What follows belongs to an exercise in optimizing a design on an open flow for small area; a production flow would make more cautious choices.
Only simulation tests tie the RTL to the original design; equivalence was not proved.
Not every run is shown, and edits may drop behaviour that the tests do not exercise.
Power is estimated from default activity; no workload was simulated. The flow treats the clock pin as an ideal source, which a real chip does not have.

## design.v

```verilog
module bufferDepth1 #(
    parameter WIDTH = 64
) (
    input clk, reset,
    input wrEnable, rdEnable,
    input [WIDTH-1:0] dataIn,
    output [WIDTH-1:0] dataOut,
    output full, empty
);
    reg [WIDTH-1:0] memory;                      
    reg fullFlag;                                
    assign full = fullFlag;
    assign empty = ~fullFlag;
    assign dataOut = memory;                     
    always @(posedge clk) begin
        if (reset) begin
            memory <= 0;
            fullFlag <= 0;
        end
        else begin
            if (wrEnable & (!fullFlag)) begin
                memory <= dataIn;
                fullFlag <= 1;
            end
            if (rdEnable & fullFlag) begin
                fullFlag <= 0;
            end
        end
    end
endmodule
module rotating_prioritizer (
    input clk, reset,
    input polarity,
    input req0, req1,
    output grant0, grant1
);
    reg grantReg0, grantReg1;
    assign grant0 = grantReg0;
    assign grant1 = grantReg1;
    reg lastGrant0, lastGrant1;
    reg reqF0, reqF1;
    reg grantF0, grantF1;
    always @(*) begin
        if (reqF0) begin
            grantF0 = 1;
            grantF1 = 0;
        end
        else begin
            grantF0 = 0;
            grantF1 = reqF1;
        end
    end
    always @(*) begin
        if (polarity) begin
            if (lastGrant1) begin
                {reqF0, reqF1} = {req0, req1};
                {grantReg0, grantReg1} = {grantF0, grantF1};              
            end
            else begin
                {reqF0, reqF1} = {req1, req0};
                {grantReg0, grantReg1} = {grantF1, grantF0};
            end
        end
        else begin  
            if (lastGrant0) begin
                {reqF0, reqF1} = {req0, req1};
                {grantReg0, grantReg1} = {grantF0, grantF1};              
            end
            else begin
                {reqF0, reqF1} = {req1, req0};
                {grantReg0, grantReg1} = {grantF1, grantF0};
            end
        end
    end
    always @(posedge clk) begin
        if (reset) begin
            lastGrant0 <= 1;  
            lastGrant1 <= 1;
        end
        else begin
            if (polarity) begin
                if (~req0 || ~req1) begin  
                    lastGrant1 <= 1;
                end
                else begin
                    if (grantReg0) begin
                        lastGrant1 <= 0;
                    end
                    if (grantReg1) begin
                        lastGrant1 <= 1;
                    end
                end
            end
            else begin  
                if (~req0 || ~req1) begin  
                    lastGrant0 <= 1;
                end
                else begin
                    if (grantReg0) begin
                        lastGrant0 <= 0;
                    end
                    if (grantReg1) begin
                        lastGrant0 <= 1;
                    end
                end
            end
        end
    end
endmodule
module cardinal_router 
#(
    parameter PACKET_SIZE = 64
)
(
    input clk, reset,                     
    output polarity,
    input cwsi,                          
    output cwri,                         
    input [PACKET_SIZE - 1:0] cwdi,      
    input ccwsi,                         
    output ccwri,                        
    input [PACKET_SIZE - 1:0] ccwdi,     
    input pesi,                          
    output peri,                         
    input [PACKET_SIZE - 1:0] pedi,      
    output cwso,                         
    input cwro,                          
    output [PACKET_SIZE - 1:0] cwdo,     
    output ccwso,                        
    input ccwro,                         
    output [PACKET_SIZE - 1:0] ccwdo,    
    output peso,                         
    input pero,                          
    output [PACKET_SIZE - 1:0] pedo      
);
    wire fullCwi0, fullCwi1, fullCcwi0, fullCcwi1, fullPei0, fullPei1;
    wire emptyCwi0, emptyCwi1, emptyCcwi0, emptyCcwi1, emptyPei0, emptyPei1;
    reg rdEnableCwi0, rdEnableCwi1, rdEnableCcwi0, rdEnableCcwi1, rdEnablePei0, rdEnablePei1;
    reg wrEnableCwi0, wrEnableCwi1, wrEnableCcwi0, wrEnableCcwi1, wrEnablePei0, wrEnablePei1;
    wire [PACKET_SIZE - 1:0] dataCwi0, dataCwi1, dataCcwi0, dataCcwi1, dataPei0, dataPei1;
    bufferDepth1 bufCwi0
    (
        .clk(clk),
        .reset(reset),
        .full(fullCwi0),
        .empty(emptyCwi0),
        .rdEnable(rdEnableCwi0),
        .wrEnable(wrEnableCwi0),
        .dataIn(cwdi),
        .dataOut(dataCwi0)
    );
    bufferDepth1 bufCwi1
    (
        .clk(clk),
        .reset(reset),
        .full(fullCwi1),
        .empty(emptyCwi1),
        .rdEnable(rdEnableCwi1),
        .wrEnable(wrEnableCwi1),
        .dataIn(cwdi),
        .dataOut(dataCwi1)
    );
    bufferDepth1 bufCcwi0
    (
        .clk(clk),
        .reset(reset),
        .full(fullCcwi0),
        .empty(emptyCcwi0),
        .rdEnable(rdEnableCcwi0),
        .wrEnable(wrEnableCcwi0),
        .dataIn(ccwdi),
        .dataOut(dataCcwi0)
    );
    bufferDepth1 bufCcwi1
    (
        .clk(clk),
        .reset(reset),
        .full(fullCcwi1),
        .empty(emptyCcwi1),
        .rdEnable(rdEnableCcwi1),
        .wrEnable(wrEnableCcwi1),
        .dataIn(ccwdi),
        .dataOut(dataCcwi1)
    );
    bufferDepth1 bufPei0
    (
        .clk(clk),
        .reset(reset),
        .full(fullPei0),
        .empty(emptyPei0),
        .rdEnable(rdEnablePei0),
        .wrEnable(wrEnablePei0),
        .dataIn(pedi),
        .dataOut(dataPei0)
    );   
    bufferDepth1 bufPei1
    (
        .clk(clk),
        .reset(reset),
        .full(fullPei1),
        .empty(emptyPei1),
        .rdEnable(rdEnablePei1),
        .wrEnable(wrEnablePei1),
        .dataIn(pedi),
        .dataOut(dataPei1)
    ); 
    wire fullCwo0, fullCwo1, fullCcwo0, fullCcwo1, fullPeo0, fullPeo1;
    wire emptyCwo0, emptyCwo1, emptyCcwo0, emptyCcwo1, emptyPeo0, emptyPeo1;
    wire rdEnableCwo0, rdEnableCwo1, rdEnableCcwo0, rdEnableCcwo1, rdEnablePeo0, rdEnablePeo1;
    reg wrEnableCwo0, wrEnableCwo1, wrEnableCcwo0, wrEnableCcwo1, wrEnablePeo0, wrEnablePeo1;
    reg [PACKET_SIZE - 1:0] dataInCwo0, dataInCwo1, dataInCcwo0, dataInCcwo1, dataInPeo0, dataInPeo1;
    wire [PACKET_SIZE - 1:0] dataOutCwo0, dataOutCwo1, dataOutCcwo0, dataOutCcwo1, dataOutPeo0, dataOutPeo1;
    bufferDepth1 bufCwo0
    (
        .clk(clk),
        .reset(reset),
        .full(fullCwo0),
        .empty(emptyCwo0),
        .rdEnable(rdEnableCwo0),
        .wrEnable(wrEnableCwo0),
        .dataIn(dataInCwo0),
        .dataOut(dataOutCwo0)
    );
    bufferDepth1 bufCwo1
    (
        .clk(clk),
        .reset(reset),
        .full(fullCwo1),
        .empty(emptyCwo1),
        .rdEnable(rdEnableCwo1),
        .wrEnable(wrEnableCwo1),
        .dataIn(dataInCwo1),
        .dataOut(dataOutCwo1)
    );
    bufferDepth1 bufCcwo0
    (
        .clk(clk),
        .reset(reset),
        .full(fullCcwo0),
        .empty(emptyCcwo0),
        .rdEnable(rdEnableCcwo0),
        .wrEnable(wrEnableCcwo0),
        .dataIn(dataInCcwo0),
        .dataOut(dataOutCcwo0)
    );
    bufferDepth1 bufCcwo1
    (
        .clk(clk),
        .reset(reset),
        .full(fullCcwo1),
        .empty(emptyCcwo1),
        .rdEnable(rdEnableCcwo1),
        .wrEnable(wrEnableCcwo1),
        .dataIn(dataInCcwo1),
        .dataOut(dataOutCcwo1)
    );
    bufferDepth1 bufPeo0
    (
        .clk(clk),
        .reset(reset),
        .full(fullPeo0),
        .empty(emptyPeo0),
        .rdEnable(rdEnablePeo0),
        .wrEnable(wrEnablePeo0),
        .dataIn(dataInPeo0),
        .dataOut(dataOutPeo0)
    );   
    bufferDepth1 bufPeo1
    (
        .clk(clk),
        .reset(reset),
        .full(fullPeo1),
        .empty(emptyPeo1),
        .rdEnable(rdEnablePeo1),
        .wrEnable(wrEnablePeo1),
        .dataIn(dataInPeo1),
        .dataOut(dataOutPeo1)
    );  
    reg reqCwiCwo, reqCwiPeo;
    reg reqCcwiCcwo, reqCcwiPeo;
    reg reqPeiCwo, reqPeiCcwo;
    wire grantCwiCwo, grantCwiPeo; 
    wire grantCcwiCcwo, grantCcwiPeo;
    wire grantPeiCwo, grantPeiCcwo;
    rotating_prioritizer arbiterCwo
    (
        .clk(clk),
        .reset(reset),
        .polarity(polarity),
        .req0(reqCwiCwo),
        .req1(reqPeiCwo),
        .grant0(grantCwiCwo),
        .grant1(grantPeiCwo)
    );
    rotating_prioritizer arbiterCcwo
    (
        .clk(clk),
        .reset(reset),
        .polarity(polarity),
        .req0(reqCcwiCcwo),
        .req1(reqPeiCcwo),
        .grant0(grantCcwiCcwo),
        .grant1(grantPeiCcwo)
    );
    rotating_prioritizer arbiterPeo
    (
        .clk(clk),
        .reset(reset),
        .polarity(polarity),
        .req0(reqCwiPeo),
        .req1(reqCcwiPeo),
        .grant0(grantCwiPeo),
        .grant1(grantCcwiPeo)
    );
    reg cwriReg, ccwriReg, periReg;
    reg cwsoReg, ccwsoReg, pesoReg;
    reg polarityReg;
    assign cwri     = cwriReg;
    assign ccwri    = ccwriReg;
    assign peri     = periReg;
    assign cwso     = cwsoReg;
    assign ccwso    = ccwsoReg;
    assign peso     = pesoReg;
    assign cwdo = (polarityReg == 0)   ? dataOutCwo1   : dataOutCwo0;
    assign ccwdo = (polarityReg == 0)  ? dataOutCcwo1  : dataOutCcwo0;  
    assign pedo = (polarityReg == 0)   ? dataOutPeo1   : dataOutPeo0; 
    assign rdEnableCwo0     = (polarityReg == 1)   ? (cwsoReg & cwro)      : 0;
    assign rdEnableCwo1     = (polarityReg == 0)   ? (cwsoReg & cwro)      : 0;
    assign rdEnableCcwo0    = (polarityReg == 1)   ? (ccwsoReg & ccwro)    : 0;  
    assign rdEnableCcwo1    = (polarityReg == 0)   ? (ccwsoReg & ccwro)    : 0;  
    assign rdEnablePeo0     = (polarityReg == 1)   ? (pesoReg & pero)      : 0;
    assign rdEnablePeo1     = (polarityReg == 0)   ? (pesoReg & pero)      : 0;  
    assign polarity = polarityReg;
    always @(posedge clk) begin
        if (reset) begin
            polarityReg <= 0;
        end
        else begin
            polarityReg <= ~polarityReg;
        end
    end
    always @(*) begin
        if(polarityReg == 0) begin
            if(emptyCwi1) begin 
                cwriReg = 1;
            end
            else begin 
                cwriReg = 0;
            end
            if(emptyCcwi1) begin 
                ccwriReg = 1;
            end
            else begin 
                ccwriReg = 0;
            end
            if(emptyPei1) begin 
                periReg = 1; 
            end
            else begin 
                periReg = 0;
            end
        end
        else begin  
            if(emptyCwi0) begin 
                cwriReg = 1;
            end
            else begin 
                cwriReg = 0;
            end
            if(emptyCcwi0) begin 
                ccwriReg = 1;
            end
            else begin 
                ccwriReg = 0;
            end
            if(emptyPei0) begin 
                periReg = 1;
            end
            else begin 
                periReg = 0;
            end
        end
    end
    always @(*) begin
        if(polarityReg == 0) begin
            wrEnableCwi0 = 0;
            wrEnableCcwi0 = 0;
            wrEnablePei0 = 0;
            if(cwsi && cwriReg) begin 
                wrEnableCwi1 = 1;
            end
            else begin 
                wrEnableCwi1 = 0;
            end
            if(ccwsi && ccwriReg) begin
                wrEnableCcwi1 = 1;
            end
            else begin 
                wrEnableCcwi1 = 0; 
            end
            if(pesi && periReg) begin 
                wrEnablePei1 = 1;
            end
            else begin 
                wrEnablePei1 = 0;   
            end
        end
        else begin
            wrEnableCwi1 = 0;
            wrEnableCcwi1 = 0;
            wrEnablePei1 = 0;
            if(cwsi && cwriReg) begin 
                wrEnableCwi0 = 1;
            end
            else begin 
                wrEnableCwi0 = 0;
            end
            if(ccwsi && ccwriReg) begin 
                wrEnableCcwi0 = 1;
            end
            else begin 
                wrEnableCcwi0 = 0; 
            end
            if(pesi && periReg) begin 
                wrEnablePei0 = 1;
            end
            else begin 
                wrEnablePei0 = 0; 
            end
        end 
    end
    always @(*) begin
        reqCwiCwo = 0;
        reqCwiPeo = 0;
        reqCcwiCcwo = 0;
        reqCcwiPeo = 0;
        reqPeiCwo = 0;
        reqPeiCcwo = 0;
        if(polarityReg == 0) begin  
            if(fullCwi0 && (dataCwi0[48] == 1) && emptyCwo0) begin 
                reqCwiCwo = 1;
            end
            if(fullCwi0 && (dataCwi0[48] == 0) && emptyPeo0) begin 
                reqCwiPeo = 1;
            end
            if(fullCcwi0 && (dataCcwi0[48] == 1) && emptyCcwo0) begin 
                reqCcwiCcwo = 1;
            end
            if(fullCcwi0 && (dataCcwi0[48] == 0) && emptyPeo0) begin 
                reqCcwiPeo = 1;
            end
            if(fullPei0 && (dataPei0[62] == 0) && emptyCwo0) begin 
                reqPeiCwo = 1;
            end
            if(fullPei0 && (dataPei0[62] == 1) && emptyCcwo0) begin 
                reqPeiCcwo = 1;
            end
        end
        else begin  
            if(fullCwi1 && (dataCwi1[48] == 1) && emptyCwo1) begin 
                reqCwiCwo = 1;
            end
            if(fullCwi1 && (dataCwi1[48] == 0) && emptyPeo1) begin 
                reqCwiPeo = 1;
            end
            if(fullCcwi1 && (dataCcwi1[48] == 1) && emptyCcwo1) begin 
                reqCcwiCcwo = 1;
            end
            if(fullCcwi1 && (dataCcwi1[48] == 0) && emptyPeo1) begin 
                reqCcwiPeo = 1;
            end
            if(fullPei1 && (dataPei1[62] == 0) && emptyCwo1) begin 
                reqPeiCwo = 1;
            end
            if(fullPei1 && (dataPei1[62] == 1) && emptyCcwo1) begin 
                reqPeiCcwo = 1;
            end
        end
    end
    always @(*) begin
        rdEnableCwi0 = 0;
        rdEnableCwi1 = 0;
        rdEnableCcwi0 = 0;
        rdEnableCcwi1 = 0;
        rdEnablePei0 = 0;
        rdEnablePei1 = 0;
        wrEnableCwo0 = 0;
        wrEnableCwo1 = 0;
        wrEnableCcwo0 = 0;
        wrEnableCcwo1 = 0;
        wrEnablePeo0 = 0;
        wrEnablePeo1 = 0;
        dataInCwo0 = 64'bx;
        dataInCwo1 = 64'bx;
        dataInCcwo0 = 64'bx;
        dataInCcwo1 = 64'bx;
        dataInPeo0 = 64'bx;
        dataInPeo1 = 64'bx;
        if(polarityReg == 0)  
        begin
            if(grantCwiCwo) begin                            
                rdEnableCwi0 = 1;
                wrEnableCwo0 = 1;
                dataInCwo0 = dataCwi0;                       
                dataInCwo0[55-:8] = dataCwi0[55-:8] >> 1;    
            end
            if(grantCwiPeo) begin
                rdEnableCwi0 = 1;
                wrEnablePeo0 = 1;
                dataInPeo0 = dataCwi0;
                dataInPeo0[55-:8] = dataCwi0[55-:8] >> 1;
            end
            if(grantCcwiCcwo) begin
                rdEnableCcwi0 = 1;
                wrEnableCcwo0 = 1;
                dataInCcwo0 = dataCcwi0;
                dataInCcwo0[55-:8] = dataCcwi0[55-:8] >> 1;
            end
            if(grantCcwiPeo) begin
                rdEnableCcwi0 = 1;
                wrEnablePeo0 = 1;
                dataInPeo0 = dataCcwi0;
                dataInPeo0[55-:8] = dataCcwi0[55-:8] >> 1;
            end
            if(grantPeiCwo) begin
                rdEnablePei0 = 1;
                wrEnableCwo0 = 1;
                dataInCwo0 = dataPei0;
                dataInCwo0[55-:8] = dataPei0[55-:8] >> 1;
            end
            if(grantPeiCcwo) begin
                rdEnablePei0 = 1;
                wrEnableCcwo0 = 1;
                dataInCcwo0 = dataPei0;
                dataInCcwo0[55-:8] = dataPei0[55-:8] >> 1;
            end
        end
        else  
        begin
            if(grantCwiCwo) begin
                rdEnableCwi1 = 1;
                wrEnableCwo1 = 1;
                dataInCwo1 = dataCwi1;
                dataInCwo1[55-:8] = dataCwi1[55-:8] >> 1;
            end
            if(grantCwiPeo) begin
                rdEnableCwi1 = 1;
                wrEnablePeo1 = 1;
                dataInPeo1 = dataCwi1;
                dataInPeo1[55-:8] = dataCwi1[55-:8] >> 1;
            end
            if(grantCcwiCcwo) begin
                rdEnableCcwi1 = 1;
                wrEnableCcwo1 = 1;
                dataInCcwo1 = dataCcwi1;
                dataInCcwo1[55-:8] = dataCcwi1[55-:8] >> 1;
            end
            if(grantCcwiPeo) begin
                rdEnableCcwi1 = 1;
                wrEnablePeo1 = 1;
                dataInPeo1 = dataCcwi1;
                dataInPeo1[55-:8] = dataCcwi1[55-:8] >> 1;
            end
            if(grantPeiCwo) begin
                rdEnablePei1 = 1;
                wrEnableCwo1 = 1;
                dataInCwo1 = dataPei1;
                dataInCwo1[55-:8] = dataPei1[55-:8] >> 1;
            end
            if(grantPeiCcwo) begin
                rdEnablePei1 = 1;
                wrEnableCcwo1 = 1;
                dataInCcwo1 = dataPei1;
                dataInCcwo1[55-:8] = dataPei1[55-:8] >> 1;
            end
        end
    end
    always @(*) begin
        cwsoReg     = (polarityReg == 0) ? (fullCwo1 & cwro)   : (fullCwo0 & cwro);
        ccwsoReg    = (polarityReg == 0) ? (fullCcwo1 & ccwro) : (fullCcwo0 & ccwro);  
        pesoReg     = (polarityReg == 0) ? (fullPeo1 & pero)   : (fullPeo0 & pero);    
    end 
endmodule 
```

## run.sh

```bash
#!/bin/bash
# synth_recipe.tcl (not shown) runs the flow's synth.tcl, then flattens the netlist and writes it again
# the make line also repeats each setting of config.mk as NAME=value (left out here)
make -C /OpenROAD-flow-scripts/flow DESIGN_CONFIG=/design/flow/config.mk WORK_HOME=/design/flow/orfs CLKGATE_MAP_FILE= SYNTH_SCRIPT=/design/flow/synth_recipe.tcl finish
```

## config.mk

```make
export PLATFORM = sky130hd
export DESIGN_NAME = cardinal_router
export DESIGN_NICKNAME = cardinal_router
export VERILOG_FILES = /design/flow/design.v
export SDC_FILE = /design/flow/constraint.sdc
export NUM_CORES = 4
export LEC_CHECK = 0
export CAP_MARGIN = 20
export CORE_MARGIN = 2
export CORE_UTILIZATION = 40
export SLEW_MARGIN = 20
```

## constraint.sdc

```tcl
create_clock -name core_clock -period 4.0 [get_ports {clk}]
set_input_delay 0.8000 -clock core_clock [delete_from_list [all_inputs] [get_ports {clk}]]
set_output_delay 0.8000 -clock core_clock [all_outputs]
set_load 0.01 [all_outputs]
```

run_1/clock_nets.png
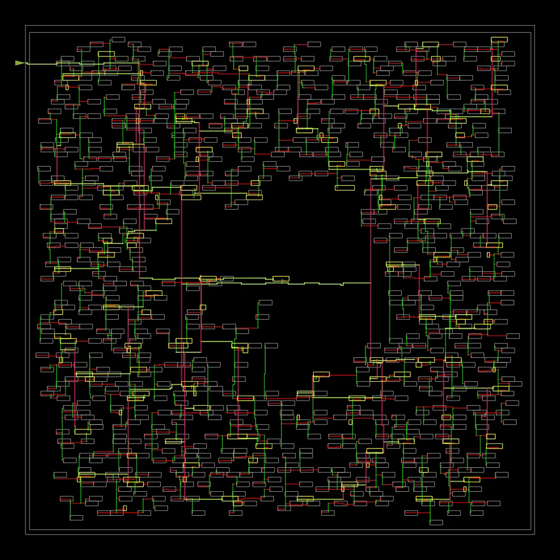
Final Skew: 0.0242 ns
clk_buf instances: 131
Seq cells: 779

run_1/gates.png
The bar under the picture is 100 um long.
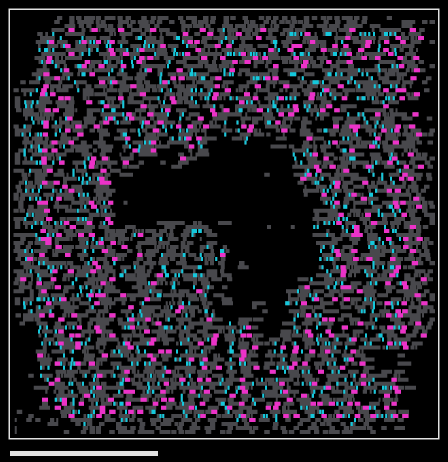
family	color	cells	where
mux cells	magenta	513	spread over the die
nand cells	cyan	796	spread over the die
multi-input combinational area share: 0.391
commonest non-fill, non-tap cell in the layout: nand2_1
non-filler cells, final: 5013

run_1/sizing.png
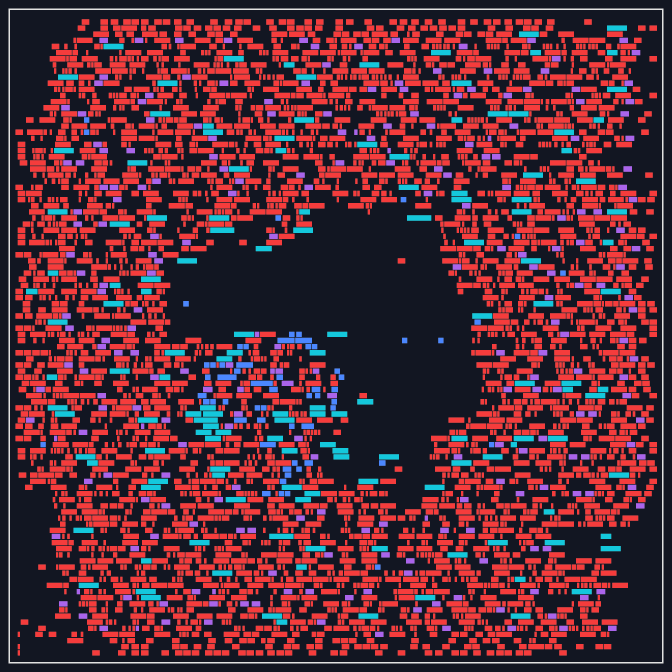
size	color	cells	most used
x6 and larger	cyan	143	clkbuf_16
x2	purple	243	mux2_2
x1 and smaller	red	3503	nand2_1
x3 and x4	blue	60	buf_4
Layout area overhead: 23.4%
non-clock buffer count: 453
Final Cell Area: 40200 um2
final worst setup slack: 0.419 ns

==> flow_summary.toml, run 1 <==
[cts]
numCtsBuffers = 85
clockRootBuffer = "clkbuf_16"
cts_tree = "done"
clock_latency_ns = 0.64
htree_levels = 3
clock_sinks = 779
path_clk_slew_ns = 0.06
post-cts-setup-buffers = 0
cts_resized = 0

[global_routing]
grt_pass1_wl_mm = 164
grt_usage = 0.259
antenna_found_initial = 7
grt_use_met2 = 0.426
grt_max_degree = 212
use_met3 = 0.0368

[timing]
slew_headroom = 0.255
setup_viol = 0
setup_tns_ns = 0
rsz0062_at_grt = "false"
holdWs_ns = 0.463
finalMaxSlewViolations = 0
finalHoldViolations = 0
fmax_mhz = 279

[routing]
dr.max_layer_used = "met5"
drt_iter0_drc = 1961
wirelength_mm = 112
vias_per_cell = 5.38
vias = 26987
post_drt_wl_per_cell_um = 22.3
first_pass_iters = 5
met2_length_mm = 52.6
final_antenna_net_count = 0
wl_met1_mm = 49.0
drc_errors = 0

[job]
maxCapViolCount = 0

[placement]
port_buffers = 394
placed_cell_area_um2 = 37400
gp_congestion = 0.767
place_ws_ns = 0.905
dpl.cell_count = 4857
dpl.hpwl_mm = 65.2

[power]
p_sw_frac = 0.265
power_frac_seq = 0.449
p_seq_mw = 8.41
comb-power_mw = 2.37
vdd_drop_max_mv = 0.326
p_clk_mw = 7.96
p_total_mw = 18.7
power-top-group = "registers"
power_frac_comb = 0.127
p_leak_nw = 13.9
p_sw_mw = 4.96
p_clk_frac = 0.425

[synth]
synthAdderAreaFrac = 0
synth_top_area_cell = "dfxtp_1"
synth_edf_count = 0
synth.area.mux_share = 0.165
synth_cells = 3655
ys_seq_area_frac = 0.478
yosysUniqueCellTypes = 55
yosys-top-cells-area = "dfxtp_1, mux2i_1, nand2_1, a211oi_1, mux2_2"
synth_top_area_share = 0.478
yosys_register_bits = 779
synth_xor_area_frac = 0
synth_area_per_cell_um2 = 8.93
synth-async-reset-ratio = 0
syn_area_um2 = 32600
synth.most_common_cell = "nand2_1"

[status]
outcome = "timing/DRC/antenna clean"

[floorplan]
io-pin-count = 399
fp.dieW_um = 290
core_um2 = 80700
die_h_um = 290
rows = 104

[setup_path]
reg2reg_to = "bufCwo0.memory[23]"
crit_fanout = 43
crit_type = "flop to output port"
reg2reg_depth = 8
slowest_stage = "buf_4"
cp.depth = 3
critPathCaptureType = "output port"
rr_startpoint = "polarityReg"
arrival_ns = 2.78

[final_layout]
finish.utilization = 0.499
layout_common_cells = "nand2_1, dfxtp_1, clkdlybuf4s50_1"
nonClkBufAreaFrac = 0.116
multi_input_area_um2 = 15800
n_antenna_cell = 4
seqCellArea_um2 = 15600

[hold_path]
holdPathEnd = "bufCcwi1.memory[63]"
hold_path.class = "flop to flop"
--- run 2 (changed files replaced; the others as in run 1) ---
==> design.v <==
module in_pair #(
    parameter WIDTH = 64
) (
    input clk, reset,
    input send,                  
    input rd,                    
    input [WIDTH-1:0] dataIn,
    output ready,                
    output intFull,              
    output [WIDTH-1:0] intData   
);
    reg extFull, intFullR;
    reg [WIDTH-1:0] extMem, intMem;
    assign ready   = ~extFull;
    assign intFull = intFullR;
    assign intData = intMem;
    always @(posedge clk) begin
        if (reset) begin
            extFull  <= 1'b0;
            intFullR <= 1'b0;
        end else begin
            intFullR <= extFull | send;
            extFull  <= intFullR & ~rd;
        end
    end
    always @(posedge clk) begin
        intMem <= extFull ? extMem : dataIn;
        extMem <= intMem;
    end
endmodule
module out_pair #(
    parameter WIDTH = 64
) (
    input clk, reset,
    input ready,                 
    input wr,                    
    input [WIDTH-1:0] dataIn,
    output send,                 
    output intEmpty,             
    output [WIDTH-1:0] extData   
);
    reg extFull, intFullR;
    reg [WIDTH-1:0] extMem, intMem;
    assign send     = extFull & ready;
    assign intEmpty = ~intFullR;
    assign extData  = extMem;
    always @(posedge clk) begin
        if (reset) begin
            extFull  <= 1'b0;
            intFullR <= 1'b0;
        end else begin
            extFull  <= intFullR | wr;
            intFullR <= extFull & ~ready;
        end
    end
    always @(posedge clk) begin
        extMem <= intFullR ? intMem : dataIn;
        intMem <= extMem;
    end
endmodule
module rotating_prioritizer (
    input clk, reset,
    input req0, req1,
    output grant0, grant1
);
    reg priInt, priExt;
    assign grant0 = req0 & (~req1 | priInt);
    assign grant1 = req1 & (~req0 | ~priInt);
    always @(posedge clk) begin
        if (reset) begin
            priInt <= 1'b1;
            priExt <= 1'b1;
        end else begin
            priInt <= priExt;
            priExt <= ~(req0 & req1 & priInt);
        end
    end
endmodule
module cardinal_router
#(
    parameter PACKET_SIZE = 64
)
(
    input clk, reset,                     
    output polarity,
    input cwsi,                          
    output cwri,                         
    input [PACKET_SIZE - 1:0] cwdi,      
    input ccwsi,                         
    output ccwri,                        
    input [PACKET_SIZE - 1:0] ccwdi,     
    input pesi,                          
    output peri,                         
    input [PACKET_SIZE - 1:0] pedi,      
    output cwso,                         
    input cwro,                          
    output [PACKET_SIZE - 1:0] cwdo,     
    output ccwso,                        
    input ccwro,                         
    output [PACKET_SIZE - 1:0] ccwdo,    
    output peso,                         
    input pero,                          
    output [PACKET_SIZE - 1:0] pedo      
);
    reg polarityReg;
    assign polarity = polarityReg;
    always @(posedge clk) begin
        if (reset) polarityReg <= 1'b0;
        else       polarityReg <= ~polarityReg;
    end
    wire fullCwi, fullCcwi, fullPei;
    wire rdCwi, rdCcwi, rdPei;
    wire [PACKET_SIZE - 1:0] dataCwi, dataCcwi, dataPei;
    in_pair #(PACKET_SIZE) bufCwi  (.clk(clk), .reset(reset), .send(cwsi),  .rd(rdCwi),  .dataIn(cwdi),
                                    .ready(cwri),  .intFull(fullCwi),  .intData(dataCwi));
    in_pair #(PACKET_SIZE) bufCcwi (.clk(clk), .reset(reset), .send(ccwsi), .rd(rdCcwi), .dataIn(ccwdi),
                                    .ready(ccwri), .intFull(fullCcwi), .intData(dataCcwi));
    in_pair #(PACKET_SIZE) bufPei  (.clk(clk), .reset(reset), .send(pesi),  .rd(rdPei),  .dataIn(pedi),
                                    .ready(peri),  .intFull(fullPei),  .intData(dataPei));
    wire emptyCwo, emptyCcwo, emptyPeo;
    wire wrCwo, wrCcwo, wrPeo;
    wire [PACKET_SIZE - 2:0] dataInCwo, dataInCcwo, dataInPeo;
    wire [PACKET_SIZE - 2:0] dataOutCwo, dataOutCcwo, dataOutPeo;
    assign cwdo  = {dataOutCwo[62:55],  1'b0, dataOutCwo[54:0]};
    assign ccwdo = {dataOutCcwo[62:55], 1'b0, dataOutCcwo[54:0]};
    assign pedo  = {dataOutPeo[62:55],  1'b0, dataOutPeo[54:0]};
    out_pair #(PACKET_SIZE - 1) bufCwo  (.clk(clk), .reset(reset), .ready(cwro),  .wr(wrCwo),  .dataIn(dataInCwo),
                                     .send(cwso),  .intEmpty(emptyCwo),  .extData(dataOutCwo));
    out_pair #(PACKET_SIZE - 1) bufCcwo (.clk(clk), .reset(reset), .ready(ccwro), .wr(wrCcwo), .dataIn(dataInCcwo),
                                     .send(ccwso), .intEmpty(emptyCcwo), .extData(dataOutCcwo));
    out_pair #(PACKET_SIZE - 1) bufPeo  (.clk(clk), .reset(reset), .ready(pero),  .wr(wrPeo),  .dataIn(dataInPeo),
                                     .send(peso),  .intEmpty(emptyPeo),  .extData(dataOutPeo));
    wire reqCwiCwo   = fullCwi  &  dataCwi[48]  & emptyCwo;
    wire reqCwiPeo   = fullCwi  & ~dataCwi[48]  & emptyPeo;
    wire reqCcwiCcwo = fullCcwi &  dataCcwi[48] & emptyCcwo;
    wire reqCcwiPeo  = fullCcwi & ~dataCcwi[48] & emptyPeo;
    wire reqPeiCwo   = fullPei  & ~dataPei[62]  & emptyCwo;
    wire reqPeiCcwo  = fullPei  &  dataPei[62]  & emptyCcwo;
    wire grantCwiCwo, grantPeiCwo, grantCcwiCcwo, grantPeiCcwo, grantCwiPeo, grantCcwiPeo;
    rotating_prioritizer arbiterCwo  (.clk(clk), .reset(reset), .req0(reqCwiCwo),   .req1(reqPeiCwo),
                                      .grant0(grantCwiCwo),   .grant1(grantPeiCwo));
    rotating_prioritizer arbiterCcwo (.clk(clk), .reset(reset), .req0(reqCcwiCcwo), .req1(reqPeiCcwo),
                                      .grant0(grantCcwiCcwo), .grant1(grantPeiCcwo));
    rotating_prioritizer arbiterPeo  (.clk(clk), .reset(reset), .req0(reqCwiPeo),   .req1(reqCcwiPeo),
                                      .grant0(grantCwiPeo),   .grant1(grantCcwiPeo));
    assign rdCwi  = grantCwiCwo | grantCwiPeo;
    assign rdCcwi = grantCcwiCcwo | grantCcwiPeo;
    assign rdPei  = grantPeiCwo | grantPeiCcwo;
    assign wrCwo  = grantCwiCwo | grantPeiCwo;
    assign wrCcwo = grantCcwiCcwo | grantPeiCcwo;
    assign wrPeo  = grantCwiPeo | grantCcwiPeo;
    function [PACKET_SIZE - 2:0] hop;
        input [PACKET_SIZE - 1:0] p;
        begin
            hop = {p[63:56], p[55:49], p[47:0]};
        end
    endfunction
    assign dataInCwo  = grantPeiCwo  ? hop(dataPei)  : hop(dataCwi);
    assign dataInCcwo = grantPeiCcwo ? hop(dataPei)  : hop(dataCcwi);
    assign dataInPeo  = grantCcwiPeo ? hop(dataCcwi) : hop(dataCwi);
endmodule
run_2/sizing.png
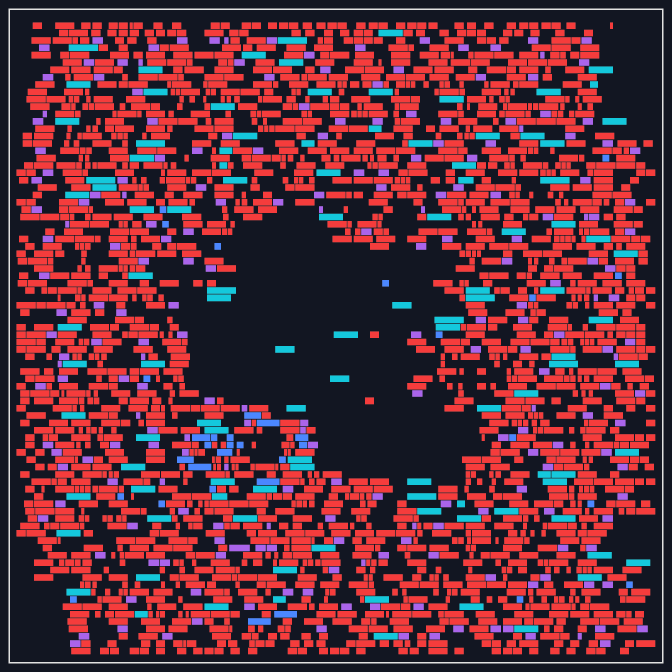
size	color	cells	most used
x1 and smaller	red	1851	dfxtp_1
x2	purple	220	mux2_2
x6 and larger	cyan	106	clkbuf_16
x3 and x4	blue	34	buf_4
final worst setup slack: 1.19 ns
Final Cell Area: 29800 um2

run_2/cts.png
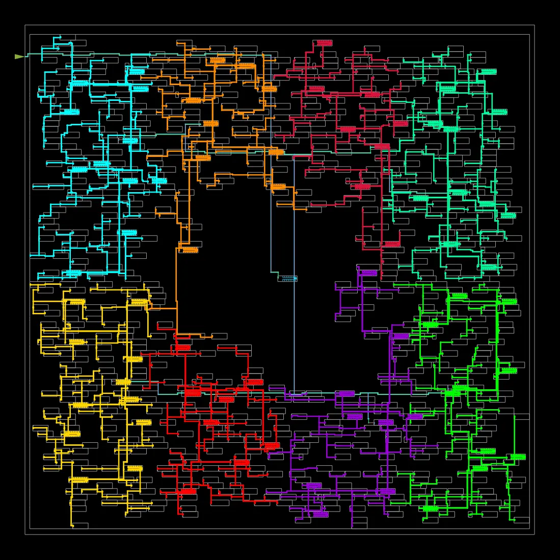
Num CTS Buffers: 78
H-tree Lvls: 3
root buf cell: clkbuf_16
clock tree sinks: 779

==> flow_summary.toml, run 2 <==
[synth]
synth.area.mux_share = 0.0957
ys_seq_area_frac = 0.694
synth_edf_count = 0
yosysUniqueCellTypes = 32
synthAdderAreaFrac = 0
synth_cells = 1780
yosys_register_bits = 779
synth_top_area_cell = "dfxtp_1"
synth_area_per_cell_um2 = 12.6
synth_top_area_share = 0.694
yosys-top-cells-area = "dfxtp_1, mux2_2, nor2b_1, a31oi_1, a21oi_1"
synth.most_common_cell = "dfxtp_1"

[final_layout]
n_antenna_cell = 7
clock_buffers = 100
nonClkBufAreaFrac = 0.139
seq_cells = 779
seqCellArea_um2 = 15600
layout_common_cells = "dfxtp_1, clkdlybuf4s50_1, mux2_2"
multi_input_area_um2 = 6370

[routing]
dr.max_layer_used = "met5"
first_pass_iters = 5
drt_iter0_drc = 877
final_antenna_net_count = 0
drc_errors = 0
met2_length_mm = 31.2
post_drt_wl_per_cell_um = 22.2
vias_per_cell = 5.02
wl_met1_mm = 28.4

[cts]
cts_tree = "done"
cts_resized = 0
path_clk_slew_ns = 0.06
clock_latency_ns = 0.62

[floorplan]
fp.dieW_um = 241
die_h_um = 241
core_um2 = 55300
io-pin-count = 399

[power]
vdd_drop_max_mv = 0.338
power_frac_comb = 0.079
p_clk_frac = 0.426
p_seq_mw = 8.81
p_clk_mw = 7.56
power-top-group = "registers"
p_total_mw = 17.8
power_frac_seq = 0.496

[status]
outcome = "timing/DRC/antenna clean"

[timing]
holdWs_ns = 0.345
finalMaxSlewViolations = 0
setup_tns_ns = 0
rsz0062_at_grt = "false"

[setup_path]
reg2reg_depth = 4
critPathCaptureType = "output port"
crit_fanout = 34
crit_type = "flop to output port"
rr_startpoint = "bufCwi.intMem[48]"

[global_routing]
use_met3 = 0.0643
grt_pass1_wl_mm = 97.4
grt_use_met2 = 0.367
grt_max_degree = 81

[placement]
dpl.cell_count = 2815
place_ws_ns = 1.28
dpl.hpwl_mm = 39.0
gp_congestion = 0.771
port_buffers = 394

[job]
maxCapViolCount = 0

[hold_path]
hold_path.class = "flop to flop"
==> inputs of run 3 (changes only) <==
--- a/design.v
+++ b/design.v
@@ -34,6 +34,6 @@
     input clk, reset,
     input ready,                 
-    input wr,                    
-    input [WIDTH-1:0] dataIn,
+    input wr0, wr1,              
+    input [WIDTH-1:0] dataIn0, dataIn1,
     output send,                 
     output intEmpty,             
@@ -50,10 +50,10 @@
             intFullR <= 1'b0;
         end else begin
-            extFull  <= intFullR | wr;
+            extFull  <= intFullR | wr0 | wr1;
             intFullR <= extFull & ~ready;
         end
     end
     always @(posedge clk) begin
-        extMem <= intFullR ? intMem : dataIn;
+        extMem <= ({WIDTH{intFullR}} & intMem) | ({WIDTH{wr0}} & dataIn0) | ({WIDTH{wr1}} & dataIn1);
         intMem <= extMem;
     end
@@ -119,16 +119,4 @@
                                     .ready(peri),  .intFull(fullPei),  .intData(dataPei));
     wire emptyCwo, emptyCcwo, emptyPeo;
-    wire wrCwo, wrCcwo, wrPeo;
-    wire [PACKET_SIZE - 2:0] dataInCwo, dataInCcwo, dataInPeo;
-    wire [PACKET_SIZE - 2:0] dataOutCwo, dataOutCcwo, dataOutPeo;
-    assign cwdo  = {dataOutCwo[62:55],  1'b0, dataOutCwo[54:0]};
-    assign ccwdo = {dataOutCcwo[62:55], 1'b0, dataOutCcwo[54:0]};
-    assign pedo  = {dataOutPeo[62:55],  1'b0, dataOutPeo[54:0]};
-    out_pair #(PACKET_SIZE - 1) bufCwo  (.clk(clk), .reset(reset), .ready(cwro),  .wr(wrCwo),  .dataIn(dataInCwo),
-                                     .send(cwso),  .intEmpty(emptyCwo),  .extData(dataOutCwo));
-    out_pair #(PACKET_SIZE - 1) bufCcwo (.clk(clk), .reset(reset), .ready(ccwro), .wr(wrCcwo), .dataIn(dataInCcwo),
-                                     .send(ccwso), .intEmpty(emptyCcwo), .extData(dataOutCcwo));
-    out_pair #(PACKET_SIZE - 1) bufPeo  (.clk(clk), .reset(reset), .ready(pero),  .wr(wrPeo),  .dataIn(dataInPeo),
-                                     .send(peso),  .intEmpty(emptyPeo),  .extData(dataOutPeo));
     wire reqCwiCwo   = fullCwi  &  dataCwi[48]  & emptyCwo;
     wire reqCwiPeo   = fullCwi  & ~dataCwi[48]  & emptyPeo;
@@ -144,10 +132,4 @@
     rotating_prioritizer arbiterPeo  (.clk(clk), .reset(reset), .req0(reqCwiPeo),   .req1(reqCcwiPeo),
                                       .grant0(grantCwiPeo),   .grant1(grantCcwiPeo));
-    assign rdCwi  = grantCwiCwo | grantCwiPeo;
-    assign rdCcwi = grantCcwiCcwo | grantCcwiPeo;
-    assign rdPei  = grantPeiCwo | grantPeiCcwo;
-    assign wrCwo  = grantCwiCwo | grantPeiCwo;
-    assign wrCcwo = grantCcwiCcwo | grantPeiCcwo;
-    assign wrPeo  = grantCwiPeo | grantCcwiPeo;
     function [PACKET_SIZE - 2:0] hop;
         input [PACKET_SIZE - 1:0] p;
@@ -156,6 +138,16 @@
         end
     endfunction
-    assign dataInCwo  = grantPeiCwo  ? hop(dataPei)  : hop(dataCwi);
-    assign dataInCcwo = grantPeiCcwo ? hop(dataPei)  : hop(dataCcwi);
-    assign dataInPeo  = grantCcwiPeo ? hop(dataCcwi) : hop(dataCwi);
+    wire [PACKET_SIZE - 2:0] dataOutCwo, dataOutCcwo, dataOutPeo;
+    assign cwdo  = {dataOutCwo[62:55],  1'b0, dataOutCwo[54:0]};
+    assign ccwdo = {dataOutCcwo[62:55], 1'b0, dataOutCcwo[54:0]};
+    assign pedo  = {dataOutPeo[62:55],  1'b0, dataOutPeo[54:0]};
+    out_pair #(PACKET_SIZE - 1) bufCwo  (.clk(clk), .reset(reset), .ready(cwro),  .wr0(grantCwiCwo),   .wr1(grantPeiCwo),  .dataIn0(hop(dataCwi)),  .dataIn1(hop(dataPei)),
+                                     .send(cwso),  .intEmpty(emptyCwo),  .extData(dataOutCwo));
+    out_pair #(PACKET_SIZE - 1) bufCcwo (.clk(clk), .reset(reset), .ready(ccwro), .wr0(grantCcwiCcwo), .wr1(grantPeiCcwo), .dataIn0(hop(dataCcwi)), .dataIn1(hop(dataPei)),
+                                     .send(ccwso), .intEmpty(emptyCcwo), .extData(dataOutCcwo));
+    out_pair #(PACKET_SIZE - 1) bufPeo  (.clk(clk), .reset(reset), .ready(pero),  .wr0(grantCwiPeo),   .wr1(grantCcwiPeo), .dataIn0(hop(dataCwi)),  .dataIn1(hop(dataCcwi)),
+                                     .send(peso),  .intEmpty(emptyPeo),  .extData(dataOutPeo));
+    assign rdCwi  = grantCwiCwo | grantCwiPeo;
+    assign rdCcwi = grantCcwiCcwo | grantCcwiPeo;
+    assign rdPei  = grantPeiCwo | grantPeiCcwo;
 endmodule
--- a/config.mk
+++ b/config.mk
@@ -9,3 +9,5 @@
 export CORE_MARGIN = 2
 export CORE_UTILIZATION = 40
+export CTS_CLUSTER_DIAMETER = 100
+export CTS_CLUSTER_SIZE = 30
 export SLEW_MARGIN = 20
run_3/layers.png
Only two layers are drawn.
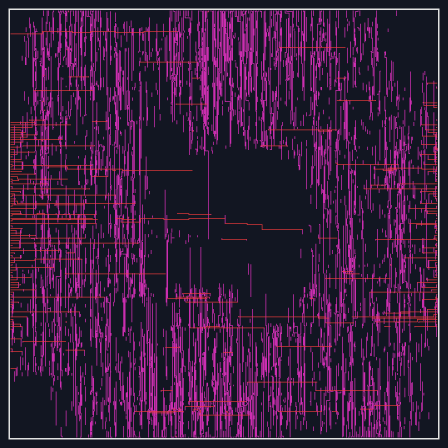
layer	color	wire length
M3	red	3120 um
M2	magenta	26.1 mm
Total GRT Usage: 0.196
routed vias: 12706

run_3/route_heat.png
24 x 24 tiles, from dark purple (low) to yellow (high), scaled to the fullest tile. Values are wire area over tile area, all layers added.
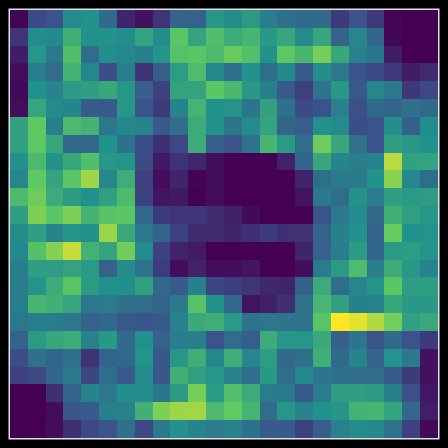
tiles over half the peak	35%
densest ninth of the die	west
mean over tiles	0.16
fullest tile	0.40
nearly empty tiles	6.6%
emptiest ninth of the die	center

==> flow_summary.toml, run 3 <==
[status]
outcome = "timing/DRC/antenna clean"

[synth]
synth.most_common_cell = "dfxtp_1"
synth-async-reset-ratio = 0
synth_cells = 1482
synth_top_area_cell = "dfxtp_1"
synth_top_area_share = 0.721
synth_xor_area_frac = 0
ys_seq_area_frac = 0.721
synth.area.mux_share = 0.0994
yosys-top-cells-area = "dfxtp_1, mux2_2, a221o_1, and2_1, buf_2"
yosys_register_bits = 779
syn_area_um2 = 21600
synth_area_per_cell_um2 = 14.6
yosysUniqueCellTypes = 30
synth-compound-area-share = 0.0911
synth_edf_count = 0
synthAdderAreaFrac = 0

[routing]
first_pass_iters = 4
final_antenna_net_count = 0
drc_errors = 0
post_drt_wl_per_cell_um = 22.2
wirelength_mm = 56.4
wl_met1_mm = 26.3
dr.max_layer_used = "met5"
drt_iter0_drc = 657
met2_length_mm = 26.1
vias_per_cell = 5.00

[floorplan]
fp.dieArea_um2 = 56000
fp.dieW_um = 237
rows = 85
core_um2 = 53700
start_util = 0.403
die_h_um = 237
io-pin-count = 399

[final_layout]
seq_cells = 779
nonClkBufAreaFrac = 0.151
layout_common_cells = "dfxtp_1, clkdlybuf4s50_1, mux2_2"
clock_buffers = 32
multi_input_comb_cells = 611
layout.nets = 2040
final_common_cell = "dfxtp_1"
finish.utilization = 0.502
clkCellAreaFrac = 0.0303
multi_input_area_um2 = 5550
n_all_inverters = 7
n_antenna_cell = 2
seqCellArea_um2 = 15600
fill_cells = 4672
n_all_buffers = 411
fin_area_um2 = 26900

[placement]
placed_cell_area_um2 = 26100
port_buffers = 394
dpl.hpwl_mm = 33.8
dpl.cell_count = 2504
gp_congestion = 0.744
place_ws_ns = 1.17

[timing]
setup_viol = 0
holdWs_ns = 0.342
min_period_ns = 2.85
finalHoldViolations = 0
slew_headroom = 0.332
rsz0062_at_grt = "false"
finalMaxSlewViolations = 0
fin_ws_ns = 1.15
worst_pin_slew_ns = 1.00
setup_tns_ns = 0

[hold_path]
hold_path.class = "flop to flop"

[global_routing]
antenna_found_initial = 8
use_met1 = 0.274
use_met3 = 0.0412
grt_max_degree = 67
grt_use_met2 = 0.319
overflow = 0
grt_pass1_wl_mm = 83.8

[power]
comb-power_mw = 1.10
p_clk_mw = 3.68
vdd_drop_max_mv = 0.421
p_seq_mw = 8.66
power_frac_comb = 0.082
power_frac_seq = 0.644
p_clk_frac = 0.274
p_total_mw = 13.4
power-top-group = "registers"

[setup_path]
cp_cell_sequence = "inv_1, clkdlybuf4s50_1"
cp.depth = 2
endpoint = "cwri"
rr_startpoint = "bufCcwi.intMem[48]"
reg2reg_depth = 4
reg2reg_to = "bufPeo.extMem[13]"
crit_fanout = 35
arrival_ns = 2.05
crit_type = "flop to output port"
critPathBufInv = 2
critPathCaptureType = "output port"

[cts]
clock_latency_ns = 0.62
htree_levels = 1
post-cts-setup-buffers = 0
cts_tree = "done"
cts_resized = 0
path_clk_slew_ns = 0.11
clockRootBuffer = "clkbuf_16"
cts.path.max_buffers = 3
numCtsBuffers = 30
clock_sinks = 779

[job]
maxCapViolCount = 0
==> inputs of run 4 (changes only) <==
==> flow/run.sh (new file) <==
#!/bin/bash
# Standard layout, with the port buffers made of the smallest buffer cell
# and custom clock tree synthesis arguments.
set -e
export BUFFER_PORTS_ARGS="-buffer_cell sky130_fd_sc_hd__buf_1"
export CTS_ARGS="-sink_clustering_enable -repair_clock_nets -dont_use_dummy_load -sink_clustering_size 30 -sink_clustering_max_diameter 100"
bash standard.sh > standard.log 2>&1
==> standard.sh (new file) <==
#!/bin/bash
# synth_recipe.tcl (not shown) runs the flow's synth.tcl, then flattens the netlist and writes it again
# the make line also repeats each setting of config.mk as NAME=value (left out here)
make -C /OpenROAD-flow-scripts/flow DESIGN_CONFIG=/design/flow/config.mk WORK_HOME=/design/flow/orfs CLKGATE_MAP_FILE= SYNTH_SCRIPT=/design/flow/synth_recipe.tcl "${@:-finish}"
--- a/config.mk
+++ b/config.mk
@@ -9,5 +9,3 @@
 export CORE_MARGIN = 2
 export CORE_UTILIZATION = 40
-export CTS_CLUSTER_DIAMETER = 100
-export CTS_CLUSTER_SIZE = 30
 export SLEW_MARGIN = 20
removed: run.sh
run_4/route_heat.png
24 x 24 tiles, from dark purple (low) to yellow (high), scaled to the fullest tile. Values are wire area over tile area, all layers added.
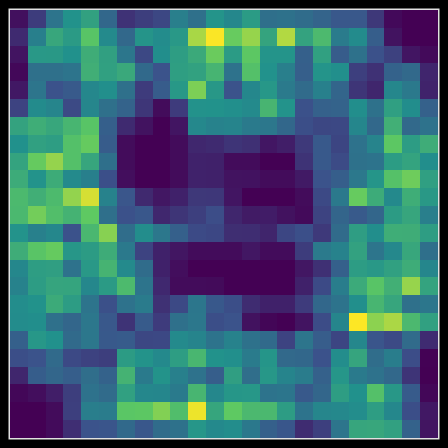
nearly empty tiles	6.2%
mean over tiles	0.16
densest ninth of the die	west
fullest tile	0.43

run_4/cts.png
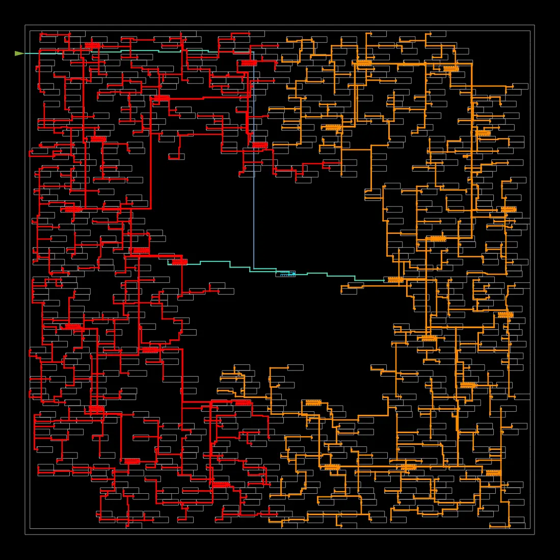
Num CTS Buffers: 29
H-tree Lvls: 1

==> flow_summary.toml, run 4 <==
[setup_path]
endpoint = "peri"
slowest_stage = "dfxtp_4"
required_ns = 3.20
rrSetupSlack_ns = 1.76
critPathBufInv = 2
arrival_ns = 1.70
critPathTopFamily = "flip-flops"
worstSetupStartpoint = "bufPei.extFull"
crit_type = "flop to output port"
cp_cell_sequence = "inv_1, buf_1"
reg2reg_to = "bufCwo.extMem[32]"
rr_startpoint = "bufPei.intMem[62]"
max_stage_delay_ns = 0.81
reg2reg_depth = 4
cp.depth = 2
crit_fanout = 35
critPathCaptureType = "output port"

[final_layout]
layout_common_cells = "dfxtp_1, buf_1, mux2_2"
n_all_inverters = 7
syn2layout_area_growth_pct = 12.7
final_common_cell = "dfxtp_1"
fill_cells = 4932
multi_input_comb_cells = 611
layout.nets = 2039
fin_area_um2 = 24400
finalNonFillerCells = 2534
clkCellAreaFrac = 0.0298
clock_buffers = 29
finish.utilization = 0.454
largestClassByArea = "sequential cells"
multi_input_area_share = 0.227
seqCellArea_um2 = 15600
n_all_buffers = 411
multi_input_area_um2 = 5550
seq-cell-share = 0.640
n_antenna_cell = 1
seq_cells = 779
nonClkBufAreaFrac = 0.0659
drive_gt1_frac = 0.141

[floorplan]
start_util = 0.403
io-pin-count = 399
die_h_um = 237
fp.dieArea_um2 = 56000
fp.dieW_um = 237
core_um2 = 53700
rows = 85
n_tap_cell = 696

[global_routing]
use_met3 = 0.0464
grt_pass1_vias = 12909
antenna_found_initial = 11
grt_usage = 0.190
overflow = 0
grt-busiest-layer = "met2"
grt_use_met2 = 0.315
grt_pass1_wl_mm = 81.2
use_met1 = 0.251
grt_max_degree = 67

[routing]
vias_per_cell = 4.96
drt_iter0_drc = 661
wl_met3_mm = 3.11
final_antenna_net_count = 0
dr.max_layer_used = "met5"
wirelength_mm = 54.8
vias = 12567
first_pass_iters = 4
wl_met1_mm = 24.9
drc_errors = 0
met2_length_mm = 25.6
post_drt_wl_per_cell_um = 21.6

[synth]
synth.most_common_cell = "dfxtp_1"
synthAdderAreaFrac = 0
yosys_register_bits = 779
yosysUniqueCellTypes = 30
yosys_warnings = 4
syn_area_um2 = 21600
synth.area.mux_share = 0.0994
synth_area_per_cell_um2 = 14.6
ys_seq_area_frac = 0.721
synth_top_family_by_area = "multiplexers"
synth-compound-area-share = 0.0911
synth_xor_area_frac = 0
synth-async-reset-ratio = 0
synth_flop_cell = "dfxtp_1"
synth_top_area_cell = "dfxtp_1"
synth_edf_count = 0
synth_cells = 1482
synth_top_area_share = 0.721
synth-simple-area-share = 0.0637
yosys-top-cells-area = "dfxtp_1, mux2_2, a221o_1, and2_1, buf_2"

[timing]
fin_ws_ns = 1.50
worst_pin_slew_ns = 1.15
clock-skew-final_ns = 0.0280
rsz0062_at_grt = "false"
setup_tns_ns = 0
min_period_ns = 2.50
slew_headroom = 0.235
setup_viol = 0
finalMaxSlewViolations = 0
finalHoldViolations = 0
holdWs_ns = 0.353
fmax_mhz = 400
fin_crit_sh = 0.626

[hold_path]
holdPathEnd = "bufPeo.intFullR"
holdCritStartpoint = "pero"
hold_path.class = "input pin to flop"
holdPathStages = 2

[power]
power-top-group = "registers"
p_clk_frac = 0.271
p_total_mw = 13.0
comb-power_mw = 0.796
p_sw_mw = 2.93
p_int_mw = 10.0
vdd_drop_max_mv = 0.374
power_frac_seq = 0.667
p_leak_nw = 9.41
powerDensity_nw_per_um2 = 532
p_clk_mw = 3.52
p_seq_mw = 8.66
power_frac_comb = 0.061
p_sw_frac = 0.226

[cts]
clock_latency_ns = 0.62
clock_sinks = 779
cts_resized = 0
post-cts-setup-buffers = 0
clockRootBuffer = "clkbuf_16"
path_clk_slew_ns = 0.11
cts.path.max_buffers = 3
cts_tree = "done"

[placement]
dpl.cell_count = 2504
placed_cell_area_um2 = 23700
gp_congestion = 0.760
dpl.hpwl_mm = 32.8
port_buffers = 394
place_ws_ns = 1.75

[job]
maxCapViolCount = 0

[status]
outcome = "timing/DRC/antenna clean"
==> inputs of run 5 (changes only) <==
--- a/config.mk
+++ b/config.mk
@@ -8,4 +8,5 @@
 export CAP_MARGIN = 20
 export CORE_MARGIN = 2
-export CORE_UTILIZATION = 40
+export CORE_UTILIZATION = 65
+export PLACE_DENSITY = 0.75
 export SLEW_MARGIN = 20
run_5/layers.png
Only two layers are drawn.
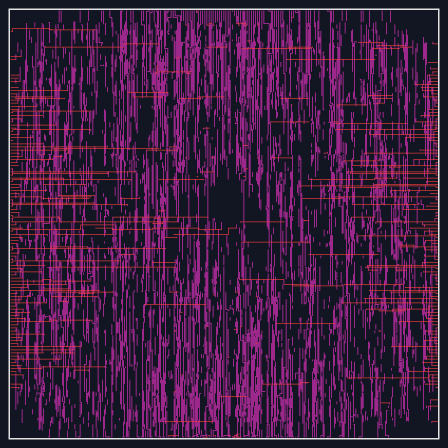
layer	color	wire length
M3	red	3850 um
M2	magenta	23.6 mm
Total GRT Usage: 0.285
routed vias: 12754

run_5/sizing.png
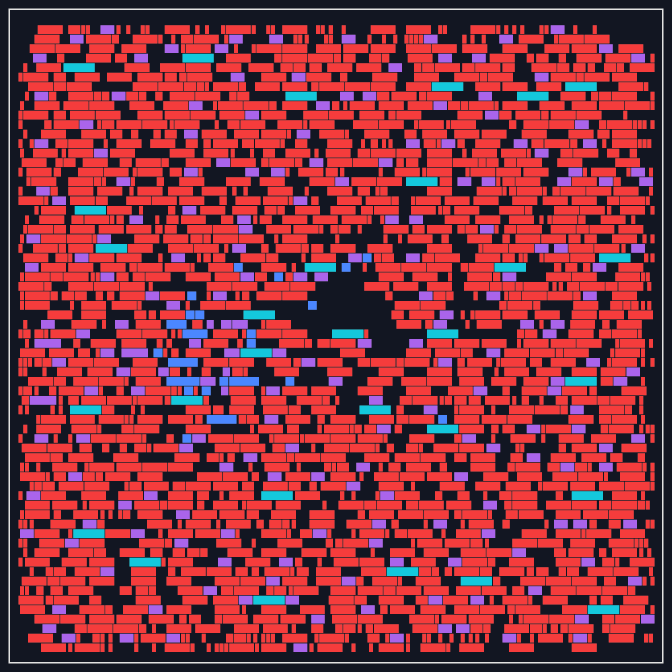
size	color	cells	most used
x2	purple	207	mux2_2
x3 and x4	blue	23	buf_4
x1 and smaller	red	1578	dfxtp_1
x6 and larger	cyan	29	clkbuf_16

==> flow_summary.toml, run 5 <==
[synth]
synth_xor_area_frac = 0
ys_seq_area_frac = 0.721
synthAdderAreaFrac = 0
synth_top_family_by_area = "multiplexers"
yosys_register_bits = 779
yosys-top-cells-area = "dfxtp_1, mux2_2, a221o_1, and2_1, buf_2"
synth_cells = 1482
yosysUniqueCellTypes = 30
synth.area.mux_share = 0.0994
synth.most_common_cell = "dfxtp_1"
synth_flop_cell = "dfxtp_1"
synth_edf_count = 0
syn_area_um2 = 21600

[setup_path]
rr_startpoint = "bufCwo.intFullR"
crit_fanout = 43
crit_type = "flop to output port"
worstSetupStartpoint = "bufCwi.extFull"
critPathBufInv = 2
arrival_ns = 1.74
reg2reg_to = "bufCwo.extMem[2]"
slowest_stage = "dfxtp_4"
max_stage_delay_ns = 0.87
endpoint = "cwri"

[timing]
setup_tns_ns = 0
slew_headroom = 0.316
fin_crit_sh = 0.636
setup_viol = 0
finalMaxSlewViolations = 0
fin_ws_ns = 1.46

[final_layout]
drive_gt1_frac = 0.141
clkCellAreaFrac = 0.0301
n_antenna_cell = 8
finalNonFillerCells = 2287
finish.utilization = 0.736
layout_common_cells = "dfxtp_1, buf_1, mux2_2"
multi_input_area_share = 0.230
largestClassByArea = "sequential cells"
multi_input_comb_cells = 611
n_all_inverters = 7
n_all_buffers = 411
fill_cells = 2326
fin_area_um2 = 24100
seqCellArea_um2 = 15600
syn2layout_area_growth_pct = 11.3

[power]
vdd_drop_max_mv = 0.417
powerDensity_nw_per_um2 = 535
p_seq_mw = 8.67
p_clk_frac = 0.267
p_leak_nw = 9.40
p_total_mw = 12.9
power_frac_comb = 0.060

[routing]
drc_errors = 0
final_antenna_net_count = 0
wl_met3_mm = 3.85
dr.max_layer_used = "met5"
wl_met1_mm = 21.7
post_drt_wl_per_cell_um = 22.2
met2_length_mm = 23.6
drt_iter0_drc = 784

[placement]
port_buffers = 394
place_ws_ns = 1.69
dpl.cell_count = 2250
placed_cell_area_um2 = 23300
gp_congestion = 0.828

[hold_path]
holdPathEnd = "bufPeo.intMem[6]"

[job]
maxCapViolCount = 0

[floorplan]
fp.dieW_um = 186
n_tap_cell = 442
core_um2 = 32700
start_util = 0.662
die_h_um = 186

[cts]
clock_latency_ns = 0.59
path_clk_slew_ns = 0.11
clock_sinks = 779
clockRootBuffer = "clkbuf_16"
post-cts-setup-buffers = 0
htree_levels = 1

[global_routing]
grt_use_met2 = 0.465
grt_max_degree = 66

[status]
outcome = "timing/DRC/antenna clean"
==> inputs of run 6 (changes only) <==
==> flow/run.sh (replaced) <==
#!/bin/bash
# The standard layout (standard.sh) with three changes:
#  - synthesis maps the logic with ABC's area mapper (flow/abc_map.script);
#    everything else in synth_recipe.tcl is kept as it is,
#  - the port buffers are the smallest buffer cell,
#  - clock tree synthesis clusters up to 30 sinks per leaf buffer and adds no
#    dummy loads.
set -euo pipefail
W=$PWD
{ head -n 1 synth_recipe.tcl; echo "source $W/flow/abc_override.tcl"; tail -n +2 synth_recipe.tcl; } > synth_area.tcl
sed "s#SYNTH_SCRIPT=[^ ]*synth_recipe.tcl#SYNTH_SCRIPT=$W/synth_area.tcl#" standard.sh > standard_area.sh
grep -q "SYNTH_SCRIPT=$W/synth_area.tcl" standard_area.sh
export FLOW_ABC_SCRIPT=$W/flow/abc_map.script
export BUFFER_PORTS_ARGS="-buffer_cell sky130_fd_sc_hd__buf_1"
export CTS_ARGS="-sink_clustering_enable -repair_clock_nets -dont_use_dummy_load -sink_clustering_size 35 -sink_clustering_max_diameter 120"
bash standard_area.sh > standard.log 2>&1
==> flow/abc_map.script (new file) <==
strash
dch
amap
topo
dnsize -c
==> flow/abc_override.tcl (new file) <==
# Technology mapping with ABC's area mapper (amap) in place of the speed script.
# Only the combinational mapping changes: the registers are mapped before ABC
# runs, so they keep the standard synthesis's names and cells.
proc abc {args} {
  set i [lsearch -exact $args -script]
  if { $i >= 0 } { lset args [expr { $i + 1 }] $::env(FLOW_ABC_SCRIPT) }
  yosys abc {*}$args
}
--- a/config.mk
+++ b/config.mk
@@ -8,5 +8,4 @@
 export CAP_MARGIN = 20
 export CORE_MARGIN = 2
-export CORE_UTILIZATION = 65
-export PLACE_DENSITY = 0.75
+export CORE_UTILIZATION = 40
 export SLEW_MARGIN = 20
run_6/layers.png
Only two layers are drawn.
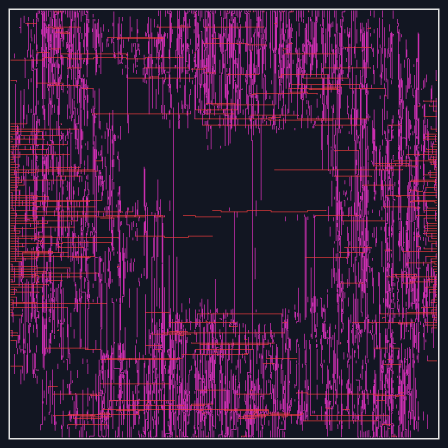
layer	color	wire length
M2	magenta	27.9 mm
M3	red	4850 um

run_6/route_heat.png
23 x 23 tiles, from dark purple (low) to yellow (high), scaled to the fullest tile. Values are wire area over tile area, all layers added.
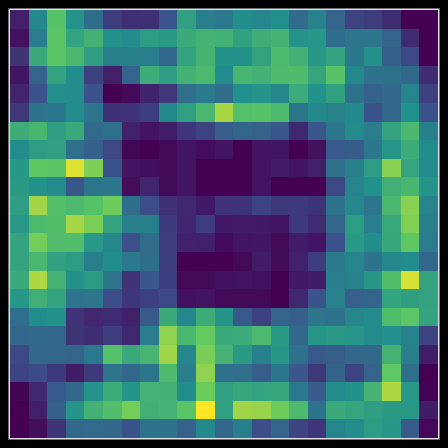
mean over tiles	0.19
nearly empty tiles	5.3%
fullest tile	0.49
tiles over half the peak	34%
routed vias: 13462
Total Wirelength: 59.2 mm

==> flow_summary.toml, run 6 <==
[status]
outcome = "timing/DRC/antenna clean"

[routing]
drc_errors = 0
post_drt_wl_per_cell_um = 23.5
met2_length_mm = 27.9
wl_met1_mm = 24.8
drt_iter0_drc = 1355
wl_met3_mm = 4.85
dr.max_layer_used = "met5"

[synth]
synth_edf_count = 0
synth.most_common_cell = "dfxtp_1"
yosysUniqueCellTypes = 18
syn_area_um2 = 20100
synth_cells = 1405
yosys-top-cells-area = "dfxtp_1, a222oi_1, a22o_1, clkinv_1, nor2_1"
synth_flop_cell = "dfxtp_1"
ys_seq_area_frac = 0.774
synth_xor_area_frac = 0
yosys_register_bits = 779
synth.area.mux_share = 0

[cts]
clock_sinks = 779
cts.path.max_buffers = 3
clock_latency_ns = 0.61
post-cts-setup-buffers = 0
htree_levels = 1
path_clk_slew_ns = 0.12
clockRootBuffer = "clkbuf_16"
cts_tree = "done"

[final_layout]
n_all_inverters = 196
fill_cells = 4627
nonClkBufAreaFrac = 0.0723
finish.utilization = 0.468
clkCellAreaFrac = 0.0278
largestClassByArea = "sequential cells"
syn2layout_area_growth_pct = 16.1
n_antenna_cell = 2
fin_area_um2 = 23400
layout_common_cells = "dfxtp_1, buf_1, clkinv_1"
n_all_buffers = 414
drive_gt1_frac = 0.0331
seqCellArea_um2 = 15600
multi_input_comb_cells = 429
finalNonFillerCells = 2518

[floorplan]
start_util = 0.403
die_h_um = 228
n_tap_cell = 672
fp.dieW_um = 228
core_um2 = 50000

[power]
power_frac_comb = 0.073
p_seq_mw = 8.80
p_sw_frac = 0.237
p_leak_nw = 9.26
powerDensity_nw_per_um2 = 560
power-top-group = "registers"
vdd_drop_max_mv = 0.311
p_clk_mw = 3.35
p_clk_frac = 0.255
p_total_mw = 13.1

[timing]
finalHoldViolations = 0
slew_headroom = 0.419
fin_ws_ns = 0.721
finalMaxSlewViolations = 0
setup_viol = 0
fin_crit_sh = 0.820

[setup_path]
max_stage_delay_ns = 0.79
arrival_ns = 2.48
critPathBufInv = 2
reg2reg_to = "bufCcwi.intMem[62]"
rr_startpoint = "bufCcwi.extFull"
crit_fanout = 31
startpoint_type = "flop"
endpoint = "ccwri"
crit_type = "flop to output port"
worstSetupStartpoint = "bufCcwi.extFull"

[placement]
place_ws_ns = 1.34
dpl.cell_count = 2490
placed_cell_area_um2 = 22700
port_buffers = 394
gp_congestion = 0.802

[global_routing]
grt_max_degree = 65
grt_usage = 0.218
grt_use_met2 = 0.367

[hold_path]
holdPathEnd = "bufCcwo.intMem[41]"
==> inputs of run 7 (changes only) <==
--- a/flow/run.sh
+++ b/flow/run.sh
@@ -13,4 +13,4 @@
 export FLOW_ABC_SCRIPT=$W/flow/abc_map.script
 export BUFFER_PORTS_ARGS="-buffer_cell sky130_fd_sc_hd__buf_1"
-export CTS_ARGS="-sink_clustering_enable -repair_clock_nets -dont_use_dummy_load -sink_clustering_size 35 -sink_clustering_max_diameter 120"
+export CTS_ARGS="-sink_clustering_enable -repair_clock_nets -dont_use_dummy_load -sink_clustering_size 30 -sink_clustering_max_diameter 100 -buf_list \"sky130_fd_sc_hd__clkbuf_8 sky130_fd_sc_hd__clkbuf_16\""
 bash standard_area.sh > standard.log 2>&1
run_7/layers.png
Only two layers are drawn.
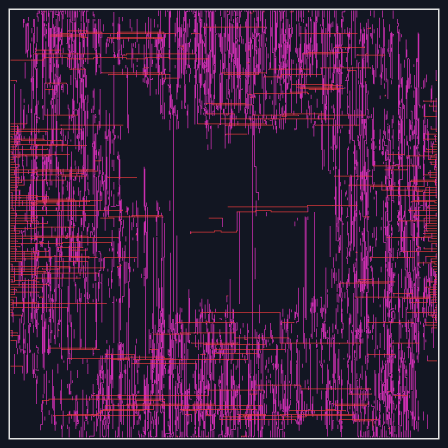
layer	color	wire length
M2	magenta	27.8 mm
M3	red	5220 um
routed vias: 13470
Total Wirelength: 59.4 mm

run_7/clock_nets.png
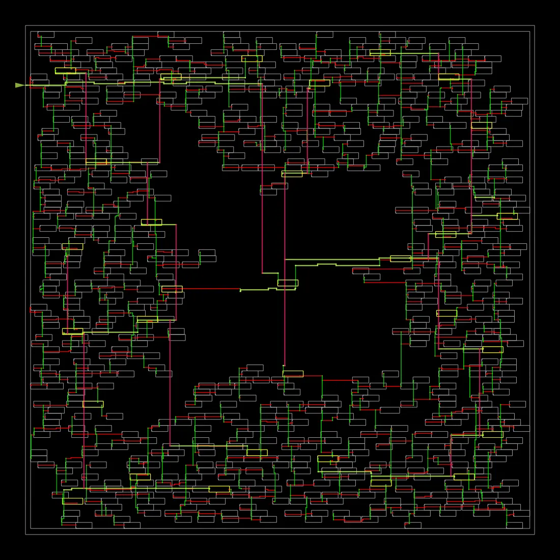
clk_buf instances: 30
Num CTS Buffers: 30
Clock Latency Late Sink: 0.62 ns
Final Skew: 0.0686 ns
Clk power: 3.56 mW

==> flow_summary.toml, run 7 <==
[status]
outcome = "timing/DRC/antenna clean"

[routing]
wl_met1_mm = 24.8
drt_iter0_drc = 1412
dr.max_layer_used = "met5"
drc_errors = 0
met2_length_mm = 27.8
post_drt_wl_per_cell_um = 23.5
wl_met3_mm = 5.22

[cts]
path_clk_slew_ns = 0.11
clockRootBuffer = "clkbuf_16"
cts.path.max_buffers = 3
post-cts-setup-buffers = 0
clock_sinks = 779
htree_levels = 1

[placement]
place_ws_ns = 1.34
port_buffers = 394
gp_congestion = 0.802
placed_cell_area_um2 = 22700
dpl.cell_count = 2490

[global_routing]
grt_use_met2 = 0.364
grt_usage = 0.219
grt_max_degree = 65

[power]
power-top-group = "registers"
power_frac_comb = 0.072
p_sw_frac = 0.237
p_clk_frac = 0.268
powerDensity_nw_per_um2 = 566
p_total_mw = 13.3
p_seq_mw = 8.79
p_leak_nw = 9.31

[final_layout]
fin_area_um2 = 23500
finalNonFillerCells = 2522
drive_gt1_frac = 0.0352
seqCellArea_um2 = 15600
multi_input_comb_cells = 429
fill_cells = 4612
finish.utilization = 0.470
clkCellAreaFrac = 0.0319
syn2layout_area_growth_pct = 16.6
n_antenna_cell = 2
largestClassByArea = "sequential cells"
n_all_buffers = 414
nonClkBufAreaFrac = 0.0720
n_all_inverters = 196

[timing]
finalHoldViolations = 0
slew_headroom = 0.415
fin_ws_ns = 0.706
setup_viol = 0
fin_crit_sh = 0.824
finalMaxSlewViolations = 0

[synth]
synth.area.mux_share = 0
synth_xor_area_frac = 0
synth.most_common_cell = "dfxtp_1"
synth_cells = 1405
synth_flop_cell = "dfxtp_1"

[setup_path]
crit_fanout = 31
arrival_ns = 2.49
worstSetupStartpoint = "bufCcwi.extFull"
rr_startpoint = "bufCcwi.extFull"
critPathBufInv = 2
crit_type = "flop to output port"
endpoint = "ccwri"

[hold_path]
holdPathEnd = "bufPeo.intMem[3]"

[floorplan]
n_tap_cell = 672
core_um2 = 50000
fp.dieW_um = 228
==> inputs of run 8 (changes only) <==
--- a/flow/run.sh
+++ b/flow/run.sh
@@ -13,4 +13,4 @@
 export FLOW_ABC_SCRIPT=$W/flow/abc_map.script
 export BUFFER_PORTS_ARGS="-buffer_cell sky130_fd_sc_hd__buf_1"
-export CTS_ARGS="-sink_clustering_enable -repair_clock_nets -dont_use_dummy_load -sink_clustering_size 30 -sink_clustering_max_diameter 100 -buf_list \"sky130_fd_sc_hd__clkbuf_8 sky130_fd_sc_hd__clkbuf_16\""
+export CTS_ARGS="-sink_clustering_enable -repair_clock_nets -dont_use_dummy_load -sink_clustering_size 20 -sink_clustering_max_diameter 60 -sink_clustering_buffer sky130_fd_sc_hd__clkbuf_8"
 bash standard_area.sh > standard.log 2>&1
run_8/gates.png
The bar under the picture is 50 um long.
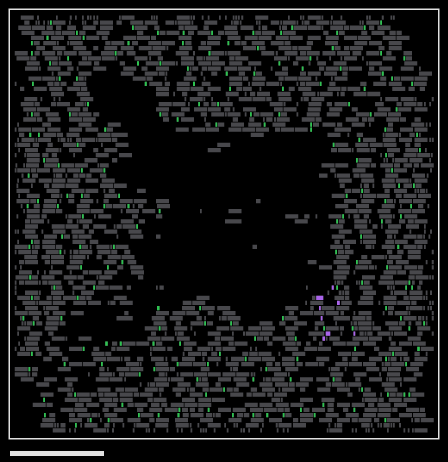
family	color	cells
inv cells	green	196
nand cells	purple	8
commonest non-fill, non-tap cell in the layout: dfxtp_1
multi-input combinational area share: 0.164
non-filler cells, final: 2542

run_8/layers.png
Only two layers are drawn.
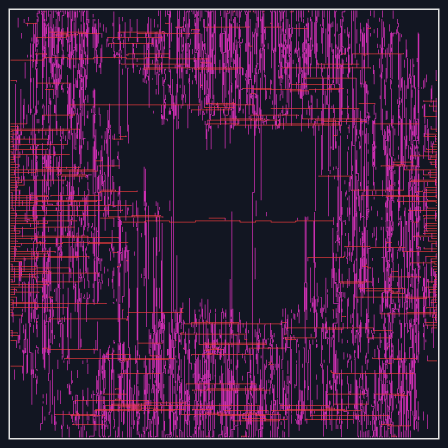
layer	color	wire length
M3	red	5350 um
M2	magenta	27.9 mm

==> flow_summary.toml, run 8 <==
[status]
outcome = "timing/DRC/antenna clean"

[synth]
synth-compound-area-share = 0.178
ys_top_cells_by_count = "dfxtp_1, clkinv_1, a22o_1"
synth_top_area_cell = "dfxtp_1"
synth.most_common_cell = "dfxtp_1"
synth_xor_area_frac = 0
synth_flop_cell = "dfxtp_1"
synth.area.mux_share = 0
synth_edf_count = 0
synth-simple-area-share = 0.00987
yosys-top-cells-area = "dfxtp_1, a222oi_1, a22o_1, clkinv_1, nor2_1"
synth_cells = 1405

[routing]
wirelength_mm = 59.8
post_drt_wl_per_cell_um = 23.5
dr.max_layer_used = "met5"
wl_met3_mm = 5.35
drt_iter0_drc = 1365
drc_errors = 0
wl_met1_mm = 24.9
vias = 13545
met2_length_mm = 27.9

[final_layout]
layout.nets = 2069
layout_common_cells = "dfxtp_1, buf_1, clkinv_1"
multi_input_comb_cells = 429
n_antenna_cell = 3
seq_cells = 779
finish.utilization = 0.470
clock_buffers = 49
drive_gt1_frac = 0.0450
clkCellAreaFrac = 0.0311
fin_area_um2 = 23500
nonClkBufAreaFrac = 0.0720
multi_input_area_um2 = 3860
n_all_inverters = 196
largestClassByArea = "sequential cells"
seqCellArea_um2 = 15600
fill_cells = 4646
n_all_buffers = 414
syn2layout_area_growth_pct = 16.6

[timing]
slew_headroom = 0.414
fin_crit_sh = 0.817
holdWs_ns = 0.318
fin_ws_ns = 0.732
clock-skew-final_ns = 0.0672
finalMaxSlewViolations = 0
finalHoldViolations = 0
worst_pin_slew_ns = 0.879
fmax_mhz = 306
setup_viol = 0

[global_routing]
overflow = 0
use_met1 = 0.286
grt_usage = 0.222
grt_max_degree = 65
grt_use_met2 = 0.364

[floorplan]
rows = 82
n_tap_cell = 672
core_um2 = 50000
fp.dieW_um = 228
die_h_um = 228

[power]
p_sw_frac = 0.242
power-top-group = "registers"
p_total_mw = 13.2
p_int_mw = 10.0
power_frac_comb = 0.073
p_leak_nw = 9.32
powerDensity_nw_per_um2 = 564
p_clk_frac = 0.264
p_clk_mw = 3.49
power_frac_seq = 0.664
p_seq_mw = 8.79

[setup_path]
slowest_stage = "clkinv_2"
max_stage_delay_ns = 0.79
reg2reg_depth = 3
critPathBufInv = 2
worstSetupStartpoint = "bufCcwi.extFull"
reg2reg_to = "bufCcwi.intMem[21]"
crit_fanout = 31
rr_startpoint = "bufCcwi.extFull"
endpoint = "ccwri"
arrival_ns = 2.47
crit_type = "flop to output port"
critPathTopFamily = "buffers and inverters"
critPathCaptureType = "output port"

[hold_path]
holdPathEnd = "bufPeo.intMem[32]"
hold_path.class = "flop to flop"

[cts]
cts.path.max_buffers = 3
htree_levels = 2
cts_tree = "done"
clock_sinks = 779
hold_buffers = 0
numCtsBuffers = 49
path_clk_slew_ns = 0.11
post-cts-setup-buffers = 0
clockRootBuffer = "clkbuf_16"
clock_latency_ns = 0.58

[placement]
port_buffers = 394
placed_cell_area_um2 = 22700
place_ws_ns = 1.34
dpl.cell_count = 2490
gp_congestion = 0.802
==> inputs of run 9 (changes only) <==
--- a/flow/run.sh
+++ b/flow/run.sh
@@ -13,4 +13,4 @@
 export FLOW_ABC_SCRIPT=$W/flow/abc_map.script
 export BUFFER_PORTS_ARGS="-buffer_cell sky130_fd_sc_hd__buf_1"
-export CTS_ARGS="-sink_clustering_enable -repair_clock_nets -dont_use_dummy_load -sink_clustering_size 20 -sink_clustering_max_diameter 60 -sink_clustering_buffer sky130_fd_sc_hd__clkbuf_8"
+export CTS_ARGS="-sink_clustering_enable -repair_clock_nets -dont_use_dummy_load -sink_clustering_size 30 -sink_clustering_max_diameter 100"
 bash standard_area.sh > standard.log 2>&1
run_9/gates.png
The bar under the picture is 50 um long.
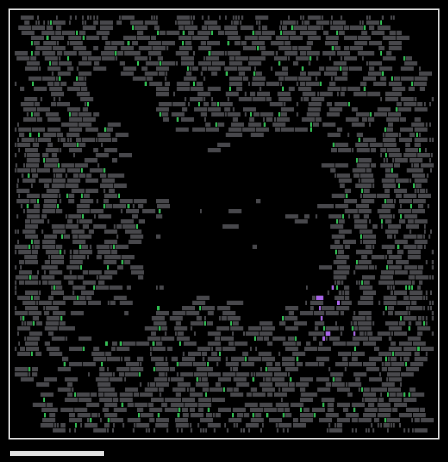
family	color	cells
inv cells	green	196
nand cells	purple	8
non-filler cells, final: 2522
multi-input combinational area share: 0.164

run_9/route_heat.png
23 x 23 tiles, from dark purple (low) to yellow (high), scaled to the fullest tile. Values are wire area over tile area, all layers added.
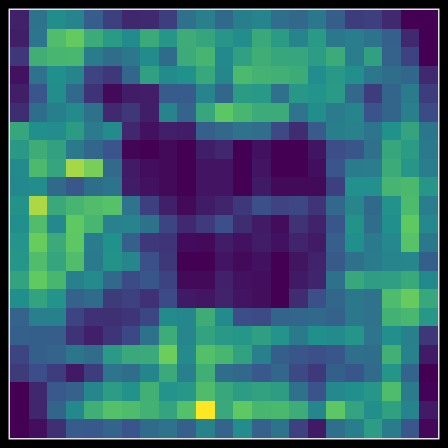
tiles over half the peak	28%
emptiest ninth of the die	center
fullest tile	0.52
mean over tiles	0.19

==> flow_summary.toml, run 9 <==
[status]
outcome = "timing/DRC/antenna clean"

[final_layout]
n_antenna_cell = 2
multi_input_area_um2 = 3860
multi_input_comb_cells = 429
seqCellArea_um2 = 15600
clkCellAreaFrac = 0.0319
n_all_buffers = 414
largestClassByArea = "sequential cells"
final_common_cell = "dfxtp_1"
nonClkBufAreaFrac = 0.0720
fill_cells = 4612

[placement]
dpl.cell_count = 2490
gp_congestion = 0.802
port_buffers = 394
place_ws_ns = 1.34

[setup_path]
critPathTopFamily = "buffers and inverters"
critPathCaptureType = "output port"
critPathBufInv = 2
rr_startpoint = "bufCcwi.extFull"
slowest_stage = "clkinv_2"
reg2reg_depth = 3
worstSetupStartpoint = "bufCcwi.extFull"

[timing]
worst_pin_slew_ns = 0.878
holdWs_ns = 0.345
fin_crit_sh = 0.824
finalMaxSlewViolations = 0
slew_headroom = 0.415
clock-skew-final_ns = 0.0686
finalHoldViolations = 0
setup_viol = 0
fin_ws_ns = 0.706

[synth]
synth.area.mux_share = 0
synth_top_area_cell = "dfxtp_1"
synth_xor_area_frac = 0
ys_top_cells_by_count = "dfxtp_1, clkinv_1, a22o_1"
synth_cells = 1405
synth.most_common_cell = "dfxtp_1"
yosys-top-cells-area = "dfxtp_1, a222oi_1, a22o_1, clkinv_1, nor2_1"
synth_edf_count = 0

[floorplan]
die_h_um = 228
core_um2 = 50000
fp.dieW_um = 228

[cts]
clockRootBuffer = "clkbuf_16"
hold_buffers = 0
clock_latency_ns = 0.62
post-cts-setup-buffers = 0
path_clk_slew_ns = 0.11
cts_tree = "done"
cts.path.max_buffers = 3

[power]
p_clk_mw = 3.56
power_frac_comb = 0.072
p_clk_frac = 0.268
powerDensity_nw_per_um2 = 566
p_sw_frac = 0.237
p_total_mw = 13.3
power_frac_seq = 0.660

[global_routing]
grt_use_met2 = 0.364
use_met1 = 0.286
grt_usage = 0.219

[routing]
dr.max_layer_used = "met5"
drc_errors = 0
wirelength_mm = 59.4
wl_met3_mm = 5.22
met2_length_mm = 27.8

[hold_path]
hold_path.class = "flop to flop"

[separate check: timing with driven ports]
The results above use ideal ports. As a check the final layouts listed here were re-extracted and re-timed, cells and wires unchanged.
Step 1 assumes that a clkbuf_16 drives the clock port and a buf_2 every other input.
Step 2 adds t to the input delays and takes it off the output delays; t is the mean of the earliest and latest rising clock arrival at the registers after step 1. Input paths then give back, and output paths get back, about the clock's delay inside the block.
Slacks: ideal ports / drivers / drivers and shift; pairs: ideal ports / drivers.
| run | t (ns) | setup WS [ns] | pins driven straight from the clock port |
|---|---|---|---|
| run 1 | 0.700 | 0.419 / 0.347 / 0.958 | 1 |
| run 2 | 0.667 | 1.190 / 1.130 / 1.244 | 1 |
| run 3 | 0.659 | 1.151 / 1.093 / 1.160 | 1 |
| run 4 | 0.666 | 1.498 / 1.439 / 1.758 | 1 |
| run 5 | 0.634 | 1.458 / 1.404 / 1.708 | 1 |
| run 6 | 0.637 | 0.721 / 0.666 / 1.304 | 1 |
| run 7 | 0.647 | 0.706 / 0.650 / 1.296 | 1 |
| run 8 | 0.604 | 0.732 / 0.675 / 1.279 | 1 |
| run 9 | 0.647 | 0.706 / 0.650 / 1.296 | 1 |
After both steps setup and hold are still met in every run listed.
